Context: an optimization exercise on an open-source flow, tuned for a short achievable clock period and few clock cycles. The choices shown serve that exercise and are no tape-out recipe. The RTL was checked by simulation tests, not by an equivalence proof against the original design. The series may have gaps, and a smaller design here may also do less where the tests do not look.

==> run_1/clock_tree.png <==
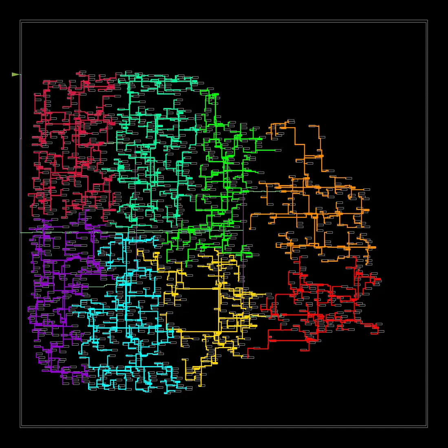
==> run_1/metal_density.png <==
30 x 30 tiles, from black (low) to pale yellow (high), scaled to the fullest tile. Values are wire area over tile area, all layers added.
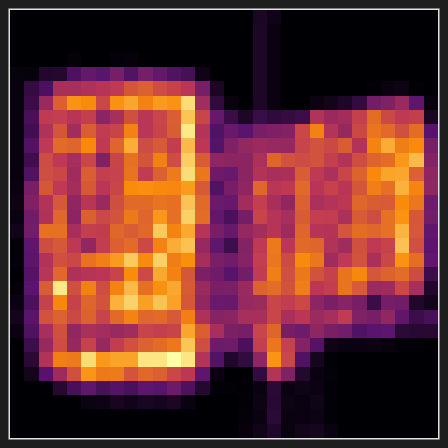
==> run_1/io_fan.png <==
Bar = 200 um.
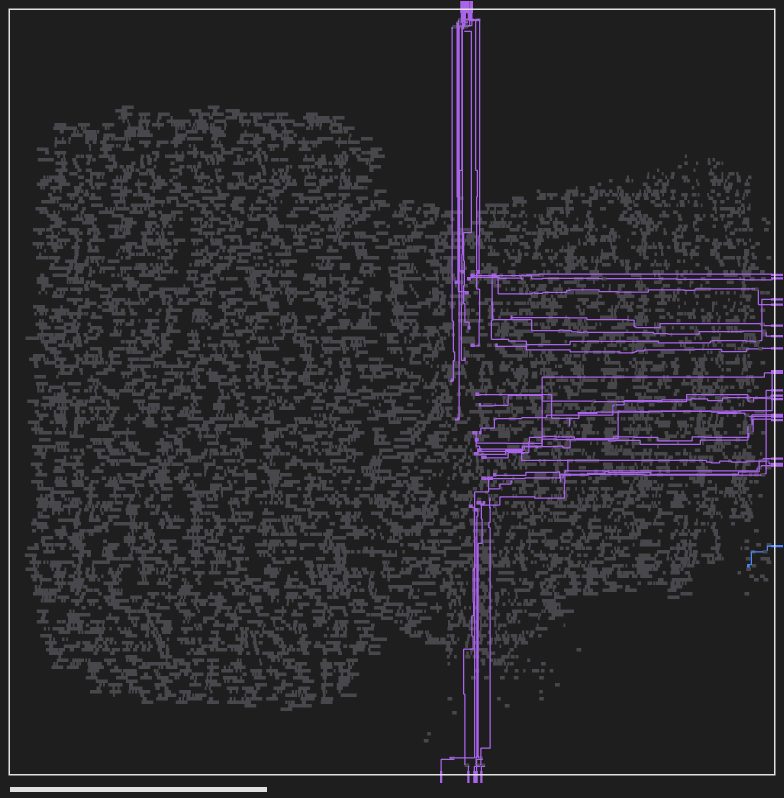
--- flow/design.v ---
module Mux2_1 (
    sel,
    in1,
    in2,
    out
);
    parameter N=1;
    output [N-1:0] out;
    input [N-1:0] in1, in2;
    input sel;
    assign out = (sel)?in2:in1;
endmodule
module Mux4_1 (
    sel,
    in1,
    in2,
    in3,
    in4,
    out
);
    parameter N=1;
    input [1:0] sel;
    input [N-1:0] in1, in2, in3, in4;
    output reg [N-1:0] out;
    always @(*) begin
        case(sel)
            2'b00: out = in1;
            2'b01: out = in2;
            2'b10: out = in3;
            2'b11: out = in4;
				default: out =in1;
        endcase
    end
endmodule
module FlipFlop(
    input clk, 
    input rst, 
    input d, 
    output reg q
);
    always @(posedge clk or posedge rst) begin
	if(rst == 1)
      q<=0; 
	 else 
begin
		  q<=d;
    end
end
endmodule
module RegWLoad(
    clk,
    rst,
    load,
    data_in, 
    data_out 
);
    parameter SIZE=32;
    input clk, rst, load;
    input [SIZE-1:0] data_in; 
    output [SIZE-1:0] data_out;
    wire [SIZE-1:0] ds;
    genvar i;
    generate
    for(i=0;i<SIZE;i=i+1) begin : GENERATE_HEADER
        Mux2_1 m (load,data_out[i],data_in[i],ds[i]);
        FlipFlop f(clk,rst,ds[i],data_out[i]);
    end
    endgenerate
endmodule
module rca32(
input [31:0] a,
input [31:0] b,
input cin,
output wire [31:0] sum,
output wire [31:0] cout
);
integer i;
reg [31:0] sumtemp;
reg [31:0] couttemp;
always @(*)
begin	
   sumtemp[0] = a[0] ^ b[0] ^ cin;
   couttemp[0] = a[0]&b[0] | b[0]&cin | a[0]&cin;
for(i=1;i<32;i=i+1)
    begin
		sumtemp[i] = a[i] ^ b[i] ^ couttemp[i-1];
		  couttemp[i] = a[i]&b[i] | b[i]&couttemp[i-1] | a[i]&couttemp[i-1];
	end
end
assign cout=couttemp;
assign sum = sumtemp;
endmodule
module AdderSub (
    input sub,
    input [31:0] input1,
    input [31:0] input2,
    output [31:0] adderout
);
    wire co;
    wire ci;
    wire [31:0] b2;
    assign ci=sub?1:0;
    assign b2=sub?~input2:input2;
    rca32 r(input1,b2,ci,adderout,co);
endmodule
module Shifter(
input [31:0] tobeshifted,
input [4:0] amount,
input [1:0] left,
output [31:0] aftershifting
);
reg signed [31:0] shifting;
always @(*) begin
    shifting=tobeshifted;
    if(left[0]==1 && left[1]==0)begin
        if(amount[0]==1) begin 
				shifting = shifting <<1; 
        end
        if(amount[1]==1) begin 
				shifting = shifting <<2;
        end
        if(amount[2]==1) begin
				shifting = shifting <<4;
        end
        if(amount[3]==1) begin
				shifting = shifting <<8;
        end
        if(amount[4]==1) begin
				shifting = shifting <<16;
        end
    end
    else if(left[1]==0 && left[0]==0)begin
        if(amount[0]==1) begin 
				shifting = shifting>>1; 
        end
        if(amount[1]==1)begin 
				shifting = shifting>>2;
        end
        if(amount[2]==1)begin
				shifting = shifting >>4;
        end
        if(amount[3]==1)begin
				shifting = shifting >>8;
        end
        if(amount[4]==1) begin
				shifting = shifting >>16;
        end
    end
    else begin
        if(amount[0]==1) begin 
				shifting = $signed(shifting)>>>1; 
        end
        if(amount[1]==1)begin 
				shifting = $signed(shifting)>>>2;
        end
        if(amount[2]==1)begin
				shifting = $signed(shifting)>>>4;
        end
        if(amount[3]==1)begin
				shifting = $signed(shifting)>>>8;
        end
        if(amount[4]==1) begin
				shifting = $signed(shifting)>>>16;
        end
    end
end
assign aftershifting=shifting;
endmodule
module ALU(
    input [3:0] sel,
    input [2:0] func3,
    input [31:0] input1,
    input [31:0] input2,
	 input CompFlag,
    output reg [31:0] alu_out,
    output reg flag
);
    wire [31:0] sum_diff;
    wire sub;
    wire [31:0] shifted;
    assign sub = (sel==1)?1:0;
    AdderSub a1(sub,input1,input2,sum_diff);
    Shifter s1(input1,{input2[4],input2[3],input2[2],input2[1],input2[0]},{sel[1],sel[0]}, shifted);
    always @(*) begin
        case(sel)
            4'b00_00: alu_out=sum_diff;
            4'b00_01: alu_out=sum_diff;
            4'b01_01: alu_out=input1&input2;
            4'b01_00: alu_out=input1|input2;
            4'b01_11: alu_out=input1^input2;
            4'b10_01: alu_out=shifted;
            4'b10_00: alu_out=shifted;
            4'b10_10: alu_out=shifted;
            4'b11_11: alu_out= (input1<input2)?1'b1:1'b0;
            4'b11_01: alu_out= ($signed(input1)<$signed(input2))?1'b1:1'b0;
				4'b00_11: alu_out= input2;
				4'b00_10: alu_out= (CompFlag == 1'b1)?(input2 + 32'd2):(input2 + 32'd4);
				4'b11_00: alu_out=input1;
				4'b11_10: alu_out=(~input1)&input2;
            default: alu_out=0;
        endcase
        case(func3)
            3'b000: flag=(input1==input2)?1:0;
            3'b001 : flag=(input1!=input2)?1:0;
            3'b100 : flag=($signed(input1)<$signed(input2))?1:0;
            3'b101 : flag=($signed(input1)>=$signed(input2))?1:0;
            3'b110 :flag=(input1<input2)?1:0;
            3'b111 :flag=(input1>=input2)?1:0;
            default: flag=0;
        endcase
    end
endmodule
module ALUControl(
    input [1:0] ALUOp,
    input [2:0] func3,
    input func7,
	 input [4:0] opcode,
    output reg [3:0] sel
);
    always @(*) begin
        case(ALUOp) 
            0:	if (opcode==5'b11100 && (func3==3'b001 || func3==3'b101))
							sel = 4'b11_00;
						else if (opcode==5'b11100 && (func3==3'b010 || func3==3'b110))
							sel = 4'b01_00;
						else if (opcode==5'b11100 && (func3==3'b010 || func3==3'b110))
							sel = 4'b01_00;
						else if (opcode==5'b11100 && (func3==3'b011 || func3==3'b111))
							sel = 4'b11_10;
					else 
						sel = 4'b00_00;    
            1:	if((opcode==5'b11_011)||(opcode==5'b11_001))
						sel= 4'b00_10; 
					else 
						sel = 4'b00_00;    
            2: if(opcode==5'b01_101)
						sel = 4'b00_11;
					else if((func3==3'b000)&&!func7) 
                    sel = 4'b00_00;
                else if (func3==3'b000)
                    sel = 4'b00_01;
                else if(func3==3'b001)
                    sel = 4'b10_01;
                else if(func3==3'b010)
                    sel = 4'b11_01;
                else if(func3==3'b011)
                    sel = 4'b11_11;
                else if(func3==3'b101 && func7 ==1'b0) 
                    sel = 4'b10_00;
					 else if(func3==3'b101 && func7 == 1'b1) 
                    sel = 4'b10_10;
                else if(func3==3'b100)
                    sel = 4'b01_11;
                 else if(func3==3'b110)
                    sel = 4'b01_00;
                else if(func3==3'b111)
                    sel = 4'b01_01;
                else
                    sel = 4'b0000;
            3:	 if(func3==3'b000) 
                    sel = 4'b00_00;
                else if(func3==3'b001) 
                    sel = 4'b10_01;
                else if(func3==3'b010) 
                    sel = 4'b11_01;
                else if(func3==3'b011) 
                    sel = 4'b11_11;
                else if(func3==3'b101 && func7 ==1'b0) 
                    sel = 4'b10_00;
					 else if(func3==3'b101 && func7 == 1'b1) 
                    sel = 4'b10_10;
                else if(func3==3'b100) 
                    sel = 4'b01_11;
                 else if(func3==3'b110) 
                    sel = 4'b01_00;
                else if(func3==3'b111) 
                    sel = 4'b01_01;
                else
                    sel = 4'b0000;
            default: sel = 4'b00_11;        
        endcase
    end
endmodule
module ControlUnit (
    input [4:0] opcode,
	 input [2:0] func,
	 input [11:0]func12,
    output Branch,
    output MemRead,
    output MemToReg,
    output [1:0] ALUOp,
    output MemWrite,
    output ALUSrc,
    output RegWrite,
    output jump,
    output auipc,
	 output csr,
	 output csr_imm,
	 output MRET,
	 output US
);
    assign Branch = (opcode==5'b11_000)?1:0;
    assign MemRead = (opcode[4:2]==0)?1:0; 
    assign MemToReg = (opcode[4:2]==0)?1:0;
    assign ALUOp[1] = ((opcode[4:2]==3)||(opcode[4:2]==1))?1:0;
    assign ALUOp[0] = ((opcode[4:2]==6)||(opcode[4:2]==1))?1:0;
    assign MemWrite = (opcode[4:2]==2)?1:0;
    assign ALUSrc = ((opcode[4:2]==0)||(opcode[4:2]==2)||(opcode[4:2]==1)||(opcode==5'b01_101))?1:0;
    assign RegWrite = ((opcode[4:2]==0)||(opcode[4:2]==1)||(opcode[4:2]==3)||(opcode==5'b11_001)||(opcode==5'b11_011)||(opcode==5'b11100))?1:0;
    assign auipc = (opcode== (5'b00_101));
    assign jump = (opcode==(5'b11_001))||(opcode==(5'b11_011));
	 assign csr = (opcode== (5'b11100));
	 assign csr_imm = (func[2]==1&&opcode== (5'b11100));
	 assign MRET =((opcode== (5'b11100))&&(func12==32'h302))?1'b1:1'b0;
	 assign US = func[2]; 
endmodule
module rv32_ImmGen (
    input  wire [31:0]  IR,
    output reg  [31:0]  Imm
);
always @(*) begin
	case (IR[6:2])
		5'b00_100   : 	Imm = { {21{IR[31]}}, IR[30:25], IR[24:21], IR[20] };
		5'b01_000     :     Imm = { {21{IR[31]}}, IR[30:25], IR[11:8], IR[7] };
		5'b01_101       :     Imm = { IR[31], IR[30:20], IR[19:12], 12'b0 };
		5'b00_101     :     Imm = { IR[31], IR[30:20], IR[19:12], 12'b0 };
		5'b11_011       : 	Imm = { {12{IR[31]}}, IR[19:12], IR[20], IR[30:25], IR[24:21], 1'b0 };
		5'b11_001      : 	Imm = { {21{IR[31]}}, IR[30:25], IR[24:21], IR[20] };
		5'b11_000    : 	Imm = { {20{IR[31]}}, IR[7], IR[30:25], IR[11:8], 1'b0};
		5'b11100	: Imm = { 27'b0, IR[19:15] };
		default           : 	Imm = { {21{IR[31]}}, IR[30:25], IR[24:21], IR[20] };  
	endcase 
end
endmodule
module Decompressor(
input [15:0] IW_Comp,
output reg [31:0] IW_Decomp
    );
	 wire [1:0] opcode = IW_Comp[1:0];
	 wire [4:0] rd_rs1 = IW_Comp[11:7];
	 wire [4:0] rs2 = IW_Comp[6:2];
	 wire [2:0] funct3 = IW_Comp[15:13];
	 always @ (*)
	 begin
		IW_Decomp = 32'b11111111111111111111111111111111;
		if(IW_Comp == 16'b1001000000000010)
			begin
				IW_Decomp = 32'b00000000000100000000000001110011;
			end
		else if (opcode == 2'b00)
			begin
				case(funct3)
					0:  
					begin
						IW_Decomp = {{2'b0,IW_Comp[10:7],IW_Comp[12:11],IW_Comp[5],IW_Comp[6],2'b0}, 5'd2, 3'b0, {2'b1,IW_Comp[4:2]}, 7'b0010011};
					end
					2:  
					begin
						IW_Decomp = {{5'b0, IW_Comp[5], IW_Comp[12:10], IW_Comp[6], 2'b0}, {2'b1,IW_Comp[9:7]}, 3'b010, {2'b1,IW_Comp[4:2]}, 7'b0000011};
					end
					6:  
					begin
						IW_Decomp = {{5'b0, IW_Comp[5], IW_Comp[12]}, {2'b1,IW_Comp[4:2]}, {2'b1,IW_Comp[9:7]}, 3'b010, {IW_Comp[11:10], IW_Comp[6], 2'b0}, 7'b0100011};
					end
				endcase
			end
		else if (opcode == 2'b01)
			begin
				case(funct3)
					0:  
						begin
						IW_Decomp = {{(IW_Comp[12])?7'b1111111:7'b0, IW_Comp[6:2]}, IW_Comp[11:7], 3'b000, IW_Comp[11:7], 7'b0010011};
						end
					1:  
						begin
							IW_Decomp = {{IW_Comp[12],{IW_Comp[8], IW_Comp[10:9], IW_Comp[6], IW_Comp[7], IW_Comp[2], IW_Comp[11], IW_Comp[5:3]} , (IW_Comp[12])?9'b111111111:9'b0}, 5'b00001, 7'b1101111};
						end
					2:  
						begin
						IW_Decomp = {{(IW_Comp[12])?7'b1111111:7'b0, IW_Comp[6:2]}, 8'b0, rd_rs1, 7'b0010011};
						end
					3: 
						begin
						if (IW_Comp[11:7] == 5'b00010)  
							begin
							IW_Decomp = {{(IW_Comp[12])?2'b11:2'b0, IW_Comp[12], IW_Comp[4:3], IW_Comp[5], IW_Comp[2], IW_Comp[6], 4'b0}, IW_Comp[11:7], 3'b000, IW_Comp[11:7], 7'b0010011};
							end
						else  
							begin
							IW_Decomp = {{(IW_Comp[12])?14'b11111111111111:14'b0, IW_Comp[12], IW_Comp[6:2]}, rd_rs1, 7'b0110111};
							end
						end
					4:
						begin
						if ((IW_Comp[15:10] == 6'b100011) && (IW_Comp[6:5] == 2'b10))   
							begin
							IW_Decomp = {7'b0, {2'b01, IW_Comp[4:2]}, {2'b01, IW_Comp[9:7]}, 3'b110, {2'b01, IW_Comp[9:7]}, 7'b0110011};
							end
						else if ((IW_Comp[15:10] == 6'b100011) && (IW_Comp[6:5] == 2'b01))	 
							begin
							IW_Decomp = {7'b0, {2'b01, IW_Comp[4:2]}, {2'b01, IW_Comp[9:7]}, 3'b100, {2'b01, IW_Comp[9:7]}, 7'b0110011};
							end
						else if ((IW_Comp[15:10] == 6'b100011) && (IW_Comp[6:5] == 2'b00))	 
							begin
							IW_Decomp = {7'b0100000, {2'b01, IW_Comp[4:2]}, {2'b01, IW_Comp[9:7]}, 3'b000, {2'b01, IW_Comp[9:7]}, 7'b0110011};
							end
						else if (IW_Comp[11:10] == 2'b11)   
						begin
							IW_Decomp = {7'b0, {2'b01, IW_Comp[4:2]}, {2'b01, IW_Comp[9:7]}, 3'b111, {2'b01, IW_Comp[9:7]}, 7'b0110011};
						end
						else if (IW_Comp[11:10] == 2'b10)   
							begin
							IW_Decomp = {{(IW_Comp[12])?6'b111111:6'b0, IW_Comp[12], IW_Comp[6:2]}, {2'b01, IW_Comp[9:7]}, 3'b111, {2'b01, IW_Comp[9:7]}, 7'b0010011};
							end
						else if (IW_Comp[11:10] == 2'b01)   
							begin
							IW_Decomp = {6'b010000, IW_Comp[12], IW_Comp[6:2], {2'b01, IW_Comp[9:7]}, 3'b101, {2'b01, IW_Comp[9:7]}, 7'b0010011};
							end
						else if (IW_Comp[11:10] == 2'b00)   
							begin
							IW_Decomp = {6'b0, IW_Comp[12], IW_Comp[6:2], {2'b01, IW_Comp[9:7]}, 3'b101, {2'b01, IW_Comp[9:7]}, 7'b0010011};
							end
						end
					5:  
						begin
						IW_Decomp = {{IW_Comp[12],{IW_Comp[8], IW_Comp[10:9], IW_Comp[6], IW_Comp[7], IW_Comp[2], IW_Comp[11], IW_Comp[5:3]} , (IW_Comp[12])?9'b111111111:9'b0}, 5'b0, 7'b1101111};
						end
					6:  
						begin
							IW_Decomp = {{IW_Comp[12], IW_Comp[12], IW_Comp[12], IW_Comp[12], IW_Comp[6:5], IW_Comp[2]}, 5'b0, {2'b01, IW_Comp[9:7]}, 3'b000, {IW_Comp[11:10], IW_Comp[4:3], IW_Comp[12]}, 7'b1100011};
						end
					7:  
						begin
							IW_Decomp = {{IW_Comp[12], IW_Comp[12], IW_Comp[12], IW_Comp[12], IW_Comp[6:5], IW_Comp[2]}, 5'b0, {2'b01, IW_Comp[9:7]}, 3'b001, {IW_Comp[11:10], IW_Comp[4:3], IW_Comp[12]}, 7'b1100011};
						end
				endcase
			end
		else if (opcode == 2'b10)
		begin
			case(funct3)
				0:  
					begin
					IW_Decomp = {6'b0, IW_Comp[12], IW_Comp[6:2], rd_rs1, 3'b001, rd_rs1, 7'b0010011};
					end
				2:  
					begin
					IW_Decomp = {{4'b0, IW_Comp[3:2], IW_Comp[12], IW_Comp[6:4], 2'b0}, 5'b00010, 3'b010, rd_rs1, 7'b0000011};
					end
				4:
					begin
					if (IW_Comp[6:2] != 0)
						begin
							if (IW_Comp[12] == 1)  
								IW_Decomp = {7'b0, rs2, rd_rs1, 3'b0, rd_rs1, 7'b0110011};
							else  
								IW_Decomp = {7'b0, rs2, 5'b0, 3'b0, rd_rs1, 7'b0110011};
						end
					else if (IW_Comp[12] == 1)   
						IW_Decomp = {12'b0, rd_rs1, 3'b0, 5'b00001, 7'b1100111};
					else  
						IW_Decomp = {12'b0, rd_rs1, 3'b0, 5'b0, 7'b1100111};
					end
				6:  
					begin
					IW_Decomp = {{4'b0, IW_Comp[8:7], IW_Comp[12]}, rs2, 5'b00010, 3'b010, {IW_Comp[11:9], 2'b0}, 7'b0100011};
					end
				endcase
			end
		end
endmodule
module ForwardingUnit(
input MEMWB_RegWrite_out,
input IDEX_MemWrite_out,
input [4:0] IR_out_rs1,
input [4:0] IDEX_IW_out_rd,
input [4:0] IDEX_IW_out_rs1,
input [4:0] IDEX_IW_out_rs2,
input [4:0] IR_out_rs2,
input MEMWB_MemToReg_out,
input [4:0] MEMWB_RD,
output reg [1:0] forwardA,
output reg [1:0] forwardB
    );
always @(*)
begin
if(MEMWB_RegWrite_out && (MEMWB_RD!=0) && (MEMWB_RD == IDEX_IW_out_rs1))
    forwardA = 2'b10;
    else 
      forwardA = 2'b00;
if(MEMWB_RegWrite_out && (MEMWB_RD!=0) && (MEMWB_RD == IDEX_IW_out_rs2))
    forwardB = 2'b10;
     else 
       forwardB = 2'b00;
 if((MEMWB_MemToReg_out||(MEMWB_MemToReg_out&&IDEX_MemWrite_out)) && (MEMWB_RD != 0) && (MEMWB_RD==IDEX_IW_out_rs1) ) 
    forwardA = 2'b01;
if((MEMWB_MemToReg_out||(MEMWB_MemToReg_out&&IDEX_MemWrite_out)) && (MEMWB_RD != 0) && (MEMWB_RD==IDEX_IW_out_rs2) ) 
    forwardB = 2'b01;
end
endmodule
module RegFile(
	input  clk,
	input rst,
	input  rf_write_register,
	input  [4:0] rf_rd,
	input  [31:0] rf_write_data,
	input  [4:0] rs1,
	input  [4:0] rs2,
	output  [31:0] read_data1,
	output  [31:0] read_data2
	);
	assign read_data1 = (rs1==0) ? 32'b0: rf[rs1];
	assign read_data2 = (rs2==0) ? 32'b0: rf[rs2];
    reg[31:0] rf[31:0];
	  integer i;
    always @ (posedge clk or posedge rst)
	 begin
			 if(rst)begin
					 for (i=0; i<32; i=i+1) rf[i] <= 32'b0;
			 end
			 else begin
				  if(rf_write_register==1)
						rf[rf_rd] <= rf_write_data;
			 end
	end
endmodule
module DataPath(
   input clk,
   input rst,
	input [31:0] DataMem_out,
	output memory_write,
   output [31:0] RS2ALU_Mux_Out,
	output [1:0] MemSize,
	output [31:0] Mem_Addr,
	output memory_unsigned
);
    wire [31:0] PC_4;
    wire [31:0] PC_New;
    wire [31:0] IDEX_PC;
    wire jump;
    wire auipc;
    wire [31:0] PC;
    wire Branch_Sel;
    wire [31:0] IR_out;
    wire [31:0] Imm_in;
    wire Branch_in;
    wire MemRead_in;
    wire MemToReg_in;
    wire [1:0] ALUOp_in;
    wire MemWrite_in;
    wire ALUSrc_in;
    wire RegWrite_in;
    wire IDEX_Branch_out;
    wire IDEX_MemRead_out;
    wire IDEX_MemToReg_out;
    wire [1:0] IDEX_ALUOp_out;
    wire IDEX_MemWrite_out;
    wire IDEX_ALUSrc_out;
    wire IDEX_RegWrite_out;
    wire [31:0] IDEX_IW_out;
    wire MEMWB_MemToReg_out;
    wire Stall;
    wire [3:0] ALU_Sel;
    wire [31:0] ALU_out;
    wire ALUFlag;
    wire [31:0] RFIn_2;
    wire [31:0] RS1_in;
    wire [31:0] RS2_in;
    wire [31:0] IDEX_RS1_out;
    wire [31:0] IDEX_RS2_out;
    wire [31:0] WB_out;
    wire [31:0] JA_out;
    wire [31:0] ALUIn1;
    wire [31:0] ALUIn2;
    wire [31:0] MEMWB_ALUOut;
    wire [31:0] AUIPC_out;
    wire [31:0] MEMWB_DataMemOut;
    wire [1:0] forwardA;
    wire [1:0] forwardB;
    wire MEMWB_RegWrite_out;
    wire [4:0] MEMWB_RD;
    wire [31:0] IDEX_Imm_out;
	 wire [31:0] MEMWB_AUIPCadderout;
	 wire [31:0] jaltemp;
	 wire [31:0] DataIR_in;
	 wire [31:0] Inst_Decomp;
	 wire CompFlag_in;
	 wire IDEX_CompFlag;
	 wire MEMWB_jump_out;
	 wire MEMWB_auipc_out;
	 wire IDEX_jump_out;
	 wire IDEX_auipc_out;
    wire [31:0] Branching_out;
	 wire [31:0] IRMem_out;
	 wire UnsiSignal;
	 wire csr, csr_imm_control, MRET;
	 wire [31:0] JAL_R_out;
	 wire IDEX_JALR;
    reg counter;
    always @(posedge clk or posedge rst) begin
        if (rst) counter <= 1'b1;
        else     counter <= ~counter;
    end
    wire ld_long = ~counter;
    wire ld_ir   = counter;
    Mux4_1 #(32) PC_Mux(.sel({IDEX_jump_out,Branch_Sel}), .in1(PC_4), .in2(Branching_out),.in3(JAL_R_out), .in4(JAL_R_out), .out(PC_New));
    RegWLoad #(32) PC_reg(.clk(clk), .rst(rst), .load(ld_long & ~Stall), .data_in(PC_New), .data_out(PC));
	 assign PC_4 = (IRMem_out[1:0] == 2'b11)?(PC + 32'd4):(PC + 32'd2);
    Mux2_1 #(32) Addr_Mux(.sel(counter), .in2(PC), .in1(ALU_out), .out(Mem_Addr));
    Mux2_1 #(1) MemWrite_Mux(.sel(counter), .in1(IDEX_MemWrite_out), .in2(1'b0), .out(memory_write));
    Mux2_1 #(2) MemSize_Mux(.sel(counter), .in1(IDEX_IW_out[13:12]), .in2(2'b10), .out(MemSize));
    Decompressor Decomp(.IW_Comp(DataMem_out[15:0]), .IW_Decomp(Inst_Decomp));
	 assign DataIR_in = (DataMem_out[1:0] == 2'b11)?DataMem_out:Inst_Decomp;
	 assign CompFlag_in = (IRMem_out[1:0] == 2'b11)?1'b0:1'b1;
	 RegWLoad #(32) IR(.clk(clk), .rst(rst), .load(ld_ir), .data_in(DataIR_in), .data_out(IR_out));
	 RegWLoad #(32) IRDecomp(.clk(clk), .rst(rst), .load(ld_ir), .data_in(DataMem_out), .data_out(IRMem_out));
	 wire oring;
	 assign oring = MEMWB_jump_out | MEMWB_auipc_out;
    rv32_ImmGen ImmGen(.IR(IR_out), .Imm(Imm_in));
    ControlUnit ControlUnit(.opcode(IR_out[6:2]),.MRET(MRET),.func12(IR_out[31:20]), .Branch(Branch_in), .MemRead(MemRead_in), .MemToReg(MemToReg_in), .ALUOp(ALUOp_in), .MemWrite(MemWrite_in), .ALUSrc(ALUSrc_in), .RegWrite(RegWrite_in) ,.jump(jump),.auipc(auipc), .csr(csr), .csr_imm(csr_imm_control),.func(IR_out[14:12]), .US(UnsiSignal));
    Mux2_1 #(32) JAL_AUIPC_Mux(.sel(MEMWB_jump_out), .in1(MEMWB_AUIPCadderout), .in2(IDEX_PC), .out(JA_out));
    Mux2_1 #(32) RS2Data_Mux(.sel(oring), .in1(WB_out), .in2(JA_out), .out(RFIn_2));
    RegFile RF(.clk(clk), .rst(rst), .rf_write_register(counter & MEMWB_RegWrite_out), .rf_rd(MEMWB_RD), .rf_write_data(RFIn_2),
               .rs1(IR_out[19:15]), .rs2(IR_out[24:20]), .read_data1(RS1_in), .read_data2(RS2_in));
    assign Stall = 1'b0;
    wire kill = Stall||IDEX_jump_out||Branch_Sel;
    RegWLoad #(32) IDEX_IW_Reg(.clk(clk), .rst(rst), .load(ld_long), .data_in(IR_out), .data_out(IDEX_IW_out));
    RegWLoad #(32) IDEX_ImmGen_Reg(.clk(clk), .rst(rst), .load(ld_long), .data_in(Imm_in), .data_out(IDEX_Imm_out));
    RegWLoad #(1)  IDEX_Branch_Reg(.clk(clk), .rst(rst), .load(ld_long), .data_in(kill?1'b0:Branch_in), .data_out(IDEX_Branch_out));
    RegWLoad #(1)  IDEX_MemRead_Reg(.clk(clk), .rst(rst), .load(ld_long), .data_in(kill?1'b0:MemRead_in), .data_out(IDEX_MemRead_out));
    RegWLoad #(1)  IDEX_MemToReg_Reg(.clk(clk), .rst(rst), .load(ld_long), .data_in(kill?1'b0:MemToReg_in), .data_out(IDEX_MemToReg_out));
    RegWLoad #(2)  IDEX_ALUOp_Reg(.clk(clk), .rst(rst), .load(ld_long), .data_in(kill?2'b0:ALUOp_in), .data_out(IDEX_ALUOp_out));
    RegWLoad #(1)  IDEX_MemWrite_Reg(.clk(clk), .rst(rst), .load(ld_long), .data_in(kill?1'b0:MemWrite_in), .data_out(IDEX_MemWrite_out));
    RegWLoad #(1)  IDEX_UnsiSignal_Reg(.clk(clk), .rst(rst), .load(ld_long), .data_in(kill?1'b0:UnsiSignal), .data_out(memory_unsigned));
	 RegWLoad #(1)  IDEX_ALUSrc_Reg(.clk(clk), .rst(rst), .load(ld_long), .data_in(kill?1'b0:ALUSrc_in), .data_out(IDEX_ALUSrc_out));
    RegWLoad #(1)  IDEX_RegWrite_Reg(.clk(clk), .rst(rst), .load(ld_long), .data_in(kill?1'b0:RegWrite_in), .data_out(IDEX_RegWrite_out));
    RegWLoad #(32) IDEX_RS1_Reg(.clk(clk), .rst(rst), .load(ld_long), .data_in(RS1_in), .data_out(IDEX_RS1_out));
    RegWLoad #(32) IDEX_RS2_Reg(.clk(clk), .rst(rst), .load(ld_long), .data_in(RS2_in), .data_out(IDEX_RS2_out));
    RegWLoad #(32) IDEX_PC_Reg(.clk(clk),.rst(rst), .load(ld_long), .data_in(PC), .data_out(IDEX_PC));
	 RegWLoad #(1)  IDEX_jump_Reg(.clk(clk), .rst(rst), .load(ld_long), .data_in(kill?1'b0:jump), .data_out(IDEX_jump_out));
	 RegWLoad #(1)  IDEX_auipc_Reg(.clk(clk), .rst(rst), .load(ld_long), .data_in(kill?1'b0:auipc), .data_out(IDEX_auipc_out));
	 RegWLoad #(1)  IDEX_CompFlag_Reg(.clk(clk), .rst(rst), .load(ld_long), .data_in(kill?1'b0:CompFlag_in), .data_out(IDEX_CompFlag));
    ALUControl ALUControl(.opcode(IDEX_IW_out[6:2]),.ALUOp(IDEX_ALUOp_out), .func3(IDEX_IW_out[14:12]), .func7(IDEX_IW_out[30]), .sel(ALU_Sel));
    Mux4_1 #(32) ALUIn1_Mux(.sel(forwardA), .in1(IDEX_RS1_out), .in2(WB_out), .in3(MEMWB_ALUOut), .in4(32'b0), .out(ALUIn1));
    Mux4_1 #(32) RS2ALU_Mux(.sel(forwardB), .in1(IDEX_RS2_out), .in2(WB_out), .in3(MEMWB_ALUOut), .in4(32'b0), .out(RS2ALU_Mux_Out));
    Mux4_1 #(32) ALUIn2_Mux(.sel({IDEX_jump_out,IDEX_ALUSrc_out}), .in1(RS2ALU_Mux_Out), .in2(IDEX_Imm_out),.in3(IDEX_PC),.in4(IDEX_PC), .out(ALUIn2));
    ALU ALU(.sel(ALU_Sel), .func3(IDEX_IW_out[14:12]), .input1(ALUIn1), .input2(ALUIn2), .CompFlag(IDEX_CompFlag), .alu_out(ALU_out), .flag(ALUFlag));
	 assign IDEX_JALR = (IDEX_IW_out[6:2] == 5'b11_001);
	 Mux2_1 #(32) RggD_Mux(.sel(IDEX_JALR), .in1(IDEX_PC), .in2(ALUIn1), .out(jaltemp));
  	 AdderSub AUIPC_Addr(.sub(IDEX_Imm_out[31]), .input1(jaltemp), .input2(((IDEX_Imm_out[31]==1'b0)?IDEX_Imm_out:(~IDEX_Imm_out+32'b1))), .adderout(AUIPC_out));
	 assign JAL_R_out = (IDEX_JALR)?{AUIPC_out[31:1], 1'b0}:AUIPC_out;
  	 AdderSub branch_Addr(.sub(IDEX_Imm_out[31]), .input1(IDEX_PC), .input2(((IDEX_Imm_out[31]==1'b0)?IDEX_Imm_out:((~IDEX_Imm_out+32'b1)))), .adderout(Branching_out));
    ForwardingUnit fwd(.IDEX_MemWrite_out(IDEX_MemWrite_out),.MEMWB_RegWrite_out(MEMWB_RegWrite_out),.IR_out_rs1(IR_out[19:15]),.IDEX_IW_out_rd(IDEX_IW_out[11:7]),.IDEX_IW_out_rs1(IDEX_IW_out[19:15]),.IDEX_IW_out_rs2(IDEX_IW_out[24:20]),.IR_out_rs2(IR_out[24:20]),.MEMWB_MemToReg_out(MEMWB_MemToReg_out),.MEMWB_RD(MEMWB_RD),.forwardA(forwardA),.forwardB(forwardB));
	 Mux2_1 #(32) WB_Mux(.sel(MEMWB_MemToReg_out), .in1(MEMWB_ALUOut), .in2(MEMWB_DataMemOut), .out(WB_out));
    assign Branch_Sel = ALUFlag & IDEX_Branch_out;
    RegWLoad #(1)  MEMWB_MemToReg_Reg(.clk(clk), .rst(rst), .load(ld_long), .data_in(IDEX_MemToReg_out), .data_out(MEMWB_MemToReg_out));
    RegWLoad #(32) MEMWB_ALUOut_Reg(.clk(clk), .rst(rst), .load(ld_long), .data_in(IDEX_auipc_out ? AUIPC_out : ALU_out), .data_out(MEMWB_ALUOut));
    RegWLoad #(32) MEMWB_DataMemOut_Reg(.clk(clk), .rst(rst), .load(ld_long), .data_in(DataMem_out), .data_out(MEMWB_DataMemOut));
    RegWLoad #(1)  MEMWB_RegWrite_Reg(.clk(clk), .rst(rst), .load(ld_long), .data_in(IDEX_RegWrite_out), .data_out(MEMWB_RegWrite_out));
    RegWLoad #(5)  MEMWB_RD_Reg(.clk(clk), .rst(rst), .load(ld_long), .data_in(IDEX_IW_out[11:7]), .data_out(MEMWB_RD));
 	 RegWLoad #(1)  MEMWB_jump_Reg(.clk(clk), .rst(rst), .load(ld_long), .data_in(IDEX_jump_out), .data_out(MEMWB_jump_out));
	 RegWLoad #(1)  MEMWB_auipc_Reg(.clk(clk), .rst(rst), .load(ld_long), .data_in(IDEX_auipc_out), .data_out(MEMWB_auipc_out));
	 RegWLoad #(32) MEMWB_AUIPCout_reg(.clk(clk), .rst(rst), .load(ld_long), .data_in(AUIPC_out), .data_out(MEMWB_AUIPCadderout));
endmodule
--- flow/run.sh ---
#!/bin/bash
# synth_recipe.tcl (not shown) runs the flow's synth.tcl, then flattens the netlist and writes it again
# the make line also repeats each setting of config.mk as NAME=value (left out here)
make -C /OpenROAD-flow-scripts/flow DESIGN_CONFIG=/design/flow/config.mk WORK_HOME=/design/flow/orfs CLKGATE_MAP_FILE= SYNTH_SCRIPT=/design/flow/synth_recipe.tcl finish
--- flow/config.mk ---
export PLATFORM = sky130hd
export DESIGN_NAME = DataPath
export DESIGN_NICKNAME = DataPath
export VERILOG_FILES = /design/flow/design.v
export SDC_FILE = /design/flow/constraint.sdc
export NUM_CORES = 4
export LEC_CHECK = 0
export CAP_MARGIN = 20
export CORE_MARGIN = 2
export CORE_UTILIZATION = 22
export PLACE_DENSITY = 0.4
export SLEW_MARGIN = 20
--- flow/constraint.sdc ---
create_clock -name core_clock -period 20.0 [get_ports {clk}]
set_input_delay 4.0000 -clock core_clock [delete_from_list [all_inputs] [get_ports {clk}]]
set_output_delay 4.0000 -clock core_clock [all_outputs]
set_load 0.01 [all_outputs]
==> impl_metrics.py, run 1 <==
metrics = {
    "logic_synthesis": {
        "syn_inst": 8803,
        "yosysMostFrequentCell": "dfrtp_1",
        "yosysSeqAreaShare_pct": 43.3,
        "synth_area_leaders": "dfrtp_1 43%, a21oi_1 7.7%, nor2_1 6.2%",
        "netlist_top_cells_count": "1324 x dfrtp_1, 1260 x nor2_1, 1180 x a21oi_1",
        "yosys_warnings": 13,
        "yosys.area.top_type_share_pct": 43.3,
    },
    "grt": {
        "busiest_layer": "met2",
        "met2_usage_pct": 39.4,
        "gr-total-overflow": 0,
        "gr-usage-met1_pct": 35.9,
        "grt_max_degree": 137,
    },
    "run_status": {
        "status": "no timing/DRC/antenna violations",
    },
    "clocking": {
        "clk_path_buf_depth": 4,
        "insertion_delay_ps": 880,
        "cts_setup_buffers": 4,
        "cts_hold_buf": 0,
        "path_clk_slew_ps": 60,
    },
    "route": {
        "drt_iter0_drc": 12100,
        "top_layer": "met5",
        "wl_met1_um": 203000,
        "drt_first_pass_iters": 10,
    },
    "worst_hold_path": {
        "holdPathStages": 2,
    },
    "critical_path": {
        "cp.arrival_ps": 15830,
        "reg2regPathDepth": 49,
        "startpoint": "MEMWB_RD_Reg.GENERATE_HEADER[2].f.q$_DFFE_PP0N_",
        "crit_path_start_kind": "register",
        "endpoint_kind": "output port",
    },
    "layout": {
        "regMostFlops": "RF.rf",
        "seqCellArea_um2": 33200,
        "post-route-cell-area_um2": 90600,
        "fin_cells": 13500,
    },
    "floorplan": {
        "start_util_pct": 22.1,
        "rows": 216,
    },
    "timing": {
        "hold_viol_final": 0,
        "slew_headroom_pct": 11.5,
    },
}
Testbench counts for the RTL of run 1, summed over its fixed seeds: cycles 30,954.
About clock_tree.png:
Num Clock Sinks: 1325
sequential cells: 1325
Inserted Clock Buffers: 169
H-tree levels: 4
root buffer cell: clkbuf_16

About metal_density.png:
nearly empty tiles: 28%
emptiest ninth of the die: lower right
mean over tiles: 0.24
tiles over half the peak: 35%
fullest tile: 0.74
final wirelength: 493000 um
vias: 80000

About io_fan.png:
legend:
  purple:
    port: `RS2ALU_Mux_Out`
    direction: output
    end_cells: 32
    wire: 8110 um
  blue:
    port: `memory_write`
    direction: output
    end_cells: 1
    wire: 28.8 um
I/O pin count: 102
# port buffers: 101

[run 1: placed cells by master, fill, tap and decap left out, types with 29 or more instances in the layout]
cell / count
dfrtp_1: 1319
nor2_1: 1169
a21oi_1: 1149
nand2_1: 696
o21ai_0: 577
buf_4: 490
a22oi_1: 359
a221oi_1: 272
a22o_1: 266
clkbuf_16: 174
mux2i_1: 158
nand3_1: 153
nand4_1: 147
nor3_1: 144
inv_1: 133
clkdlybuf4s50_1: 96
o22ai_1: 93
mux2_2: 93
xnor2_1: 88
nor2_4: 87
ha_1: 71
a222oi_1: 70
a31oi_1: 66
fa_1: 61
a211oi_1: 40
clkbuf_1: 39
clkbuf_8: 37
nor4_1: 36
o211ai_1: 34
nor2b_1: 31
a21oi_2: 31
nand2b_1: 31
a2111oi_0: 29
fa_2: 29
[run 1: layout make-up]
class / count / share of cell area, %
sequential: 1325 / 36.6
clock inverter: 49 / 0.668
tap: 4578 / 6.32
multi-input combinational: 6496 / 44.9
timing repair buffer: 595 / 5.26
clock buffer: 250 / 5.53
inverter: 166 / 0.697
antenna: 19 / 0.0525
[run 1: how the worst max path moves through the flow]
stage                                                                   end  slack [ps]
after floorplan           IDEX_ALUOp_Reg.GENERATE_HEADER[0].f.q$_DFFE_PP0N_       -2320
after global placement                                         Mem_Addr[31]       -2030
after detailed placement                                       Mem_Addr[31]       -1970
after CTS                                                      Mem_Addr[31]          50
after global routing                                           Mem_Addr[31]        -170
final                                                          Mem_Addr[31]         170
[run 1: worst max-delay path: cells and delay by family (launching register included)]
kind,cells,cell delay [ps]
fa+ha+maj,30,11750
compound gates,9,1460
buf+inv,5,650
simple gates,2,430
flops,1,390
xor+xnor,2,320
[run 1: cell families after synthesis]
| kind of cell | Yosys count | synth area share, % |
|---|---|---|
| flops | 1325 | 43.3 |
| xor+xnor | 103 | 1.19 |
| mux | 252 | 3.46 |
| buf+inv | 982 | 5.02 |
| simple gates | 2656 | 15.0 |
| compound gates | 3324 | 28.4 |
| fa+ha+maj | 161 | 3.52 |
==> run 2: a larger rewrite; changed files in full <==
==> flow/design.v <==
module DataPath(
   input clk,
   input rst,
   input [31:0] DataMem_out,
   output memory_write,
   output [31:0] RS2ALU_Mux_Out,
   output [1:0] MemSize,
   output [31:0] Mem_Addr,
   output memory_unsigned
);
    function [31:0] expand;
        input [15:0] c;
        reg [4:0] rdp, rs2p, rd, rs2;
        begin
            rdp  = {2'b01, c[4:2]};
            rs2p = {2'b01, c[4:2]};
            rd   = c[11:7];
            rs2  = c[6:2];
            expand = 32'h00000013;  
            case ({c[15:13], c[1:0]})
                5'b000_00:  
                    expand = {2'b0, c[10:7], c[12:11], c[5], c[6], 2'b00, 5'd2, 3'b000, rdp, 7'b0010011};
                5'b010_00:  
                    expand = {5'b0, c[5], c[12:10], c[6], 2'b00, 2'b01, c[9:7], 3'b010, rdp, 7'b0000011};
                5'b110_00:  
                    expand = {5'b0, c[5], c[12], rs2p, 2'b01, c[9:7], 3'b010, c[11:10], c[6], 2'b00, 7'b0100011};
                5'b000_01:  
                    expand = {{7{c[12]}}, c[6:2], rd, 3'b000, rd, 7'b0010011};
                5'b001_01:  
                    expand = {c[12], c[8], c[10:9], c[6], c[7], c[2], c[11], c[5:3], c[12], {8{c[12]}}, 5'd1, 7'b1101111};
                5'b010_01:  
                    expand = {{7{c[12]}}, c[6:2], 5'd0, 3'b000, rd, 7'b0010011};
                5'b011_01:
                    if (rd == 5'd2)  
                        expand = {{3{c[12]}}, c[4:3], c[5], c[2], c[6], 4'b0000, 5'd2, 3'b000, 5'd2, 7'b0010011};
                    else  
                        expand = {{15{c[12]}}, c[6:2], rd, 7'b0110111};
                5'b100_01:
                    case (c[11:10])
                        2'b00: expand = {7'b0000000, c[6:2], 2'b01, c[9:7], 3'b101, 2'b01, c[9:7], 7'b0010011};  
                        2'b01: expand = {7'b0100000, c[6:2], 2'b01, c[9:7], 3'b101, 2'b01, c[9:7], 7'b0010011};  
                        2'b10: expand = {{7{c[12]}}, c[6:2], 2'b01, c[9:7], 3'b111, 2'b01, c[9:7], 7'b0010011};  
                        default:
                            case (c[6:5])
                                2'b00: expand = {7'b0100000, rs2p, 2'b01, c[9:7], 3'b000, 2'b01, c[9:7], 7'b0110011};  
                                2'b01: expand = {7'b0000000, rs2p, 2'b01, c[9:7], 3'b100, 2'b01, c[9:7], 7'b0110011};  
                                2'b10: expand = {7'b0000000, rs2p, 2'b01, c[9:7], 3'b110, 2'b01, c[9:7], 7'b0110011};  
                                default: expand = {7'b0000000, rs2p, 2'b01, c[9:7], 3'b111, 2'b01, c[9:7], 7'b0110011};  
                            endcase
                    endcase
                5'b101_01:  
                    expand = {c[12], c[8], c[10:9], c[6], c[7], c[2], c[11], c[5:3], c[12], {8{c[12]}}, 5'd0, 7'b1101111};
                5'b110_01:  
                    expand = {{4{c[12]}}, c[6:5], c[2], 5'd0, 2'b01, c[9:7], 3'b000, c[11:10], c[4:3], c[12], 7'b1100011};
                5'b111_01:  
                    expand = {{4{c[12]}}, c[6:5], c[2], 5'd0, 2'b01, c[9:7], 3'b001, c[11:10], c[4:3], c[12], 7'b1100011};
                5'b000_10:  
                    expand = {7'b0000000, c[6:2], rd, 3'b001, rd, 7'b0010011};
                5'b010_10:  
                    expand = {4'b0, c[3:2], c[12], c[6:4], 2'b00, 5'd2, 3'b010, rd, 7'b0000011};
                5'b100_10:
                    if (c[12] == 1'b0) begin
                        if (rs2 == 5'd0) expand = {12'd0, rd, 3'b000, 5'd0, 7'b1100111};           
                        else             expand = {7'b0, rs2, 5'd0, 3'b000, rd, 7'b0110011};       
                    end else begin
                        if (rs2 == 5'd0) expand = {12'd0, rd, 3'b000, 5'd1, 7'b1100111};           
                        else             expand = {7'b0, rs2, rd, 3'b000, rd, 7'b0110011};         
                    end
                5'b110_10:  
                    expand = {4'b0, c[8:7], c[12], rs2, 5'd2, 3'b010, c[11:9], 2'b00, 7'b0100011};
                default: expand = 32'h00000013;
            endcase
        end
    endfunction
    reg [31:0] ba_r;       
    reg [1:0]  bsz_r;
    reg        bwr_r;
    reg        buns_r;
    reg [31:0] bwd_r;
    reg        bfetch_r;   
    reg        bload_r;    
    reg [31:0] lf_r;       
    assign Mem_Addr        = ba_r;
    assign MemSize         = bsz_r;
    assign memory_write    = bwr_r;
    assign memory_unsigned = buns_r;
    assign RS2ALU_Mux_Out  = bwd_r;
    reg [15:0] q0, q1, q2, q3, q4, q5, q6, q7;
    reg [3:0]  occ;
    reg [2:0]  rp;
    reg [1:0]  wp;         
    reg [31:0] d_pc;
    reg [15:0] h0, h1;
    always @(*) begin
        case (rp)
            3'd0: begin h0 = q0; h1 = q1; end
            3'd1: begin h0 = q1; h1 = q2; end
            3'd2: begin h0 = q2; h1 = q3; end
            3'd3: begin h0 = q3; h1 = q4; end
            3'd4: begin h0 = q4; h1 = q5; end
            3'd5: begin h0 = q5; h1 = q6; end
            3'd6: begin h0 = q6; h1 = q7; end
            default: begin h0 = q7; h1 = q0; end
        endcase
    end
    wire        h32     = (h0[1:0] == 2'b11);
    wire        d_avail = (occ != 4'd0) && (!h32 || occ >= 4'd2);
    wire [31:0] di      = h32 ? {h1, h0} : expand(h0);
    wire [6:0] opc = di[6:0];
    wire [4:0] d_rd  = di[11:7];
    wire [2:0] d_f3  = di[14:12];
    wire [4:0] d_rs1 = di[19:15];
    wire [4:0] d_rs2 = di[24:20];
    wire d_lui    = (opc == 7'b0110111);
    wire d_auipc  = (opc == 7'b0010111);
    wire d_jal    = (opc == 7'b1101111);
    wire d_jalr   = (opc == 7'b1100111);
    wire d_branch = (opc == 7'b1100011);
    wire d_load   = (opc == 7'b0000011);
    wire d_store  = (opc == 7'b0100011);
    wire d_opimm  = (opc == 7'b0010011);
    wire d_op     = (opc == 7'b0110011);
    wire [31:0] immI = {{20{di[31]}}, di[31:20]};
    wire [31:0] immS = {{20{di[31]}}, di[31:25], di[11:7]};
    wire [31:0] immB = {{20{di[31]}}, di[7], di[30:25], di[11:8], 1'b0};
    wire [31:0] immU = {di[31:12], 12'b0};
    wire [31:0] immJ = {{12{di[31]}}, di[19:12], di[20], di[30:21], 1'b0};
    reg [31:0] d_imm;
    always @(*) begin
        if (d_store)                d_imm = immS;
        else if (d_lui | d_auipc)   d_imm = immU;
        else                        d_imm = immI;
    end
    wire [31:0] d_boff = d_jal ? immJ : immB;      
    wire [31:0] d_pcimm = d_pc + (d_auipc ? immU : d_boff);
    wire [31:0] d_pcnext = d_pc + (h32 ? 32'd4 : 32'd2);
    wire d_use1 = ~(d_lui | d_auipc | d_jal);
    wire d_use2 = d_op | d_store | d_branch;
    wire d_we   = (d_lui | d_auipc | d_jal | d_jalr | d_load | d_opimm | d_op) && (d_rd != 5'd0);
    wire [4:0] d_rs1x = d_lui ? 5'd0 : d_rs1;      
    wire d_sub = d_op & di[30] & (d_f3 == 3'b000);
    wire d_sra = di[30];
    wire [2:0] d_fn = (d_lui) ? 3'b000 : d_f3;
    wire d_op2imm = ~d_op;
    reg [31:0] rf [1:31];
    reg        w_we;
    reg [4:0]  w_rd;
    reg [31:0] w_data;
    always @(posedge clk) begin
        if (w_we) rf[w_rd] <= w_data;
    end
    wire [31:0] rf1 = (d_rs1x == 5'd0) ? 32'd0 : rf[d_rs1x];
    wire [31:0] rf2 = (d_rs2  == 5'd0) ? 32'd0 : rf[d_rs2];
    wire [31:0] d_r1 = (w_we && w_rd == d_rs1x) ? w_data : rf1;
    wire [31:0] d_r2 = (w_we && w_rd == d_rs2)  ? w_data : rf2;
    reg        e_valid;
    reg [31:0] e_r1, e_r2, e_imm, e_pre, e_tgt;
    reg [4:0]  e_rd;
    reg        e_we, e_load, e_store, e_branch, e_jal, e_jalr;
    reg [2:0]  e_f3, e_fn;
    reg        e_sub, e_sra, e_op2imm, e_usepre;
    reg        e_faM, e_faW, e_fbM, e_fbW;
    reg        m_we, m_load;
    reg [4:0]  m_rd;
    reg [31:0] m_res;
    wire [31:0] a  = e_faM ? m_res : (e_faW ? w_data : e_r1);
    wire [31:0] br = e_fbM ? m_res : (e_fbW ? w_data : e_r2);
    wire [31:0] b  = e_op2imm ? e_imm : br;
    wire [31:0] addr_sum = a + e_imm;
    wire [31:0] add_res  = a + b;
    wire [31:0] sub_res  = a - b;
    wire        lt_s     = $signed(a) < $signed(b);
    wire        lt_u     = a < b;
    wire [31:0] sra_res = $signed(a) >>> b[4:0];
    wire [31:0] srl_res = a >> b[4:0];
    reg [31:0] alu;
    always @(*) begin
        case (e_fn)
            3'b000: alu = e_sub ? sub_res : add_res;
            3'b001: alu = a << b[4:0];
            3'b010: alu = {31'd0, lt_s};
            3'b011: alu = {31'd0, lt_u};
            3'b100: alu = a ^ b;
            3'b101: alu = e_sra ? sra_res : srl_res;
            3'b110: alu = a | b;
            default: alu = a & b;
        endcase
    end
    wire [31:0] e_res = e_usepre ? e_pre : alu;
    wire b_eq  = (a == br);
    wire b_lt  = $signed(a) < $signed(br);
    wire b_ltu = a < br;
    reg cond;
    always @(*) begin
        case (e_f3)
            3'b000: cond = b_eq;
            3'b001: cond = ~b_eq;
            3'b100: cond = b_lt;
            3'b101: cond = ~b_lt;
            3'b110: cond = b_ltu;
            3'b111: cond = ~b_ltu;
            default: cond = 1'b0;
        endcase
    end
    wire redirect = e_valid & (e_jal | e_jalr | (e_branch & cond));
    wire [31:0] target = e_jalr ? {addr_sum[31:1], 1'b0} : e_tgt;
    wire mem_next = e_valid & (e_load | e_store);
    wire ld_hazard = e_valid & e_load & e_we &
                     ((d_use1 && d_rs1x == e_rd) || (d_use2 && d_rs2 == e_rd));
    wire d_fire = d_avail & ~ld_hazard & ~redirect;
    wire [3:0] d_len = h32 ? 4'd2 : 4'd1;
    wire [3:0] occ_in = occ + (bfetch_r ? 4'd2 : 4'd0);
    wire       space  = (occ_in <= 4'd6);
    always @(posedge clk or posedge rst) begin
        if (rst) begin
            ba_r <= 32'd0; bsz_r <= 2'b10; bwr_r <= 1'b0; buns_r <= 1'b0;
            bfetch_r <= 1'b1; bload_r <= 1'b0; lf_r <= 32'd0;
            occ <= 4'd0; rp <= 3'd0; wp <= 2'd0; d_pc <= 32'd0;
            e_valid <= 1'b0; m_we <= 1'b0; m_load <= 1'b0; w_we <= 1'b0;
        end else begin
            if (mem_next) begin
                ba_r <= addr_sum; bwr_r <= e_store; bsz_r <= e_f3[1:0]; buns_r <= e_f3[2];
                bfetch_r <= 1'b0; bload_r <= e_load;
            end else if (redirect) begin
                ba_r <= target; lf_r <= target; bwr_r <= 1'b0; bsz_r <= 2'b10;
                bfetch_r <= 1'b1; bload_r <= 1'b0;
            end else if (space) begin
                ba_r <= lf_r + 32'd4; lf_r <= lf_r + 32'd4; bwr_r <= 1'b0; bsz_r <= 2'b10;
                bfetch_r <= 1'b1; bload_r <= 1'b0;
            end else begin
                bwr_r <= 1'b0; bfetch_r <= 1'b0; bload_r <= 1'b0;
            end
            if (redirect) begin
                occ <= 4'd0; rp <= 3'd0; wp <= 2'd0; d_pc <= target;
            end else begin
                if (bfetch_r) wp <= wp + 2'd1;
                occ <= occ_in - (d_fire ? d_len : 4'd0);
                if (d_fire) begin
                    rp <= rp + d_len[2:0];
                    d_pc <= d_pcnext;
                end
            end
            e_valid <= d_fire;
            m_we    <= e_valid & e_we;
            m_load  <= e_valid & e_load;
            w_we    <= m_we;
        end
    end
    always @(posedge clk) begin
        if (bfetch_r && !redirect) begin
            case (wp)
                2'd0: begin q0 <= DataMem_out[15:0]; q1 <= DataMem_out[31:16]; end
                2'd1: begin q2 <= DataMem_out[15:0]; q3 <= DataMem_out[31:16]; end
                2'd2: begin q4 <= DataMem_out[15:0]; q5 <= DataMem_out[31:16]; end
                default: begin q6 <= DataMem_out[15:0]; q7 <= DataMem_out[31:16]; end
            endcase
        end
        if (mem_next) bwd_r <= br;
    end
    always @(posedge clk) begin
        e_r1 <= d_r1; e_r2 <= d_r2; e_imm <= d_imm;
        e_pre <= d_auipc ? d_pcimm : d_pcnext;
        e_tgt <= d_pcimm;
        e_rd <= d_rd; e_we <= d_we; e_load <= d_load; e_store <= d_store;
        e_branch <= d_branch; e_jal <= d_jal; e_jalr <= d_jalr;
        e_f3 <= d_f3; e_fn <= d_fn; e_sub <= d_sub; e_sra <= d_sra;
        e_op2imm <= d_op2imm; e_usepre <= d_auipc | d_jal | d_jalr;
        e_faM <= e_valid & e_we & (e_rd == d_rs1x);
        e_faW <= m_we & (m_rd == d_rs1x);
        e_fbM <= e_valid & e_we & (e_rd == d_rs2);
        e_fbW <= m_we & (m_rd == d_rs2);
        m_rd <= e_rd; m_res <= e_res;
        w_rd <= m_rd;
        w_data <= m_load ? DataMem_out : m_res;
    end
endmodule
==> run_2/io_fan.png <==
Bar = 200 um.
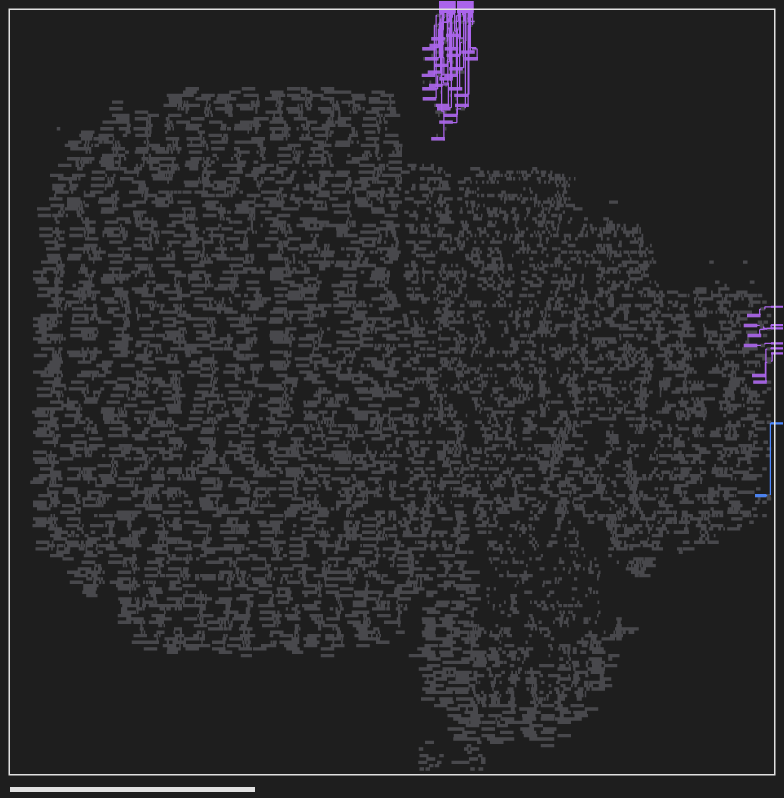
legend:
  blue:
    port: `memory_write`
    direction: output
    end_cells: 1
    wire: 61.6 um
  purple:
    port: `RS2ALU_Mux_Out`
    direction: output
    end_cells: 32
    wire: 1630 um

==> run_2/metal_density.png <==
31 x 31 tiles, from black (low) to pale yellow (high), scaled to the fullest tile. Values are wire area over tile area, all layers added.
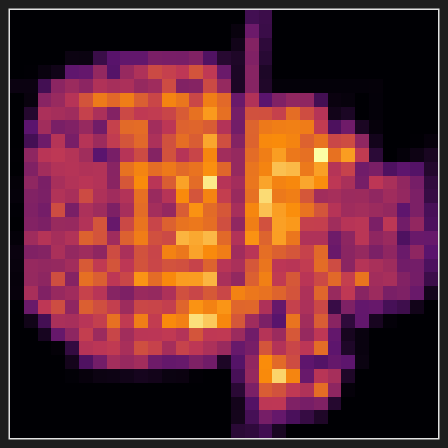
mean over tiles: 0.17
fullest tile: 0.56
nearly empty tiles: 32%
All-Layer GR Usage: 20.0%
vias: 75000

==> run 2 against run 1 <==
Net effect: global-route usage decreased by 6.8 points; clock-buffer cell count increased by 8; critical endpoint is now e_pre[31]$_DFF_P_; highest routed layer unchanged.
==> impl_metrics.py, run 2 <==
metrics = {
    "run_status": {
        "status": "no timing/DRC/antenna violations",
    },
    "logic_synthesis": {
        "synth_area_leaders": "edfxtp_1 41%, nand2_1 9.9%, dfxtp_1 6.1%",
        "yosysSeqAreaShare_pct": 50.5,
        "yosys_warnings": 1,
        "yosys.area.top_type_share_pct": 41.0,
        "synth_cell_types": 118,
        "syn_inst": 9153,
    },
    "floorplan": {
        "start_util_pct": 22.1,
        "rows": 227,
        "io_pins": 102,
    },
    "worst_hold_path": {
        "min_to": "e_tgt[0]$_DFF_P_",
        "holdPathStages": 0,
    },
    "layout": {
        "post-route-cell-area_um2": 97500,
        "final_common_cell": "nand2_1",
        "fin_cells": 14200,
        "final_cell_mix": "2221 x nand2_1, 1152 x edfxtp_1, 782 x nand3_1",
        "regMostFlops": "rf",
    },
    "critical_path": {
        "cp.arrival_ps": 9470,
        "crit_path_start_kind": "register",
        "cp_num_buf_inv": 3,
        "crit_required_ps": 20760,
        "crit_cells": 26,
        "reg2regPathDepth": 26,
        "cpLargestDelayFamily": "compound AO/OA/AOI/OAI gates",
        "endpoint_kind": "register",
    },
    "timing": {
        "hold_viol_final": 0,
        "slew_headroom_pct": 17.7,
    },
    "route": {
        "drt_iter0_drc": 9179,
        "drt_first_pass_iters": 6,
        "viasPerCell": 5.28,
    },
    "clocking": {
        "cts-htree-levels": 4,
        "insertion_delay_ps": 930,
        "clk_path_buf_depth": 4,
        "cts_setup_buffers": 0,
        "cts_hold_buf": 0,
        "cts-root-buf": "clkbuf_16",
        "path_clk_slew_ps": 60,
    },
    "grt": {
        "gr-total-overflow": 0,
        "grt_max_degree": 172,
    },
    "placement": {
        "io_buffers": 101,
    },
}
Testbench counts for the RTL of run 2, summed over its fixed seeds: cycles 19,297.
==> run_2/clock_tree.png <==
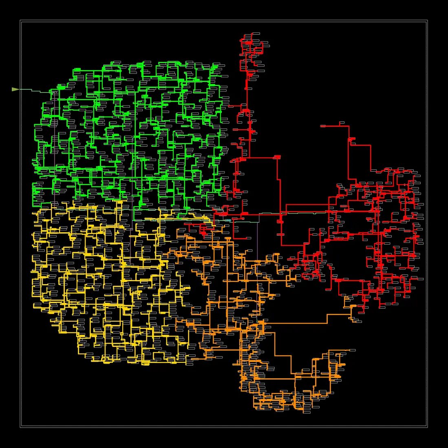
Inserted Clock Buffers: 189
Num Clock Sinks: 1524

[run 2: cell types whose count changed after synthesis, moves of 258 or more]
cell,before,now
nand2_1,702,2225
dfrtp_1,1324,112
edfxtp_1,0,1152
nor2_1,1260,439
nand3_1,157,785
a21oi_1,1180,731
a22oi_1,359,22
a22o_1,266,3
dfxtp_1,0,258
[run 2: routing by layer]
metal	global-route usage (%)	share of wire [%]	vias to the layer above
li1	-	-	33000
met1	26.7	42	37500
met2	32.0	45	3682
met3	3.08	7.6	746
met4	8.93	5.1	2
met5	0	0.0022	-
[run 2: cell type report]
cell class	count	area, um^2	area share [%]
clock inverter	95	903	0.926
multi-input combinational	6743	38700	39.6
tap	5038	6300	6.46
inverter	186	704	0.722
clock buffer	258	5320	5.46
sequential	1524	42600	43.7
timing repair buffer	341	2990	3.06
antenna	9	22.5	0.0231
[run 2: cells by family (layout without fill, tap and decap cells)]
family / count (synthesis) / in the layout / share of synthesized area, %
AND/OR/NAND/NOR: 3905 / 3905 / 19.9
AO/OA/AOI/OAI: 2208 / 2208 / 17.1
flip-flops: 1524 / 1524 / 50.5
buffers and inverters: 886 / 880 / 4.26
multiplexers: 255 / 255 / 3.26
adder cells (fa/ha/maj): 209 / 209 / 3.16
XOR/XNOR: 166 / 166 / 1.73
other: 0 / 9 / 0
[run 2: worst max-delay path by stage]
| stage | from | to | slack [ps] |
|---|---|---|---|
| 2_1_floorplan | rst | ba_r[0]$_DFFE_PP0P_ | 12990 |
| 3_3_place_gp | rp[1]$_DFFE_PP0P_ | e_pre[31]$_DFF_P_ | 11250 |
| 3_5_place_dp | rp[1]$_DFFE_PP0P_ | e_pre[31]$_DFF_P_ | 11350 |
| 4_1_cts | rp[1]$_DFFE_PP0P_ | e_pre[31]$_DFF_P_ | 11340 |
| 5_1_grt | rp[1]$_DFFE_PP0P_ | e_pre[31]$_DFF_P_ | 10700 |
| 6_report | rp[1]$_DFFE_PP0P_ | e_pre[31]$_DFF_P_ | 11290 |
==> run 3: a larger rewrite; changed files in full <==
removed: flow/run.sh
==> flow/design.v <==
module DataPath(
   input clk,
   input rst,
   input [31:0] DataMem_out,
   output memory_write,
   output [31:0] RS2ALU_Mux_Out,
   output [1:0] MemSize,
   output [31:0] Mem_Addr,
   output memory_unsigned
);
    function [31:0] expand;
        input [15:0] c;
        reg [4:0] rdp, rs2p, rd, rs2;
        begin
            rdp  = {2'b01, c[4:2]};
            rs2p = {2'b01, c[4:2]};
            rd   = c[11:7];
            rs2  = c[6:2];
            expand = 32'h00000013;  
            case ({c[15:13], c[1:0]})
                5'b000_00:  
                    expand = {2'b0, c[10:7], c[12:11], c[5], c[6], 2'b00, 5'd2, 3'b000, rdp, 7'b0010011};
                5'b010_00:  
                    expand = {5'b0, c[5], c[12:10], c[6], 2'b00, 2'b01, c[9:7], 3'b010, rdp, 7'b0000011};
                5'b110_00:  
                    expand = {5'b0, c[5], c[12], rs2p, 2'b01, c[9:7], 3'b010, c[11:10], c[6], 2'b00, 7'b0100011};
                5'b000_01:  
                    expand = {{7{c[12]}}, c[6:2], rd, 3'b000, rd, 7'b0010011};
                5'b001_01:  
                    expand = {c[12], c[8], c[10:9], c[6], c[7], c[2], c[11], c[5:3], c[12], {8{c[12]}}, 5'd1, 7'b1101111};
                5'b010_01:  
                    expand = {{7{c[12]}}, c[6:2], 5'd0, 3'b000, rd, 7'b0010011};
                5'b011_01:
                    if (rd == 5'd2)  
                        expand = {{3{c[12]}}, c[4:3], c[5], c[2], c[6], 4'b0000, 5'd2, 3'b000, 5'd2, 7'b0010011};
                    else  
                        expand = {{15{c[12]}}, c[6:2], rd, 7'b0110111};
                5'b100_01:
                    case (c[11:10])
                        2'b00: expand = {7'b0000000, c[6:2], 2'b01, c[9:7], 3'b101, 2'b01, c[9:7], 7'b0010011};  
                        2'b01: expand = {7'b0100000, c[6:2], 2'b01, c[9:7], 3'b101, 2'b01, c[9:7], 7'b0010011};  
                        2'b10: expand = {{7{c[12]}}, c[6:2], 2'b01, c[9:7], 3'b111, 2'b01, c[9:7], 7'b0010011};  
                        default:
                            case (c[6:5])
                                2'b00: expand = {7'b0100000, rs2p, 2'b01, c[9:7], 3'b000, 2'b01, c[9:7], 7'b0110011};  
                                2'b01: expand = {7'b0000000, rs2p, 2'b01, c[9:7], 3'b100, 2'b01, c[9:7], 7'b0110011};  
                                2'b10: expand = {7'b0000000, rs2p, 2'b01, c[9:7], 3'b110, 2'b01, c[9:7], 7'b0110011};  
                                default: expand = {7'b0000000, rs2p, 2'b01, c[9:7], 3'b111, 2'b01, c[9:7], 7'b0110011};  
                            endcase
                    endcase
                5'b101_01:  
                    expand = {c[12], c[8], c[10:9], c[6], c[7], c[2], c[11], c[5:3], c[12], {8{c[12]}}, 5'd0, 7'b1101111};
                5'b110_01:  
                    expand = {{4{c[12]}}, c[6:5], c[2], 5'd0, 2'b01, c[9:7], 3'b000, c[11:10], c[4:3], c[12], 7'b1100011};
                5'b111_01:  
                    expand = {{4{c[12]}}, c[6:5], c[2], 5'd0, 2'b01, c[9:7], 3'b001, c[11:10], c[4:3], c[12], 7'b1100011};
                5'b000_10:  
                    expand = {7'b0000000, c[6:2], rd, 3'b001, rd, 7'b0010011};
                5'b010_10:  
                    expand = {4'b0, c[3:2], c[12], c[6:4], 2'b00, 5'd2, 3'b010, rd, 7'b0000011};
                5'b100_10:
                    if (c[12] == 1'b0) begin
                        if (rs2 == 5'd0) expand = {12'd0, rd, 3'b000, 5'd0, 7'b1100111};           
                        else             expand = {7'b0, rs2, 5'd0, 3'b000, rd, 7'b0110011};       
                    end else begin
                        if (rs2 == 5'd0) expand = {12'd0, rd, 3'b000, 5'd1, 7'b1100111};           
                        else             expand = {7'b0, rs2, rd, 3'b000, rd, 7'b0110011};         
                    end
                5'b110_10:  
                    expand = {4'b0, c[8:7], c[12], rs2, 5'd2, 3'b010, c[11:9], 2'b00, 7'b0100011};
                default: expand = 32'h00000013;
            endcase
        end
    endfunction
    localparam NB = 8;     
    localparam NQ = 8;     
    reg [31:0] ba_r;       
    reg [1:0]  bsz_r;
    reg        bwr_r;
    reg        buns_r;
    reg [31:0] bwd_r;
    reg        bfetch_r;   
    reg [31:0] nf_r;       
    assign Mem_Addr        = ba_r;
    assign MemSize         = bsz_r;
    assign memory_write    = bwr_r;
    assign memory_unsigned = buns_r;
    assign RS2ALU_Mux_Out  = bwd_r;
    reg          bt_v   [0:NB-1];
    reg [31:1]   bt_tag [0:NB-1];
    reg [31:1]   bt_tgt [0:NB-1];
    reg          bt_l2  [0:NB-1];
    reg [2:0]    bt_rr;
    reg          bp_v, bp_inv, bp_l2;
    reg [2:0]    bp_idx;
    reg [31:1]   bp_tag, bp_tgt;
    reg          ahit, al2;
    reg [31:1]   atgt;
    reg [2:0]    aidx;
    integer k;
    always @(*) begin
        ahit = 1'b0; al2 = 1'b0; atgt = 31'd0; aidx = 3'd0;
        for (k = 0; k < NB; k = k + 1) begin
            if (bt_v[k] && bt_tag[k] == ba_r[31:1]) begin
                ahit = 1'b1;
                al2  = al2 | bt_l2[k];
                atgt = atgt | bt_tgt[k];
                aidx = aidx | k[2:0];
            end
        end
    end
    wire         phit = bp_v && bp_tag == ba_r[31:1];
    wire         hit  = phit ? ~bp_inv : ahit;
    wire         hl2  = phit ? bp_l2 : al2;
    wire [31:1]  htgt = phit ? bp_tgt : atgt;
    wire [2:0]   hidx = phit ? bp_idx : aidx;
    wire pt_lo = hit & ~hl2;           
    wire pt_hi = hit & hl2;
    reg [15:0] q     [0:NQ-1];
    reg        s_pt  [0:NQ-1];    
    reg [31:1] s_tgt [0:NQ-1];    
    reg        s_hi  [0:NQ-1];    
    reg        s_hit [0:NQ-1];    
    reg [2:0]  s_hix [0:NQ-1];    
    reg [3:0]  occ;
    reg [31:0] d_pc;
    wire [31:0] d_pc2 = d_pc + 32'd2;
    wire [31:0] d_pc4 = d_pc + 32'd4;
    wire [15:0] h0 = q[0];
    wire [15:0] h1 = q[1];
    wire        h32     = (h0[1:0] == 2'b11);
    wire        d_avail = (occ != 4'd0) && (!h32 || occ >= 4'd2);
    wire [31:0] di      = h32 ? {h1, h0} : expand(h0);
    wire        d_pt    = h32 ? s_pt[1] : s_pt[0];
    wire [31:0] d_ptgt  = {(h32 ? s_tgt[1] : s_tgt[0]), 1'b0};
    wire        d_hi    = h32 ? s_hi[1] : s_hi[0];
    wire        d_hit   = h32 ? s_hit[1] : s_hit[0];
    wire [2:0]  d_hix   = h32 ? s_hix[1] : s_hix[0];
    wire        d_bad   = h32 & s_pt[0];     
    wire [6:0] opc = di[6:0];
    wire [4:0] d_rd  = di[11:7];
    wire [2:0] d_f3  = di[14:12];
    wire [4:0] d_rs1 = di[19:15];
    wire [4:0] d_rs2 = di[24:20];
    wire d_lui    = (opc == 7'b0110111);
    wire d_auipc  = (opc == 7'b0010111);
    wire d_jal    = (opc == 7'b1101111) & ~d_bad;
    wire d_jalr   = (opc == 7'b1100111) & ~d_bad;
    wire d_branch = (opc == 7'b1100011) & ~d_bad;
    wire d_load   = (opc == 7'b0000011) & ~d_bad;
    wire d_store  = (opc == 7'b0100011) & ~d_bad;
    wire d_opimm  = (opc == 7'b0010011);
    wire d_op     = (opc == 7'b0110011);
    wire [31:0] immI = {{20{di[31]}}, di[31:20]};
    wire [31:0] immS = {{20{di[31]}}, di[31:25], di[11:7]};
    wire [31:0] immB = {{20{di[31]}}, di[7], di[30:25], di[11:8], 1'b0};
    wire [31:0] immU = {di[31:12], 12'b0};
    wire [31:0] immJ = {{12{di[31]}}, di[19:12], di[20], di[30:21], 1'b0};
    reg [31:0] d_imm;
    always @(*) begin
        if (d_store)                d_imm = immS;
        else if (d_lui | d_auipc)   d_imm = immU;
        else                        d_imm = immI;
    end
    wire [31:0] d_boff   = d_auipc ? immU : (d_jal ? immJ : immB);    
    wire [31:0] d_pcnext = h32 ? d_pc4 : d_pc2;
    wire [31:0] d_pnext  = d_pt ? d_ptgt : d_pcnext;
    wire [31:0] d_jx     = d_ptgt - immI;
    wire d_use1 = ~(d_lui | d_auipc | d_jal);
    wire d_use2 = d_op | d_store | d_branch;
    wire d_we   = (d_lui | d_auipc | d_jal | d_jalr | d_load | d_opimm | d_op) && (d_rd != 5'd0) && !d_bad;
    wire [4:0] d_rs1x = d_lui ? 5'd0 : d_rs1;
    wire d_sub = d_op & di[30] & (d_f3 == 3'b000);
    wire d_sra = di[30];
    wire [2:0] d_fn = (d_lui) ? 3'b000 : d_f3;
    wire d_op2imm = ~d_op;
    reg [31:0] rf [1:31];
    reg        w_we;
    reg [4:0]  w_rd;
    reg [31:0] w_data;
    always @(posedge clk) begin
        if (w_we) rf[w_rd] <= w_data;
    end
    wire [31:0] rf1 = (d_rs1x == 5'd0) ? 32'd0 : rf[d_rs1x];
    wire [31:0] rf2 = (d_rs2  == 5'd0) ? 32'd0 : rf[d_rs2];
    wire [31:0] d_r1 = (w_we && w_rd == d_rs1x) ? w_data : rf1;
    wire [31:0] d_r2 = (w_we && w_rd == d_rs2)  ? w_data : rf2;
    reg        e_valid;
    reg [31:0] e_r1, e_r2, e_imm, e_boff, e_link, e_pc, e_pnext, e_jx;
    reg [4:0]  e_rd;
    reg        e_we, e_load, e_store, e_branch, e_jal, e_jalr, e_auipc;
    reg [2:0]  e_f3, e_fn;
    reg        e_sub, e_sra, e_op2imm, e_usepre;
    reg        e_faM, e_faW, e_fbM, e_fbW;
    reg        e_pt, e_bad, e_h32, e_hi, e_hit;
    reg [2:0]  e_hix;
    reg        m_we, m_load;
    reg [4:0]  m_rd;
    reg [31:0] m_res;
    reg        m_tchk;             
    reg [31:0] m_ttgt, m_tpn;
    wire late   = m_tchk & (m_ttgt != m_tpn);
    wire e_stall = e_valid & m_load & (e_faM | e_fbM);
    wire e_live = e_valid & ~late;
    wire e_go   = e_live & ~e_stall;
    wire [31:0] a  = e_faM ? m_res : (e_faW ? w_data : e_r1);
    wire [31:0] br = e_fbM ? m_res : (e_fbW ? w_data : e_r2);
    wire [31:0] b  = e_op2imm ? e_imm : br;
    wire [31:0] addr_sum = a + e_imm;
    wire [31:0] pc_rel   = e_pc + e_boff;
    wire [31:0] add_res  = a + b;
    wire [31:0] sub_res  = a - b;
    wire        lt_s     = $signed(a) < $signed(b);
    wire        lt_u     = a < b;
    wire [31:0] sra_res  = $signed(a) >>> b[4:0];
    wire [31:0] srl_res  = a >> b[4:0];
    reg [31:0] alu;
    always @(*) begin
        case (e_fn)
            3'b000: alu = e_sub ? sub_res : add_res;
            3'b001: alu = a << b[4:0];
            3'b010: alu = {31'd0, lt_s};
            3'b011: alu = {31'd0, lt_u};
            3'b100: alu = a ^ b;
            3'b101: alu = e_sra ? sra_res : srl_res;
            3'b110: alu = a | b;
            default: alu = a & b;
        endcase
    end
    wire [31:0] e_res = e_usepre ? (e_auipc ? pc_rel : e_link) : alu;
    wire b_eq  = (a == br);
    wire b_lt  = $signed(a) < $signed(br);
    wire b_ltu = a < br;
    reg cond;
    always @(*) begin
        case (e_f3)
            3'b000: cond = b_eq;
            3'b001: cond = ~b_eq;
            3'b100: cond = b_lt;
            3'b101: cond = ~b_lt;
            3'b110: cond = b_ltu;
            3'b111: cond = ~b_ltu;
            default: cond = 1'b0;
        endcase
    end
    wire taken   = e_jal | e_jalr | (e_branch & cond);
    wire [31:0] e_jx1 = e_jx + 32'd1;
    wire jalr_ok = (a == e_jx) | (a == e_jx1);
    wire mis     = e_bad | (e_pt ? (~taken | (e_jalr & ~jalr_ok)) : taken);
    wire e_redir = e_go & mis;
    wire redirect = late | e_redir;
    wire [31:0] jtarget = {addr_sum[31:1], 1'b0};
    wire [31:0] act_tgt = e_jalr ? jtarget : pc_rel;
    wire [31:0] target  = late ? m_ttgt : (e_bad ? e_pc : (taken ? act_tgt : e_link));
    wire mem_next = e_go & (e_load | e_store);
    wire bt_wr  = e_redir & ~e_bad & taken;
    wire bt_inv = e_redir & ~e_bad & ~taken & e_pt;
    wire [31:0] e_lsa = e_h32 ? e_pc + 32'd2 : e_pc;        
    wire [31:0] e_fa  = e_hi ? e_lsa - 32'd2 : e_lsa;       
    wire bt_same = bp_v && bp_tag == e_fa[31:1];
    wire [2:0] bt_wi = e_hit ? e_hix : (bt_same ? bp_idx : bt_rr);
    wire d_fire = d_avail & ~e_stall;
    wire [3:0] d_len = h32 ? 4'd2 : 4'd1;
    wire        f_in   = bfetch_r;
    wire [3:0]  base   = occ - (d_fire ? d_len : 4'd0);
    wire [3:0]  f_inc  = f_in ? (pt_lo ? 4'd1 : 4'd2) : 4'd0;
    wire        space  = (occ + (bfetch_r ? 4'd2 : 4'd0)) <= (NQ - 2);
    wire [31:0] f_seq  = hit ? {htgt, 1'b0} : (ba_r + 32'd4);
    wire [31:0] nf_cur = bfetch_r ? f_seq : nf_r;
    always @(posedge clk or posedge rst) begin
        if (rst) begin
            ba_r <= 32'd0; bsz_r <= 2'b10; bwr_r <= 1'b0; buns_r <= 1'b0;
            bfetch_r <= 1'b1; nf_r <= 32'd0;
            occ <= 4'd0; d_pc <= 32'd0;
            e_valid <= 1'b0; m_we <= 1'b0; m_load <= 1'b0; w_we <= 1'b0; m_tchk <= 1'b0;
            bt_rr <= 3'd0; bp_v <= 1'b0;
            for (k = 0; k < NB; k = k + 1) bt_v[k] <= 1'b0;
        end else begin
            if (mem_next) begin
                ba_r <= addr_sum; bwr_r <= e_store; bsz_r <= e_f3[1:0]; buns_r <= e_f3[2];
                bfetch_r <= 1'b0; nf_r <= nf_cur;
            end else if (redirect) begin
                ba_r <= target; bwr_r <= 1'b0; bsz_r <= 2'b10;
                bfetch_r <= 1'b1;
            end else if (space) begin
                ba_r <= nf_cur; bwr_r <= 1'b0; bsz_r <= 2'b10;
                bfetch_r <= 1'b1;
            end else begin
                bwr_r <= 1'b0; bfetch_r <= 1'b0; nf_r <= nf_cur;
            end
            if (redirect) begin
                occ <= 4'd0;
                d_pc <= target;
            end else begin
                occ <= base + f_inc;
                if (d_fire) begin
                    d_pc <= d_pnext;
                end
            end
            if (late || (e_go & e_bad)) begin
                for (k = 0; k < NB; k = k + 1) bt_v[k] <= 1'b0;
                bp_v <= 1'b0;
            end else begin
                if (bp_v) bt_v[bp_idx] <= ~bp_inv;
                bp_v <= bt_wr | bt_inv;
                if (bt_wr && !e_hit && !bt_same) bt_rr <= bt_rr + 3'd1;
            end
            if (!(e_stall & ~late)) e_valid <= d_fire & ~redirect;
            m_we    <= e_go & e_we;
            m_load  <= e_go & e_load;
            m_tchk  <= e_go & ~mis & e_pt & (e_branch | e_jal);
            w_we    <= m_we;
        end
    end
    integer i;
    always @(posedge clk) begin
        bp_inv <= ~bt_wr;
        bp_idx <= bt_wr ? bt_wi : e_hix;
        bp_tag <= e_fa[31:1];
        bp_tgt <= act_tgt[31:1];
        bp_l2  <= e_hi;
        if (bp_v && !bp_inv) begin
            bt_tag[bp_idx] <= bp_tag;
            bt_tgt[bp_idx] <= bp_tgt;
            bt_l2[bp_idx]  <= bp_l2;
        end
        for (i = 0; i < NQ; i = i + 1) begin
            if (i < base) begin
                if (d_fire && h32) begin
                    if (i + 2 < NQ) begin
                        q[i] <= q[i+2]; s_pt[i] <= s_pt[i+2]; s_tgt[i] <= s_tgt[i+2];
                        s_hi[i] <= s_hi[i+2]; s_hit[i] <= s_hit[i+2]; s_hix[i] <= s_hix[i+2];
                    end
                end else if (d_fire) begin
                    if (i + 1 < NQ) begin
                        q[i] <= q[i+1]; s_pt[i] <= s_pt[i+1]; s_tgt[i] <= s_tgt[i+1];
                        s_hi[i] <= s_hi[i+1]; s_hit[i] <= s_hit[i+1]; s_hix[i] <= s_hix[i+1];
                    end
                end
            end else if (i == base) begin
                q[i] <= DataMem_out[15:0]; s_pt[i] <= pt_lo; s_tgt[i] <= htgt;
                s_hi[i] <= 1'b0; s_hit[i] <= hit; s_hix[i] <= hidx;
            end else if (i == base + 1) begin
                q[i] <= DataMem_out[31:16]; s_pt[i] <= pt_hi; s_tgt[i] <= htgt;
                s_hi[i] <= 1'b1; s_hit[i] <= hit; s_hix[i] <= hidx;
            end
        end
        if (mem_next) bwd_r <= br;
    end
    always @(posedge clk) begin
        if (e_stall) begin
            e_r1 <= a; e_r2 <= br;
            e_faM <= 1'b0; e_faW <= e_faM; e_fbM <= 1'b0; e_fbW <= e_fbM;
        end else begin
        e_r1 <= d_r1; e_r2 <= d_r2; e_imm <= d_imm; e_boff <= d_boff;
        e_link <= d_pcnext; e_pc <= d_pc; e_pnext <= d_pnext; e_jx <= d_jx;
        e_pt <= d_pt; e_bad <= d_bad; e_h32 <= h32; e_hi <= d_hi;
        e_hit <= d_hit; e_hix <= d_hix;
        e_rd <= d_rd; e_we <= d_we; e_load <= d_load; e_store <= d_store;
        e_branch <= d_branch; e_jal <= d_jal; e_jalr <= d_jalr; e_auipc <= d_auipc;
        e_f3 <= d_f3; e_fn <= d_fn; e_sub <= d_sub; e_sra <= d_sra;
        e_op2imm <= d_op2imm; e_usepre <= d_auipc | d_jal | d_jalr;
        e_faM <= e_valid & e_we & d_use1 & (e_rd == d_rs1x);
        e_faW <= m_we & d_use1 & (m_rd == d_rs1x);
        e_fbM <= e_valid & e_we & d_use2 & (e_rd == d_rs2);
        e_fbW <= m_we & d_use2 & (m_rd == d_rs2);
        end
        m_rd <= e_rd; m_res <= e_res;
        m_ttgt <= pc_rel; m_tpn <= e_pnext;
        w_rd <= m_rd;
        w_data <= m_load ? DataMem_out : m_res;
    end
endmodule
==> flow/flow/run.sh <==
#!/bin/bash
# The standard layout (standard.sh), with one change: repair_timing in the
# floorplan, CTS and global-route steps aims for SETUP_SLACK_MARGIN ns of setup
# slack instead of 0, so the resizer also works on paths that meet the 20 ns
# clock, which set the achieved period. The SDC, the clock and the steps are
# the standard ones.
set -euo pipefail
export SETUP_SLACK_MARGIN=14
bash standard.sh finish > flow_standard.log 2>&1
==> flow/standard.sh <==
#!/bin/bash
# synth_recipe.tcl (not shown) runs the flow's synth.tcl, then flattens the netlist and writes it again
# the make line also repeats each setting of config.mk as NAME=value (left out here)
make -C /OpenROAD-flow-scripts/flow DESIGN_CONFIG=/design/flow/config.mk WORK_HOME=/design/flow/orfs CLKGATE_MAP_FILE= SYNTH_SCRIPT=/design/flow/synth_recipe.tcl "${@:-finish}"
==> run_3/clk_routes.png <==
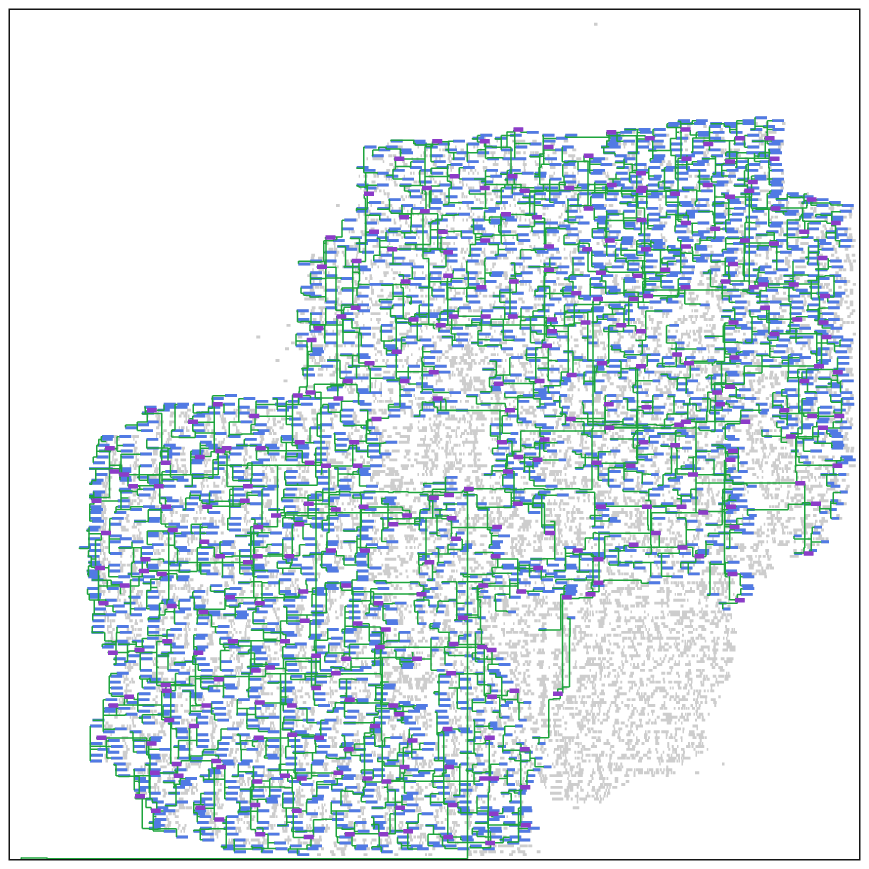
legend:
  purple:
    item: clock drivers
    count: 319
  blue:
    item: flip-flops
    count: 2566
  green:
    item: clock wires
    length: 40.2 mm
routed clock nets: 320
flops lie: spread over the die
clock latency on the worst-skew pair: 1000 ps
clk_skew: 78.5 ps

==> run_3/metal_density.png <==
39 x 39 tiles, from black (low) to pale yellow (high), scaled to the fullest tile. Values are wire area over tile area, all layers added.
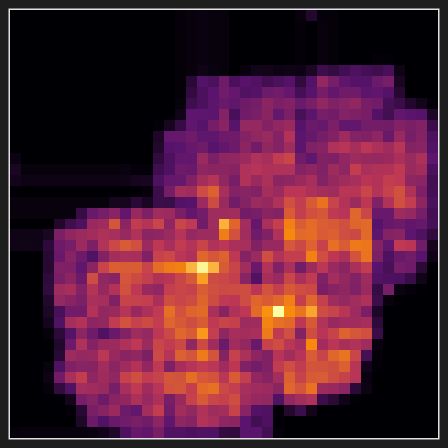
tiles over half the peak: 16%
mean over tiles: 0.17
fullest tile: 0.69
nearly empty tiles: 34%
emptiest ninth of the die: upper left
All-Layer GR Usage: 19.8%
vias: 111000
final wirelength: 649000 um
Avg WL per Cell: 29.9 um

==> run 3 against run 2 <==
Net effect: non-clock buffer count grew 254; via count is 49% higher; sequential share of layout area grew 2.6 points; utilization rose by 0.35 points; largest cell class unchanged; design area rose by 63%; synthesized area is 61% higher.
==> impl_metrics.py, run 3 <==
metrics = {
    "critical_path": {
        "crit_required_ps": 20900,
        "startpoint": "q[0][3]$_DFFE_PP_",
        "cp.arrival_ps": 6840,
        "endpoint_kind": "register",
        "crit_path_start_kind": "register",
    },
    "layout": {
        "fin_cells": 21700,
        "final_common_cell": "nand2_1",
        "final_cell_mix": "2648 x nand2_1, 2174 x edfxtp_1, 732 x nand3_1",
        "seqCellArea_um2": 73800,
        "regMostFlops": "rf",
        "multi_input_area_um2": 58300,
    },
    "worst_hold_path": {
        "min_to": "m_tpn[19]$_DFF_P_",
        "holdPathStages": 0,
    },
    "logic_synthesis": {
        "synth_area_leaders": "edfxtp_1 48%, nand2_1 7.3%, dfxtp_1 4.0%",
        "synthXorXnorAreaFrac_pct": 4.23,
        "synth-compound-area-share_pct": 14.9,
        "synth_top_family_by_area": "simple AND/OR/NAND/NOR gates",
        "netlist_top_cells_count": "2658 x nand2_1, 2174 x edfxtp_1, 769 x clkbuf_1",
        "synth-adder-area-share_pct": 2.25,
        "syn_inst": 13400,
        "synth_cell_types": 120,
        "yosys_warnings": 8,
        "yosysSeqAreaShare_pct": 54.3,
        "synth_simple_gate_area_share_pct": 16.5,
    },
    "clocking": {
        "cts_hold_buf": 0,
        "path_clk_slew_ps": 60,
        "clk_path_buf_depth": 4,
    },
    "route": {
        "wl_met3_um": 47400,
        "wl_met1_um": 276000,
        "drt_first_pass_iters": 6,
        "top_layer": "met5",
        "route.met2.wl_um": 295000,
        "viasPerCell": 5.14,
    },
    "timing": {
        "slew_headroom_pct": 15.2,
    },
    "run_status": {
        "status": "no timing/DRC/antenna violations",
    },
    "placement": {
        "io_buffers": 101,
    },
    "floorplan": {
        "io_pins": 102,
        "start_util_pct": 22.1,
    },
    "grt": {
        "gr-total-overflow": 0,
    },
}
Testbench counts for the RTL of run 3, summed over its fixed seeds: cycles 16,228.
==> run_3/clock_tree.png <==
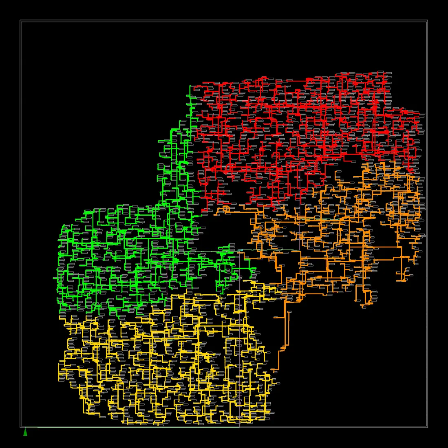
Inserted Clock Buffers: 319
Num Clock Sinks: 2566
H-tree levels: 5

## run 3: cell type report
class                   count  area share, %
clock buffers             448           5.58
repair buffers            595           3.48
diodes                     27         0.0424
repair inverters            2        0.00629
inverters                 304          0.813
clock inverters           137          0.769
well taps                8120           6.38
multi-input cells        9485           36.6
flip-flops and latches   2566           46.3
## run 3: repair_timing
| action | 4_1_cts | 5_1_grt |
|---|---|---|
| pin swaps | 9 | 2 |
| endpoints found under the setup margin | 1067 | 279 |
| hold endpoints to repair | 0 | 0 |
| buffers inserted | 44 | 14 |
| cloned | 7 | 4 |
| gates resized for setup | 246 | 60 |
## run 3: per-stage QoR
step	instance area, um^2	setup slack [ps]
floorplan	136000	13970
global placement	147000	11290
detailed placement	147000	11210
CTS	159000	13970
global route	159000	13830
finish	159000	14060
## run 3: how the worst max path moves through the flow
stage                             endpoint  slack [ps]  cells past startpoint
global route            e_jx[30]$_DFFE_PN_       13830                     20
finish                    e_r1[24]$_DFF_P_       14060                     14
floorplan                q[6][0]$_DFFE_PP_       13970                     22
global placement    s_tgt[0][25]$_DFFE_PP_       11290                     16
CTS                     e_jx[30]$_DFFE_PN_       13970                     18
detailed placement  s_tgt[0][25]$_DFFE_PP_       11210                     16
## run 3: layer usage
layer  track usage (%)  vias up
li1                  -    49100
met1              26.6    56600
met2              31.6     4694
met3              3.29      988
met4              7.99       32
met5                 0        -
## run 3: logic make-up after synthesis
kind of cell / Yosys count
AO/OA/AOI/OAI: 3033
XOR/XNOR: 634
adder cells (fa/ha/maj): 240
buffers and inverters: 1318
flip-flops: 2566
multiplexers: 526
AND/OR/NAND/NOR: 5045
## Run 4: what changed since run 3
--- a/flow/design.v
+++ b/flow/design.v
@@ -74,13 +74,14 @@
     endfunction
     localparam NB = 8;     
     localparam NQ = 8;     
+    localparam NC = 16;    
     reg [31:0] ba_r;       
     reg [1:0]  bsz_r;
     reg        bwr_r;
     reg        buns_r;
     reg [31:0] bwd_r;
     reg        bfetch_r;   
-    reg [31:0] nf_r;       
+    reg [31:0] fa_r;       
     assign Mem_Addr        = ba_r;
     assign MemSize         = bsz_r;
     assign memory_write    = bwr_r;
@@ -101,7 +102,7 @@
     always @(*) begin
         ahit = 1'b0; al2 = 1'b0; atgt = 31'd0; aidx = 3'd0;
         for (k = 0; k < NB; k = k + 1) begin
-            if (bt_v[k] && bt_tag[k] == ba_r[31:1]) begin
+            if (bt_v[k] && bt_tag[k] == fa_r[31:1]) begin
                 ahit = 1'b1;
                 al2  = al2 | bt_l2[k];
                 atgt = atgt | bt_tgt[k];
@@ -109,13 +110,29 @@
             end
         end
     end
-    wire         phit = bp_v && bp_tag == ba_r[31:1];
+    wire         phit = bp_v && bp_tag == fa_r[31:1];
     wire         hit  = phit ? ~bp_inv : ahit;
     wire         hl2  = phit ? bp_l2 : al2;
     wire [31:1]  htgt = phit ? bp_tgt : atgt;
     wire [2:0]   hidx = phit ? bp_idx : aidx;
     wire pt_lo = hit & ~hl2;           
     wire pt_hi = hit & hl2;
+    reg          ic_v   [0:NC-1];
+    reg [31:1]   ic_tag [0:NC-1];
+    reg [31:0]   ic_d   [0:NC-1];
+    reg [3:0]    ic_rr;
+    reg          chit;
+    reg [31:0]   cdata;
+    always @(*) begin
+        chit = 1'b0; cdata = 32'd0;
+        for (k = 0; k < NC; k = k + 1) begin
+            if (ic_v[k] && ic_tag[k] == fa_r[31:1]) begin
+                chit  = 1'b1;
+                cdata = cdata | ic_d[k];
+            end
+        end
+    end
+    wire [31:0] fword = chit ? cdata : DataMem_out;
     reg [15:0] q     [0:NQ-1];
     reg        s_pt  [0:NQ-1];    
     reg [31:1] s_tgt [0:NQ-1];    
@@ -164,8 +181,18 @@
     end
     wire [31:0] d_boff   = d_auipc ? immU : (d_jal ? immJ : immB);    
     wire [31:0] d_pcnext = h32 ? d_pc4 : d_pc2;
-    wire [31:0] d_pnext  = d_pt ? d_ptgt : d_pcnext;
-    wire [31:0] d_jx     = d_ptgt - immI;
+    wire [4:0]  c_op   = {h0[15:13], h0[1:0]};
+    wire        r_jal  = h32 & (h0[6:0] == 7'b1101111);
+    wire        r_br   = h32 & (h0[6:0] == 7'b1100011);
+    wire        r_cj   = ~h32 & (c_op == 5'b001_01 || c_op == 5'b101_01);
+    wire        r_cb   = ~h32 & (c_op == 5'b110_01 || c_op == 5'b111_01);
+    wire [31:0] t_j32  = d_pc + {{12{h1[15]}}, h0[15:12], h1[3:0], h1[4], h1[14:5], 1'b0};
+    wire [31:0] t_b32  = d_pc + {{20{h1[15]}}, h0[7], h1[14:9], h0[11:8], 1'b0};
+    wire [31:0] t_cj   = d_pc + {{20{h0[12]}}, h0[12], h0[8], h0[10:9], h0[6], h0[7], h0[2], h0[11], h0[5:3], 1'b0};
+    wire [31:0] t_cb   = d_pc + {{23{h0[12]}}, h0[12], h0[6:5], h0[2], h0[11:10], h0[4:3], 1'b0};
+    wire        d_early  = d_fire & ~d_pt & ~d_bad & (r_jal | r_cj | (r_br & h1[15]) | (r_cb & h0[12]));
+    wire [31:0] d_etgt   = r_jal ? t_j32 : (r_br ? t_b32 : (r_cj ? t_cj : t_cb));
+    wire [31:0] d_pnext  = d_early ? d_etgt : (d_pt ? d_ptgt : d_pcnext);
     wire d_use1 = ~(d_lui | d_auipc | d_jal);
     wire d_use2 = d_op | d_store | d_branch;
     wire d_we   = (d_lui | d_auipc | d_jal | d_jalr | d_load | d_opimm | d_op) && (d_rd != 5'd0) && !d_bad;
@@ -186,13 +213,13 @@
     wire [31:0] d_r1 = (w_we && w_rd == d_rs1x) ? w_data : rf1;
     wire [31:0] d_r2 = (w_we && w_rd == d_rs2)  ? w_data : rf2;
     reg        e_valid;
-    reg [31:0] e_r1, e_r2, e_imm, e_boff, e_link, e_pc, e_pnext, e_jx;
+    reg [31:0] e_r1, e_r2, e_imm, e_boff, e_link, e_pc, e_pnext;
     reg [4:0]  e_rd;
     reg        e_we, e_load, e_store, e_branch, e_jal, e_jalr, e_auipc;
     reg [2:0]  e_f3, e_fn;
     reg        e_sub, e_sra, e_op2imm, e_usepre;
     reg        e_faM, e_faW, e_fbM, e_fbW;
-    reg        e_pt, e_bad, e_h32, e_hi, e_hit;
+    reg        e_pt, e_bad, e_h32, e_hi, e_hit, e_dpred;
     reg [2:0]  e_hix;
     reg        m_we, m_load;
     reg [4:0]  m_rd;
@@ -244,55 +271,46 @@
         endcase
     end
     wire taken   = e_jal | e_jalr | (e_branch & cond);
-    wire [31:0] e_jx1 = e_jx + 32'd1;
-    wire jalr_ok = (a == e_jx) | (a == e_jx1);
-    wire mis     = e_bad | (e_pt ? (~taken | (e_jalr & ~jalr_ok)) : taken);
+    wire mis     = e_bad | (e_pt ? ~taken : taken);
     wire e_redir = e_go & mis;
     wire redirect = late | e_redir;
     wire [31:0] jtarget = {addr_sum[31:1], 1'b0};
     wire [31:0] act_tgt = e_jalr ? jtarget : pc_rel;
     wire [31:0] target  = late ? m_ttgt : (e_bad ? e_pc : (taken ? act_tgt : e_link));
     wire mem_next = e_go & (e_load | e_store);
-    wire bt_wr  = e_redir & ~e_bad & taken;
-    wire bt_inv = e_redir & ~e_bad & ~taken & e_pt;
+    wire bt_wr  = (e_redir | (e_go & e_dpred)) & ~e_bad & taken;
+    wire bt_inv = e_redir & ~e_bad & ~taken & e_pt & ~e_dpred;
     wire [31:0] e_lsa = e_h32 ? e_pc + 32'd2 : e_pc;        
     wire [31:0] e_fa  = e_hi ? e_lsa - 32'd2 : e_lsa;       
     wire bt_same = bp_v && bp_tag == e_fa[31:1];
     wire [2:0] bt_wi = e_hit ? e_hix : (bt_same ? bp_idx : bt_rr);
     wire d_fire = d_avail & ~e_stall;
     wire [3:0] d_len = h32 ? 4'd2 : 4'd1;
-    wire        f_in   = bfetch_r;
     wire [3:0]  base   = occ - (d_fire ? d_len : 4'd0);
-    wire [3:0]  f_inc  = f_in ? (pt_lo ? 4'd1 : 4'd2) : 4'd0;
-    wire        space  = (occ + (bfetch_r ? 4'd2 : 4'd0)) <= (NQ - 2);
-    wire [31:0] f_seq  = hit ? {htgt, 1'b0} : (ba_r + 32'd4);
-    wire [31:0] nf_cur = bfetch_r ? f_seq : nf_r;
+    wire        enq    = (chit | bfetch_r) & (base <= NQ - 2);
+    wire [3:0]  f_inc  = enq ? (pt_lo ? 4'd1 : 4'd2) : 4'd0;
+    wire [31:0] fa_nx  = hit ? {htgt, 1'b0} : (fa_r + 32'd4);
+    wire [31:0] fa_cur = enq ? fa_nx : fa_r;
+    wire        fill   = enq & ~chit & ~redirect;
     always @(posedge clk or posedge rst) begin
         if (rst) begin
-            ba_r <= 32'd0; bsz_r <= 2'b10; bwr_r <= 1'b0; buns_r <= 1'b0;
-            bfetch_r <= 1'b1; nf_r <= 32'd0;
+            fa_r <= 32'd0; ic_rr <= 4'd0;
+            for (k = 0; k < NC; k = k + 1) ic_v[k] <= 1'b0;
             occ <= 4'd0; d_pc <= 32'd0;
             e_valid <= 1'b0; m_we <= 1'b0; m_load <= 1'b0; w_we <= 1'b0; m_tchk <= 1'b0;
             bt_rr <= 3'd0; bp_v <= 1'b0;
             for (k = 0; k < NB; k = k + 1) bt_v[k] <= 1'b0;
         end else begin
-            if (mem_next) begin
-                ba_r <= addr_sum; bwr_r <= e_store; bsz_r <= e_f3[1:0]; buns_r <= e_f3[2];
-                bfetch_r <= 1'b0; nf_r <= nf_cur;
-            end else if (redirect) begin
-                ba_r <= target; bwr_r <= 1'b0; bsz_r <= 2'b10;
-                bfetch_r <= 1'b1;
-            end else if (space) begin
-                ba_r <= nf_cur; bwr_r <= 1'b0; bsz_r <= 2'b10;
-                bfetch_r <= 1'b1;
-            end else begin
-                bwr_r <= 1'b0; bfetch_r <= 1'b0; nf_r <= nf_cur;
+            fa_r <= redirect ? target : (d_early ? d_etgt : fa_cur);
+            if (fill) begin
+                ic_v[ic_rr] <= 1'b1;
+                ic_rr <= ic_rr + 4'd1;
             end
             if (redirect) begin
                 occ <= 4'd0;
                 d_pc <= target;
             end else begin
-                occ <= base + f_inc;
+                occ <= d_early ? 4'd0 : base + f_inc;
                 if (d_fire) begin
                     d_pc <= d_pnext;
                 end
@@ -308,10 +326,28 @@
             if (!(e_stall & ~late)) e_valid <= d_fire & ~redirect;
             m_we    <= e_go & e_we;
             m_load  <= e_go & e_load;
-            m_tchk  <= e_go & ~mis & e_pt & (e_branch | e_jal);
+            m_tchk  <= e_go & ~mis & e_pt;
             w_we    <= m_we;
         end
     end
+    always @(posedge clk) begin
+        if (rst) begin
+            ba_r <= 32'd0; bsz_r <= 2'b10; bwr_r <= 1'b0; buns_r <= 1'b0;
+            bfetch_r <= 1'b1;
+        end else if (mem_next) begin
+            ba_r <= addr_sum; bwr_r <= e_store; bsz_r <= e_f3[1:0]; buns_r <= e_f3[2];
+            bfetch_r <= 1'b0;
+        end else if (redirect) begin
+            ba_r <= target; bwr_r <= 1'b0; bsz_r <= 2'b10;
+            bfetch_r <= 1'b1;
+        end else if (d_early) begin
+            ba_r <= d_etgt; bwr_r <= 1'b0; bsz_r <= 2'b10;
+            bfetch_r <= 1'b1;
+        end else begin
+            ba_r <= fa_cur; bwr_r <= 1'b0; bsz_r <= 2'b10;
+            bfetch_r <= 1'b1;
+        end
+    end
     integer i;
     always @(posedge clk) begin
         bp_inv <= ~bt_wr;
@@ -338,14 +374,18 @@
                     end
                 end
             end else if (i == base) begin
-                q[i] <= DataMem_out[15:0]; s_pt[i] <= pt_lo; s_tgt[i] <= htgt;
+                q[i] <= fword[15:0]; s_pt[i] <= pt_lo; s_tgt[i] <= htgt;
                 s_hi[i] <= 1'b0; s_hit[i] <= hit; s_hix[i] <= hidx;
             end else if (i == base + 1) begin
-                q[i] <= DataMem_out[31:16]; s_pt[i] <= pt_hi; s_tgt[i] <= htgt;
+                q[i] <= fword[31:16]; s_pt[i] <= pt_hi; s_tgt[i] <= htgt;
                 s_hi[i] <= 1'b1; s_hit[i] <= hit; s_hix[i] <= hidx;
             end
         end
-        if (mem_next) bwd_r <= br;
+        bwd_r <= br;     
+        if (fill) begin
+            ic_tag[ic_rr] <= fa_r[31:1];
+            ic_d[ic_rr]   <= DataMem_out;
+        end
     end
     always @(posedge clk) begin
         if (e_stall) begin
@@ -353,8 +393,8 @@
             e_faM <= 1'b0; e_faW <= e_faM; e_fbM <= 1'b0; e_fbW <= e_fbM;
         end else begin
         e_r1 <= d_r1; e_r2 <= d_r2; e_imm <= d_imm; e_boff <= d_boff;
-        e_link <= d_pcnext; e_pc <= d_pc; e_pnext <= d_pnext; e_jx <= d_jx;
-        e_pt <= d_pt; e_bad <= d_bad; e_h32 <= h32; e_hi <= d_hi;
+        e_link <= d_pcnext; e_pc <= d_pc; e_pnext <= d_pnext;
+        e_pt <= d_pt | d_early; e_dpred <= d_early; e_bad <= d_bad; e_h32 <= h32; e_hi <= d_hi;
         e_hit <= d_hit; e_hix <= d_hix;
         e_rd <= d_rd; e_we <= d_we; e_load <= d_load; e_store <= d_store;
         e_branch <= d_branch; e_jal <= d_jal; e_jalr <= d_jalr; e_auipc <= d_auipc;
@@ -366,7 +406,7 @@
         e_fbW <= m_we & d_use2 & (m_rd == d_rs2);
         end
         m_rd <= e_rd; m_res <= e_res;
-        m_ttgt <= pc_rel; m_tpn <= e_pnext;
+        m_ttgt <= act_tgt; m_tpn <= e_pnext;
         w_rd <= m_rd;
         w_data <= m_load ? DataMem_out : m_res;
     end
--- a/flow/flow/run.sh
+++ b/flow/flow/run.sh
@@ -5,5 +5,5 @@
 # clock, which set the achieved period. The SDC, the clock and the steps are
 # the standard ones.
 set -euo pipefail
-export SETUP_SLACK_MARGIN=14
+export SETUP_SLACK_MARGIN=15
 bash standard.sh finish > flow_standard.log 2>&1
--- a/flow/config.mk
+++ b/flow/config.mk
@@ -7,6 +7,6 @@
 export LEC_CHECK = 0
 export CAP_MARGIN = 20
 export CORE_MARGIN = 2
-export CORE_UTILIZATION = 22
-export PLACE_DENSITY = 0.4
+export CORE_UTILIZATION = 35
+export PLACE_DENSITY = 0.55
 export SLEW_MARGIN = 20
==> run_4/metal_density.png <==
35 x 35 tiles, from black (low) to pale yellow (high), scaled to the fullest tile. Values are wire area over tile area, all layers added.
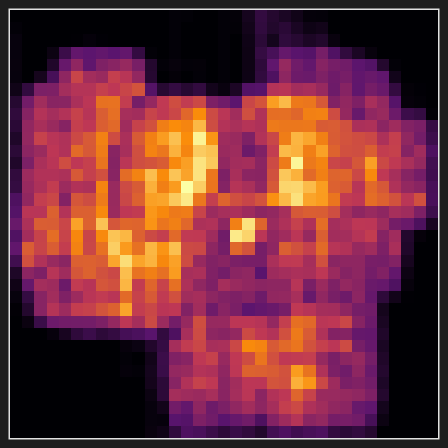
emptiest ninth of the die: lower left
tiles over half the peak: 29%
nearly empty tiles: 23%
mean over tiles: 0.25

==> run_4/io_fan.png <==
Bar = 200 um.
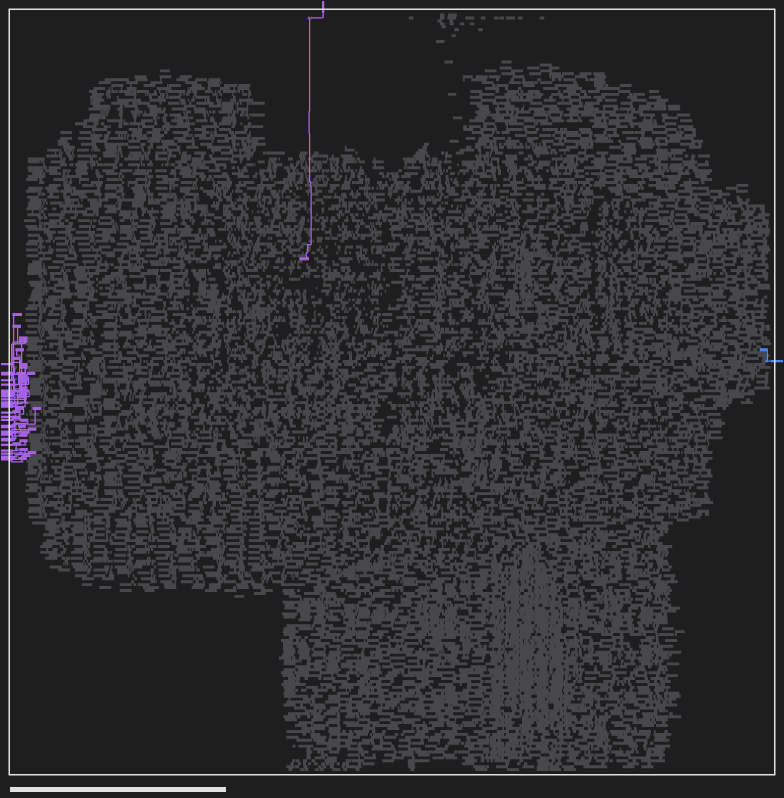
legend:
  blue:
    port: `memory_write`
    direction: output
    end_cells: 1
    wire: 18.8 um
  purple:
    port: `RS2ALU_Mux_Out`
    direction: output
    end_cells: 32
    wire: 1240 um

==> run 4 against run 3 <==
Net effect: critical path depth is 15 higher; die area is 20% lower; utilization is 16 points higher; critical endpoint is now ic_tag[0][10]$_DFFE_PP_; sequential cell count is 966 higher; highest routed layer unchanged; still clean; worst setup slack better by 250 ps.
==> impl_metrics.py, run 4 <==
metrics = {
    "timing": {
        "final.setup.worst_slack_ps": 14310,
        "min_period_over_period_pct": 28.5,
        "finalClockSkew_ps": 115,
        "slew_headroom_pct": 18.1,
    },
    "logic_synthesis": {
        "synth-compound-area-share_pct": 13.2,
        "synth_simple_gate_area_share_pct": 14.9,
        "yosysSeqAreaShare_pct": 59.1,
        "yosys_warnings": 9,
        "synthXorXnorAreaFrac_pct": 5.49,
        "synth_cell_types": 111,
        "netlist_top_cells_count": "3119 x edfxtp_1, 2793 x nand2_1, 939 x nand3_1",
        "synth_ff_type": "edfxtp_1",
        "yosys.area.top_type_share_pct": 54.0,
        "synth_top_family_by_area": "simple AND/OR/NAND/NOR gates",
        "synthMuxAreaShare_pct": 2.42,
        "synth-adder-area-share_pct": 1.77,
        "synth_area_leaders": "edfxtp_1 54%, nand2_1 6.0%, xnor2_1 3.6%",
    },
    "clocking": {
        "cts-buffers-inserted": 392,
        "path_clk_slew_ps": 60,
        "insertion_delay_ps": 1080,
        "cts.sinks": 3532,
        "cts-root-buf": "clkbuf_16",
        "clk_path_buf_depth": 4,
        "cts-htree-levels": 5,
        "cts_hold_buf": 0,
    },
    "layout": {
        "post-route-cell-area_um2": 207000,
        "final_common_cell": "edfxtp_1",
        "final_cell_mix": "3119 x edfxtp_1, 2769 x nand2_1, 933 x nand3_1",
        "regMostFlops": "rf",
        "fin_cells": 22900,
    },
    "route": {
        "wl_per_cell_um": 31.7,
        "routed_wirelength_um": 726000,
        "drt_first_pass_iters": 6,
        "vias": 139000,
        "drt_iter0_drc": 19900,
        "viasPerCell": 6.07,
    },
    "run_status": {
        "status": "no timing/DRC/antenna violations",
    },
    "critical_path": {
        "crit_path_start_kind": "register",
        "crit_required_ps": 20730,
        "cp.arrival_ps": 6420,
        "endpoint_kind": "register",
    },
    "grt": {
        "grt_max_degree": 135,
        "grtUsageTotal_pct": 27.6,
        "gr-total-overflow": 0,
    },
    "floorplan": {
        "io_pins": 102,
        "start_util_pct": 35.1,
    },
    "placement": {
        "gp_congestion": 1.06,
        "dpl_cell_area_um2": 183000,
        "io_buffers": 101,
    },
}
Testbench counts for the RTL of run 4, summed over its fixed seeds: cycles 15,090.
==> run_4/clk_routes.png <==
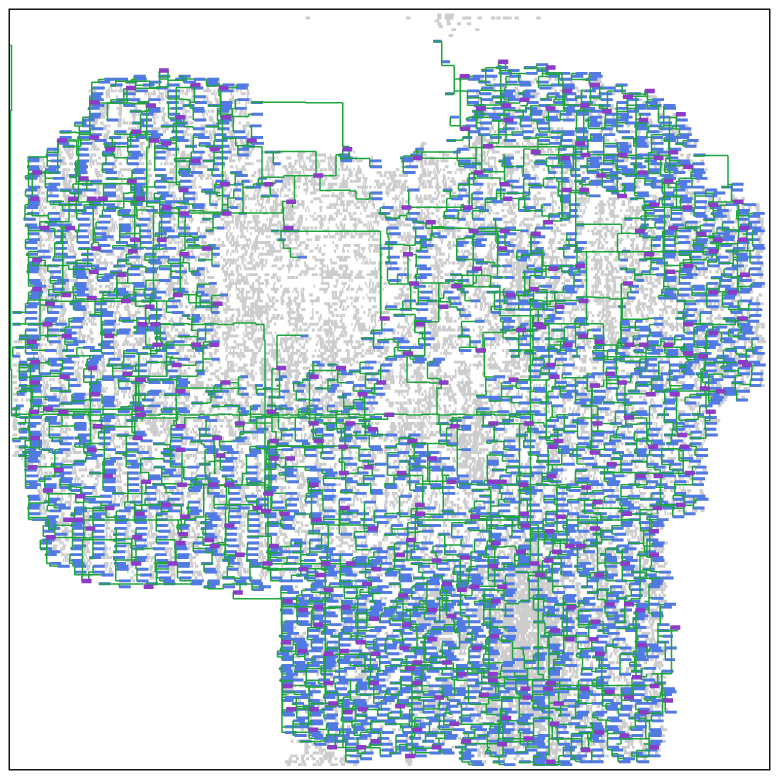
legend:
  purple:
    item: clock drivers
    count: 392
  blue:
    item: flip-flops
    count: 3532
  green:
    item: clock wires
    length: 47.4 mm
flops lie: spread over the die

run 4: final cells by class:
| cell class | count | area (um^2) | share of cell area, % |
|---|---|---|---|
| tap | 6500 | 8130 | 3.94 |
| antenna | 30 | 75.1 | 0.0364 |
| timing repair buffer | 1024 | 12600 | 6.10 |
| timing repair inverter | 1 | 5.00 | 0.00242 |
| inverter | 257 | 1030 | 0.499 |
| sequential | 3532 | 103000 | 49.8 |
| multi-input combinational | 10900 | 69300 | 33.6 |
| clock inverter | 189 | 1900 | 0.920 |
| clock buffer | 538 | 10700 | 5.20 |
run 4: repair_timing:
action | 4_1_cts | 5_1_grt
pin swaps | 69 | 105
setup buffers | 243 | 154
setup endpoints to repair | 2140 | 1602
gates cloned | 120 | 27
gates resized for setup | 1038 | 352
run 4: path summary, 6_finish.rpt:
path / end / depth (start not counted) / from
hold reg to reg: m_tpn[30]$_DFF_P_ / 0 / e_pnext[30]$_DFFE_PN_
setup reg to reg: ic_tag[0][10]$_DFFE_PP_ / 29 / e_faW$_DFF_P_
hold / removal: m_tpn[30]$_DFF_P_ / 0 / e_pnext[30]$_DFFE_PN_
max in group asynchronous: ic_rr[2]$_DFFE_PP0P_ / 3 / rst
setup / recovery: ic_tag[0][10]$_DFFE_PP_ / 29 / e_faW$_DFF_P_
min in group asynchronous: fa_r[16]$_DFF_PP0_ / 3 / rst
run 4: metal layers:
| metal | up-vias | global-route usage, % | wire, um |
|---|---|---|---|
| met5 | - | 0.0769 | 288 |
| met4 | 38 | 15.1 | 47300 |
| met3 | 1798 | 5.72 | 76200 |
| met2 | 8517 | 42.2 | 317000 |
| met1 | 69500 | 36.7 | 285000 |
| li1 | 59400 | - | - |
run 4: critical path, delay by kind of cell, from the launching register on:
family,cells,cell delay (ps)
compound gates,5,1000
fa+ha+maj,1,280
buf+inv,14,2070
flops,1,450
mux,2,390
simple gates,7,1170
## Run 5: what changed since run 4
--- a/flow/design.v
+++ b/flow/design.v
@@ -291,7 +291,7 @@
     wire [3:0]  f_inc  = enq ? (pt_lo ? 4'd1 : 4'd2) : 4'd0;
     wire [31:0] fa_nx  = hit ? {htgt, 1'b0} : (fa_r + 32'd4);
     wire [31:0] fa_cur = enq ? fa_nx : fa_r;
-    wire        fill   = enq & ~chit & ~redirect;
+    wire        fill   = enq & ~chit;     
     always @(posedge clk or posedge rst) begin
         if (rst) begin
             fa_r <= 32'd0; ic_rr <= 4'd0;
==> run_5/io_fan.png <==
Bar = 200 um.
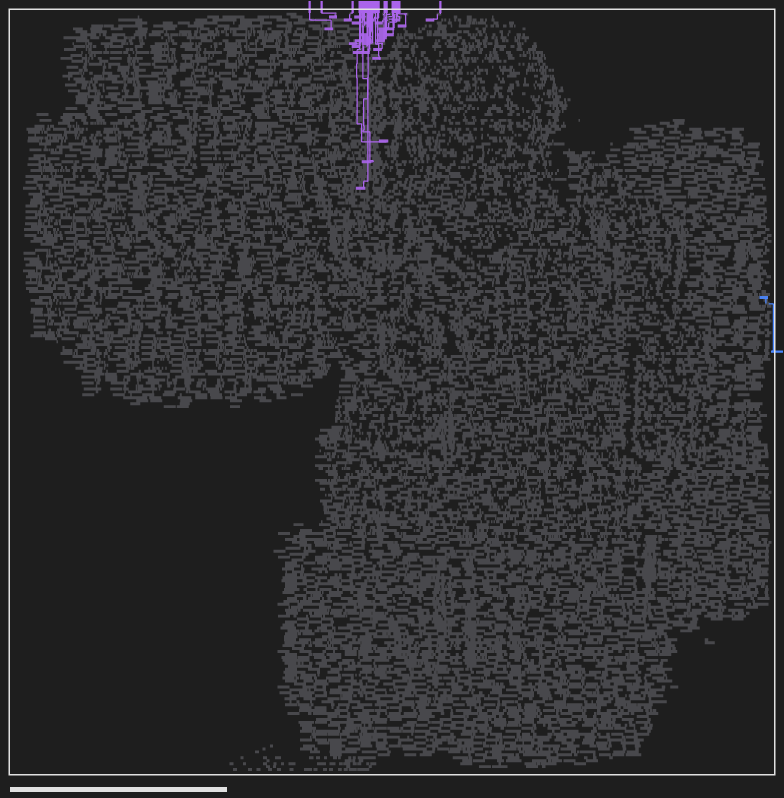
legend:
  blue:
    port: `memory_write`
    direction: output
    end_cells: 1
    wire: 55.0 um
  purple:
    port: `RS2ALU_Mux_Out`
    direction: output
    end_cells: 32
    wire: 1210 um

==> run_5/metal_density.png <==
35 x 35 tiles, from black (low) to pale yellow (high), scaled to the fullest tile. Values are wire area over tile area, all layers added.
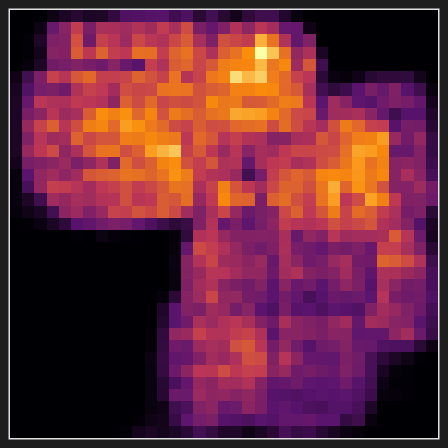
tiles over half the peak: 24%
fullest tile: 0.81
emptiest ninth of the die: lower left

==> run 5 against run 4 <==
Net effect: sequential share of layout area grew 1.4 points; critical endpoint is now Mem_Addr[6]; design area down 2.7%; maximum frequency rose by 1.9%; critical path type is now register to output port; hold slack got worse by 48 ps; still clean on timing, DRC and antenna; die area shrank 1.0%; critical path depth is 28 lower; clock skew rose by 35 ps; first-iteration DRC count up 4.2%.
==> impl_metrics.py, run 5 <==
metrics = {
    "critical_path": {
        "endpoint_kind": "output port",
        "cp.arrival_ps": 1580,
        "crit_required_ps": 16000,
        "reg2regPathDepth": 18,
        "cp_num_buf_inv": 1,
        "rr_startpoint": "e_faW$_DFF_P_",
        "cpLargestDelayFamily": "flip-flops",
    },
    "timing": {
        "slew_headroom_pct": 21.4,
        "finalClockSkew_ps": 150,
        "min_period_over_period_pct": 27.9,
    },
    "logic_synthesis": {
        "synth_cell_types": 117,
        "netlist_top_cells_count": "3119 x edfxtp_1, 2994 x nand2_1, 845 x nand3_1",
        "yosysSeqAreaShare_pct": 59.7,
        "synth_area_leaders": "edfxtp_1 55%, nand2_1 6.5%, dfxtp_1 3.6%",
        "yosysMostFrequentCell": "edfxtp_1",
    },
    "clocking": {
        "cts-root-buf": "clkbuf_16",
        "cts_hold_buf": 0,
        "path_clk_slew_ps": 60,
        "cts-htree-levels": 5,
    },
    "route": {
        "routed_wirelength_um": 713000,
        "drt_iter0_drc": 20800,
        "wl_per_cell_um": 31.9,
        "drt_first_pass_iters": 8,
        "viasPerCell": 6.08,
    },
    "floorplan": {
        "rows": 257,
        "io_pins": 102,
    },
    "layout": {
        "post-route-cell-area_um2": 201000,
        "final_common_cell": "edfxtp_1",
        "final_cell_mix": "3119 x edfxtp_1, 2977 x nand2_1, 840 x nand3_1",
    },
    "placement": {
        "gp_congestion": 1.02,
        "io_buffers": 101,
    },
    "run_status": {
        "status": "no timing/DRC/antenna violations",
    },
    "worst_hold_path": {
        "holdPathStages": 0,
        "min_to": "m_tpn[17]$_DFF_P_",
    },
    "grt": {
        "grt_max_degree": 105,
    },
}
Testbench counts for the RTL of run 5, summed over its fixed seeds: cycles 15,093.
==> run_5/clock_tree.png <==
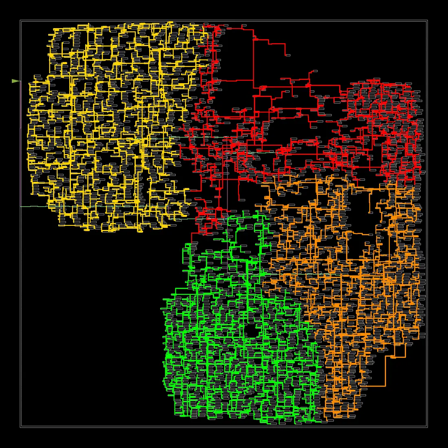
sequential cells: 3532
Num Clock Sinks: 3532
Inserted Clock Buffers: 388

[run 5: cell types whose count changed after synthesis, moves of 159 or more]
cell and change:
a211oi_1 -159, xor2_1 +168, o21ai_0 +164, nand4_1 -164, nand2_1 +201, nor2_1 -257, xnor2_1 -176
[run 5: cell families after synthesis]
group	synth area share (%)
fa+ha+maj	1.79
buf+inv	3.16
compound gates	13.5
mux	2.47
flops	59.7
simple gates	13.8
xor+xnor	5.58
[run 5: how the worst max path moves through the flow]
stage,to,slack [ps],depth (start not counted)
CTS,Mem_Addr[4],14380,1
finish,Mem_Addr[6],14420,1
global route,Mem_Addr[2],14390,1
global placement,q[2][8]$_DFFE_PP_,12820,15
floorplan,ba_r[24]$_SDFF_PP0_,13700,4
detailed placement,q[2][12]$_DFFE_PP_,12850,15
[run 5: what timing repair did]
| action | in CTS | in global routing |
|---|---|---|
| gates resized for setup | 1011 | 322 |
| pin swaps | 53 | 64 |
| setup buffers | 149 | 126 |
| cloned | 65 | 17 |
| setup endpoints to repair | 2155 | 1589 |
[run 5: metal layers]
layer | track usage [%] | part of all wire (%) | wire [um]
met1 | 36.5 | 39 | 278000
met2 | 41.7 | 44 | 311000
met3 | 6.07 | 11 | 81500
met4 | 13.3 | 5.9 | 42400
met5 | 0 | 0.012 | 86
[run 5: area by class of cell]
type,count,area (um^2),area share [%]
Antenna cell,10,25.0,0.0125
Tap cell,6475,8100,4.03
Timing Repair Buffer,833,9160,4.56
Timing Repair inverter,1,8.76,0.00436
Sequential cell,3532,103000,51.1
Clock buffer,529,10700,5.34
Clock inverter,185,1760,0.875
Inverter,269,1160,0.578
Multi-Input combinational cell,10500,67300,33.5
[run 5: metrics by stage]
| step | hold WS [ps] | std cells |
|---|---|---|
| 6_report | 293 | 22300 |
| 2_1_floorplan | 323 | 15400 |
| 5_1_grt | 290 | 22300 |
| 3_5_place_dp | 327 | 21300 |
| 4_1_cts | 285 | 22200 |
| 3_3_place_gp | 325 | 21300 |

==> gallery <==
Clock network drawn from the DEF.
shot_01.png
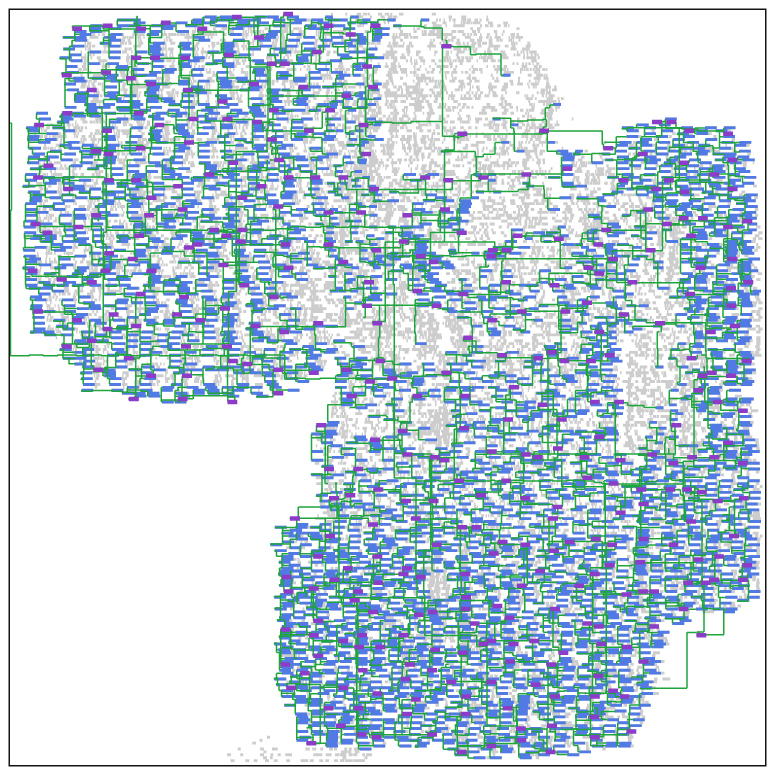
shot_02.png
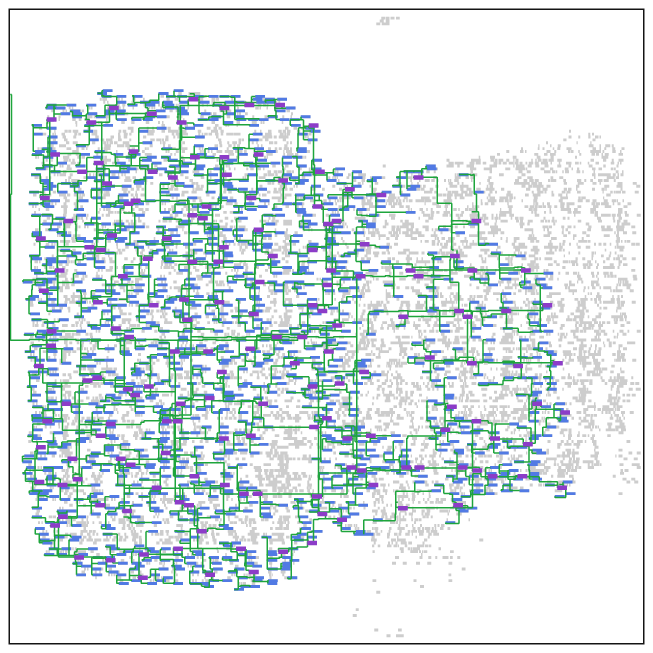
shot_03.png
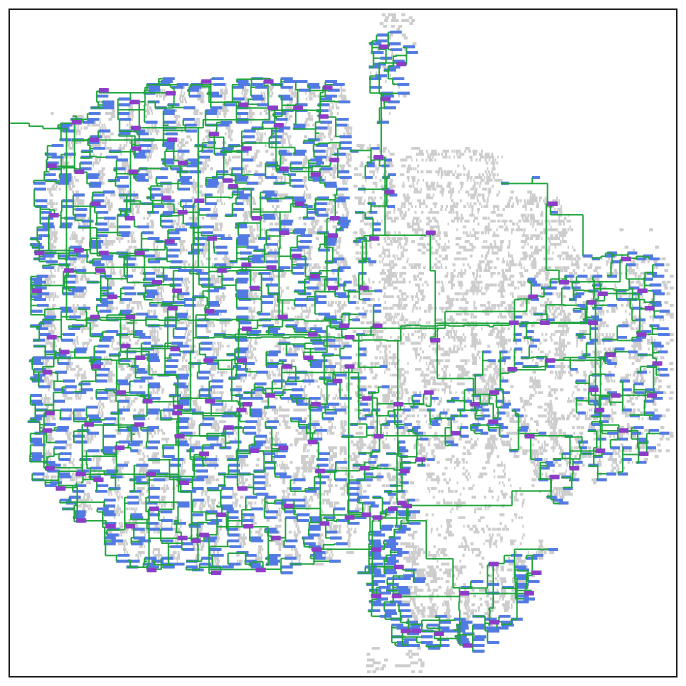
shot_01.png is run 5.
shot_02.png is run 1.
shot_03.png is run 2.

Key to shot_02.png:
legend:
  green:
    item: clock wires
    length: 21.9 mm
  purple:
    item: clock drivers
    count: 169
  blue:
    item: flip-flops
    count: 1325
routed clock nets: 170

[afterwards: timing with drivers on the ports]
How much do the figures lean on ideal ports? The routed layouts below were timed once more, with nothing changed but the port constraints.
Step 1: set_driving_cell puts a clkbuf_16 on clk and a buf_2 on each other input, an assumption about the parent block.
Step 2 adds t to the input delays and takes it off the output delays; t is the mean of the earliest and latest rising clock arrival at the registers after step 1. Input paths then give back, and output paths get back, about the clock's delay inside the block.
Slacks: ideal / step 1 / step 2; pairs: ideal / step 1.
run | t (ns) | setup WS [ns] | cell pins on the clock port's net
run 1 | 0.928 | 0.170 / 0.074 / 1.002 | 1
run 2 | 0.986 | 11.293 / 11.293 / 11.293 | 1
run 3 | 1.091 | 14.063 / 13.955 / 13.439 | 1
run 4 | 1.141 | 14.310 / 14.244 / 13.966 | 1
run 5 | 1.099 | 14.418 / 14.310 / 13.992 | 1
After both steps setup and hold are still met in every run listed. For run 3, which loses most, drivers alone change the setup slack by -0.108 ns; drivers and shift together by -0.624 ns. The worst setup slack also covers recovery checks on asynchronous resets.
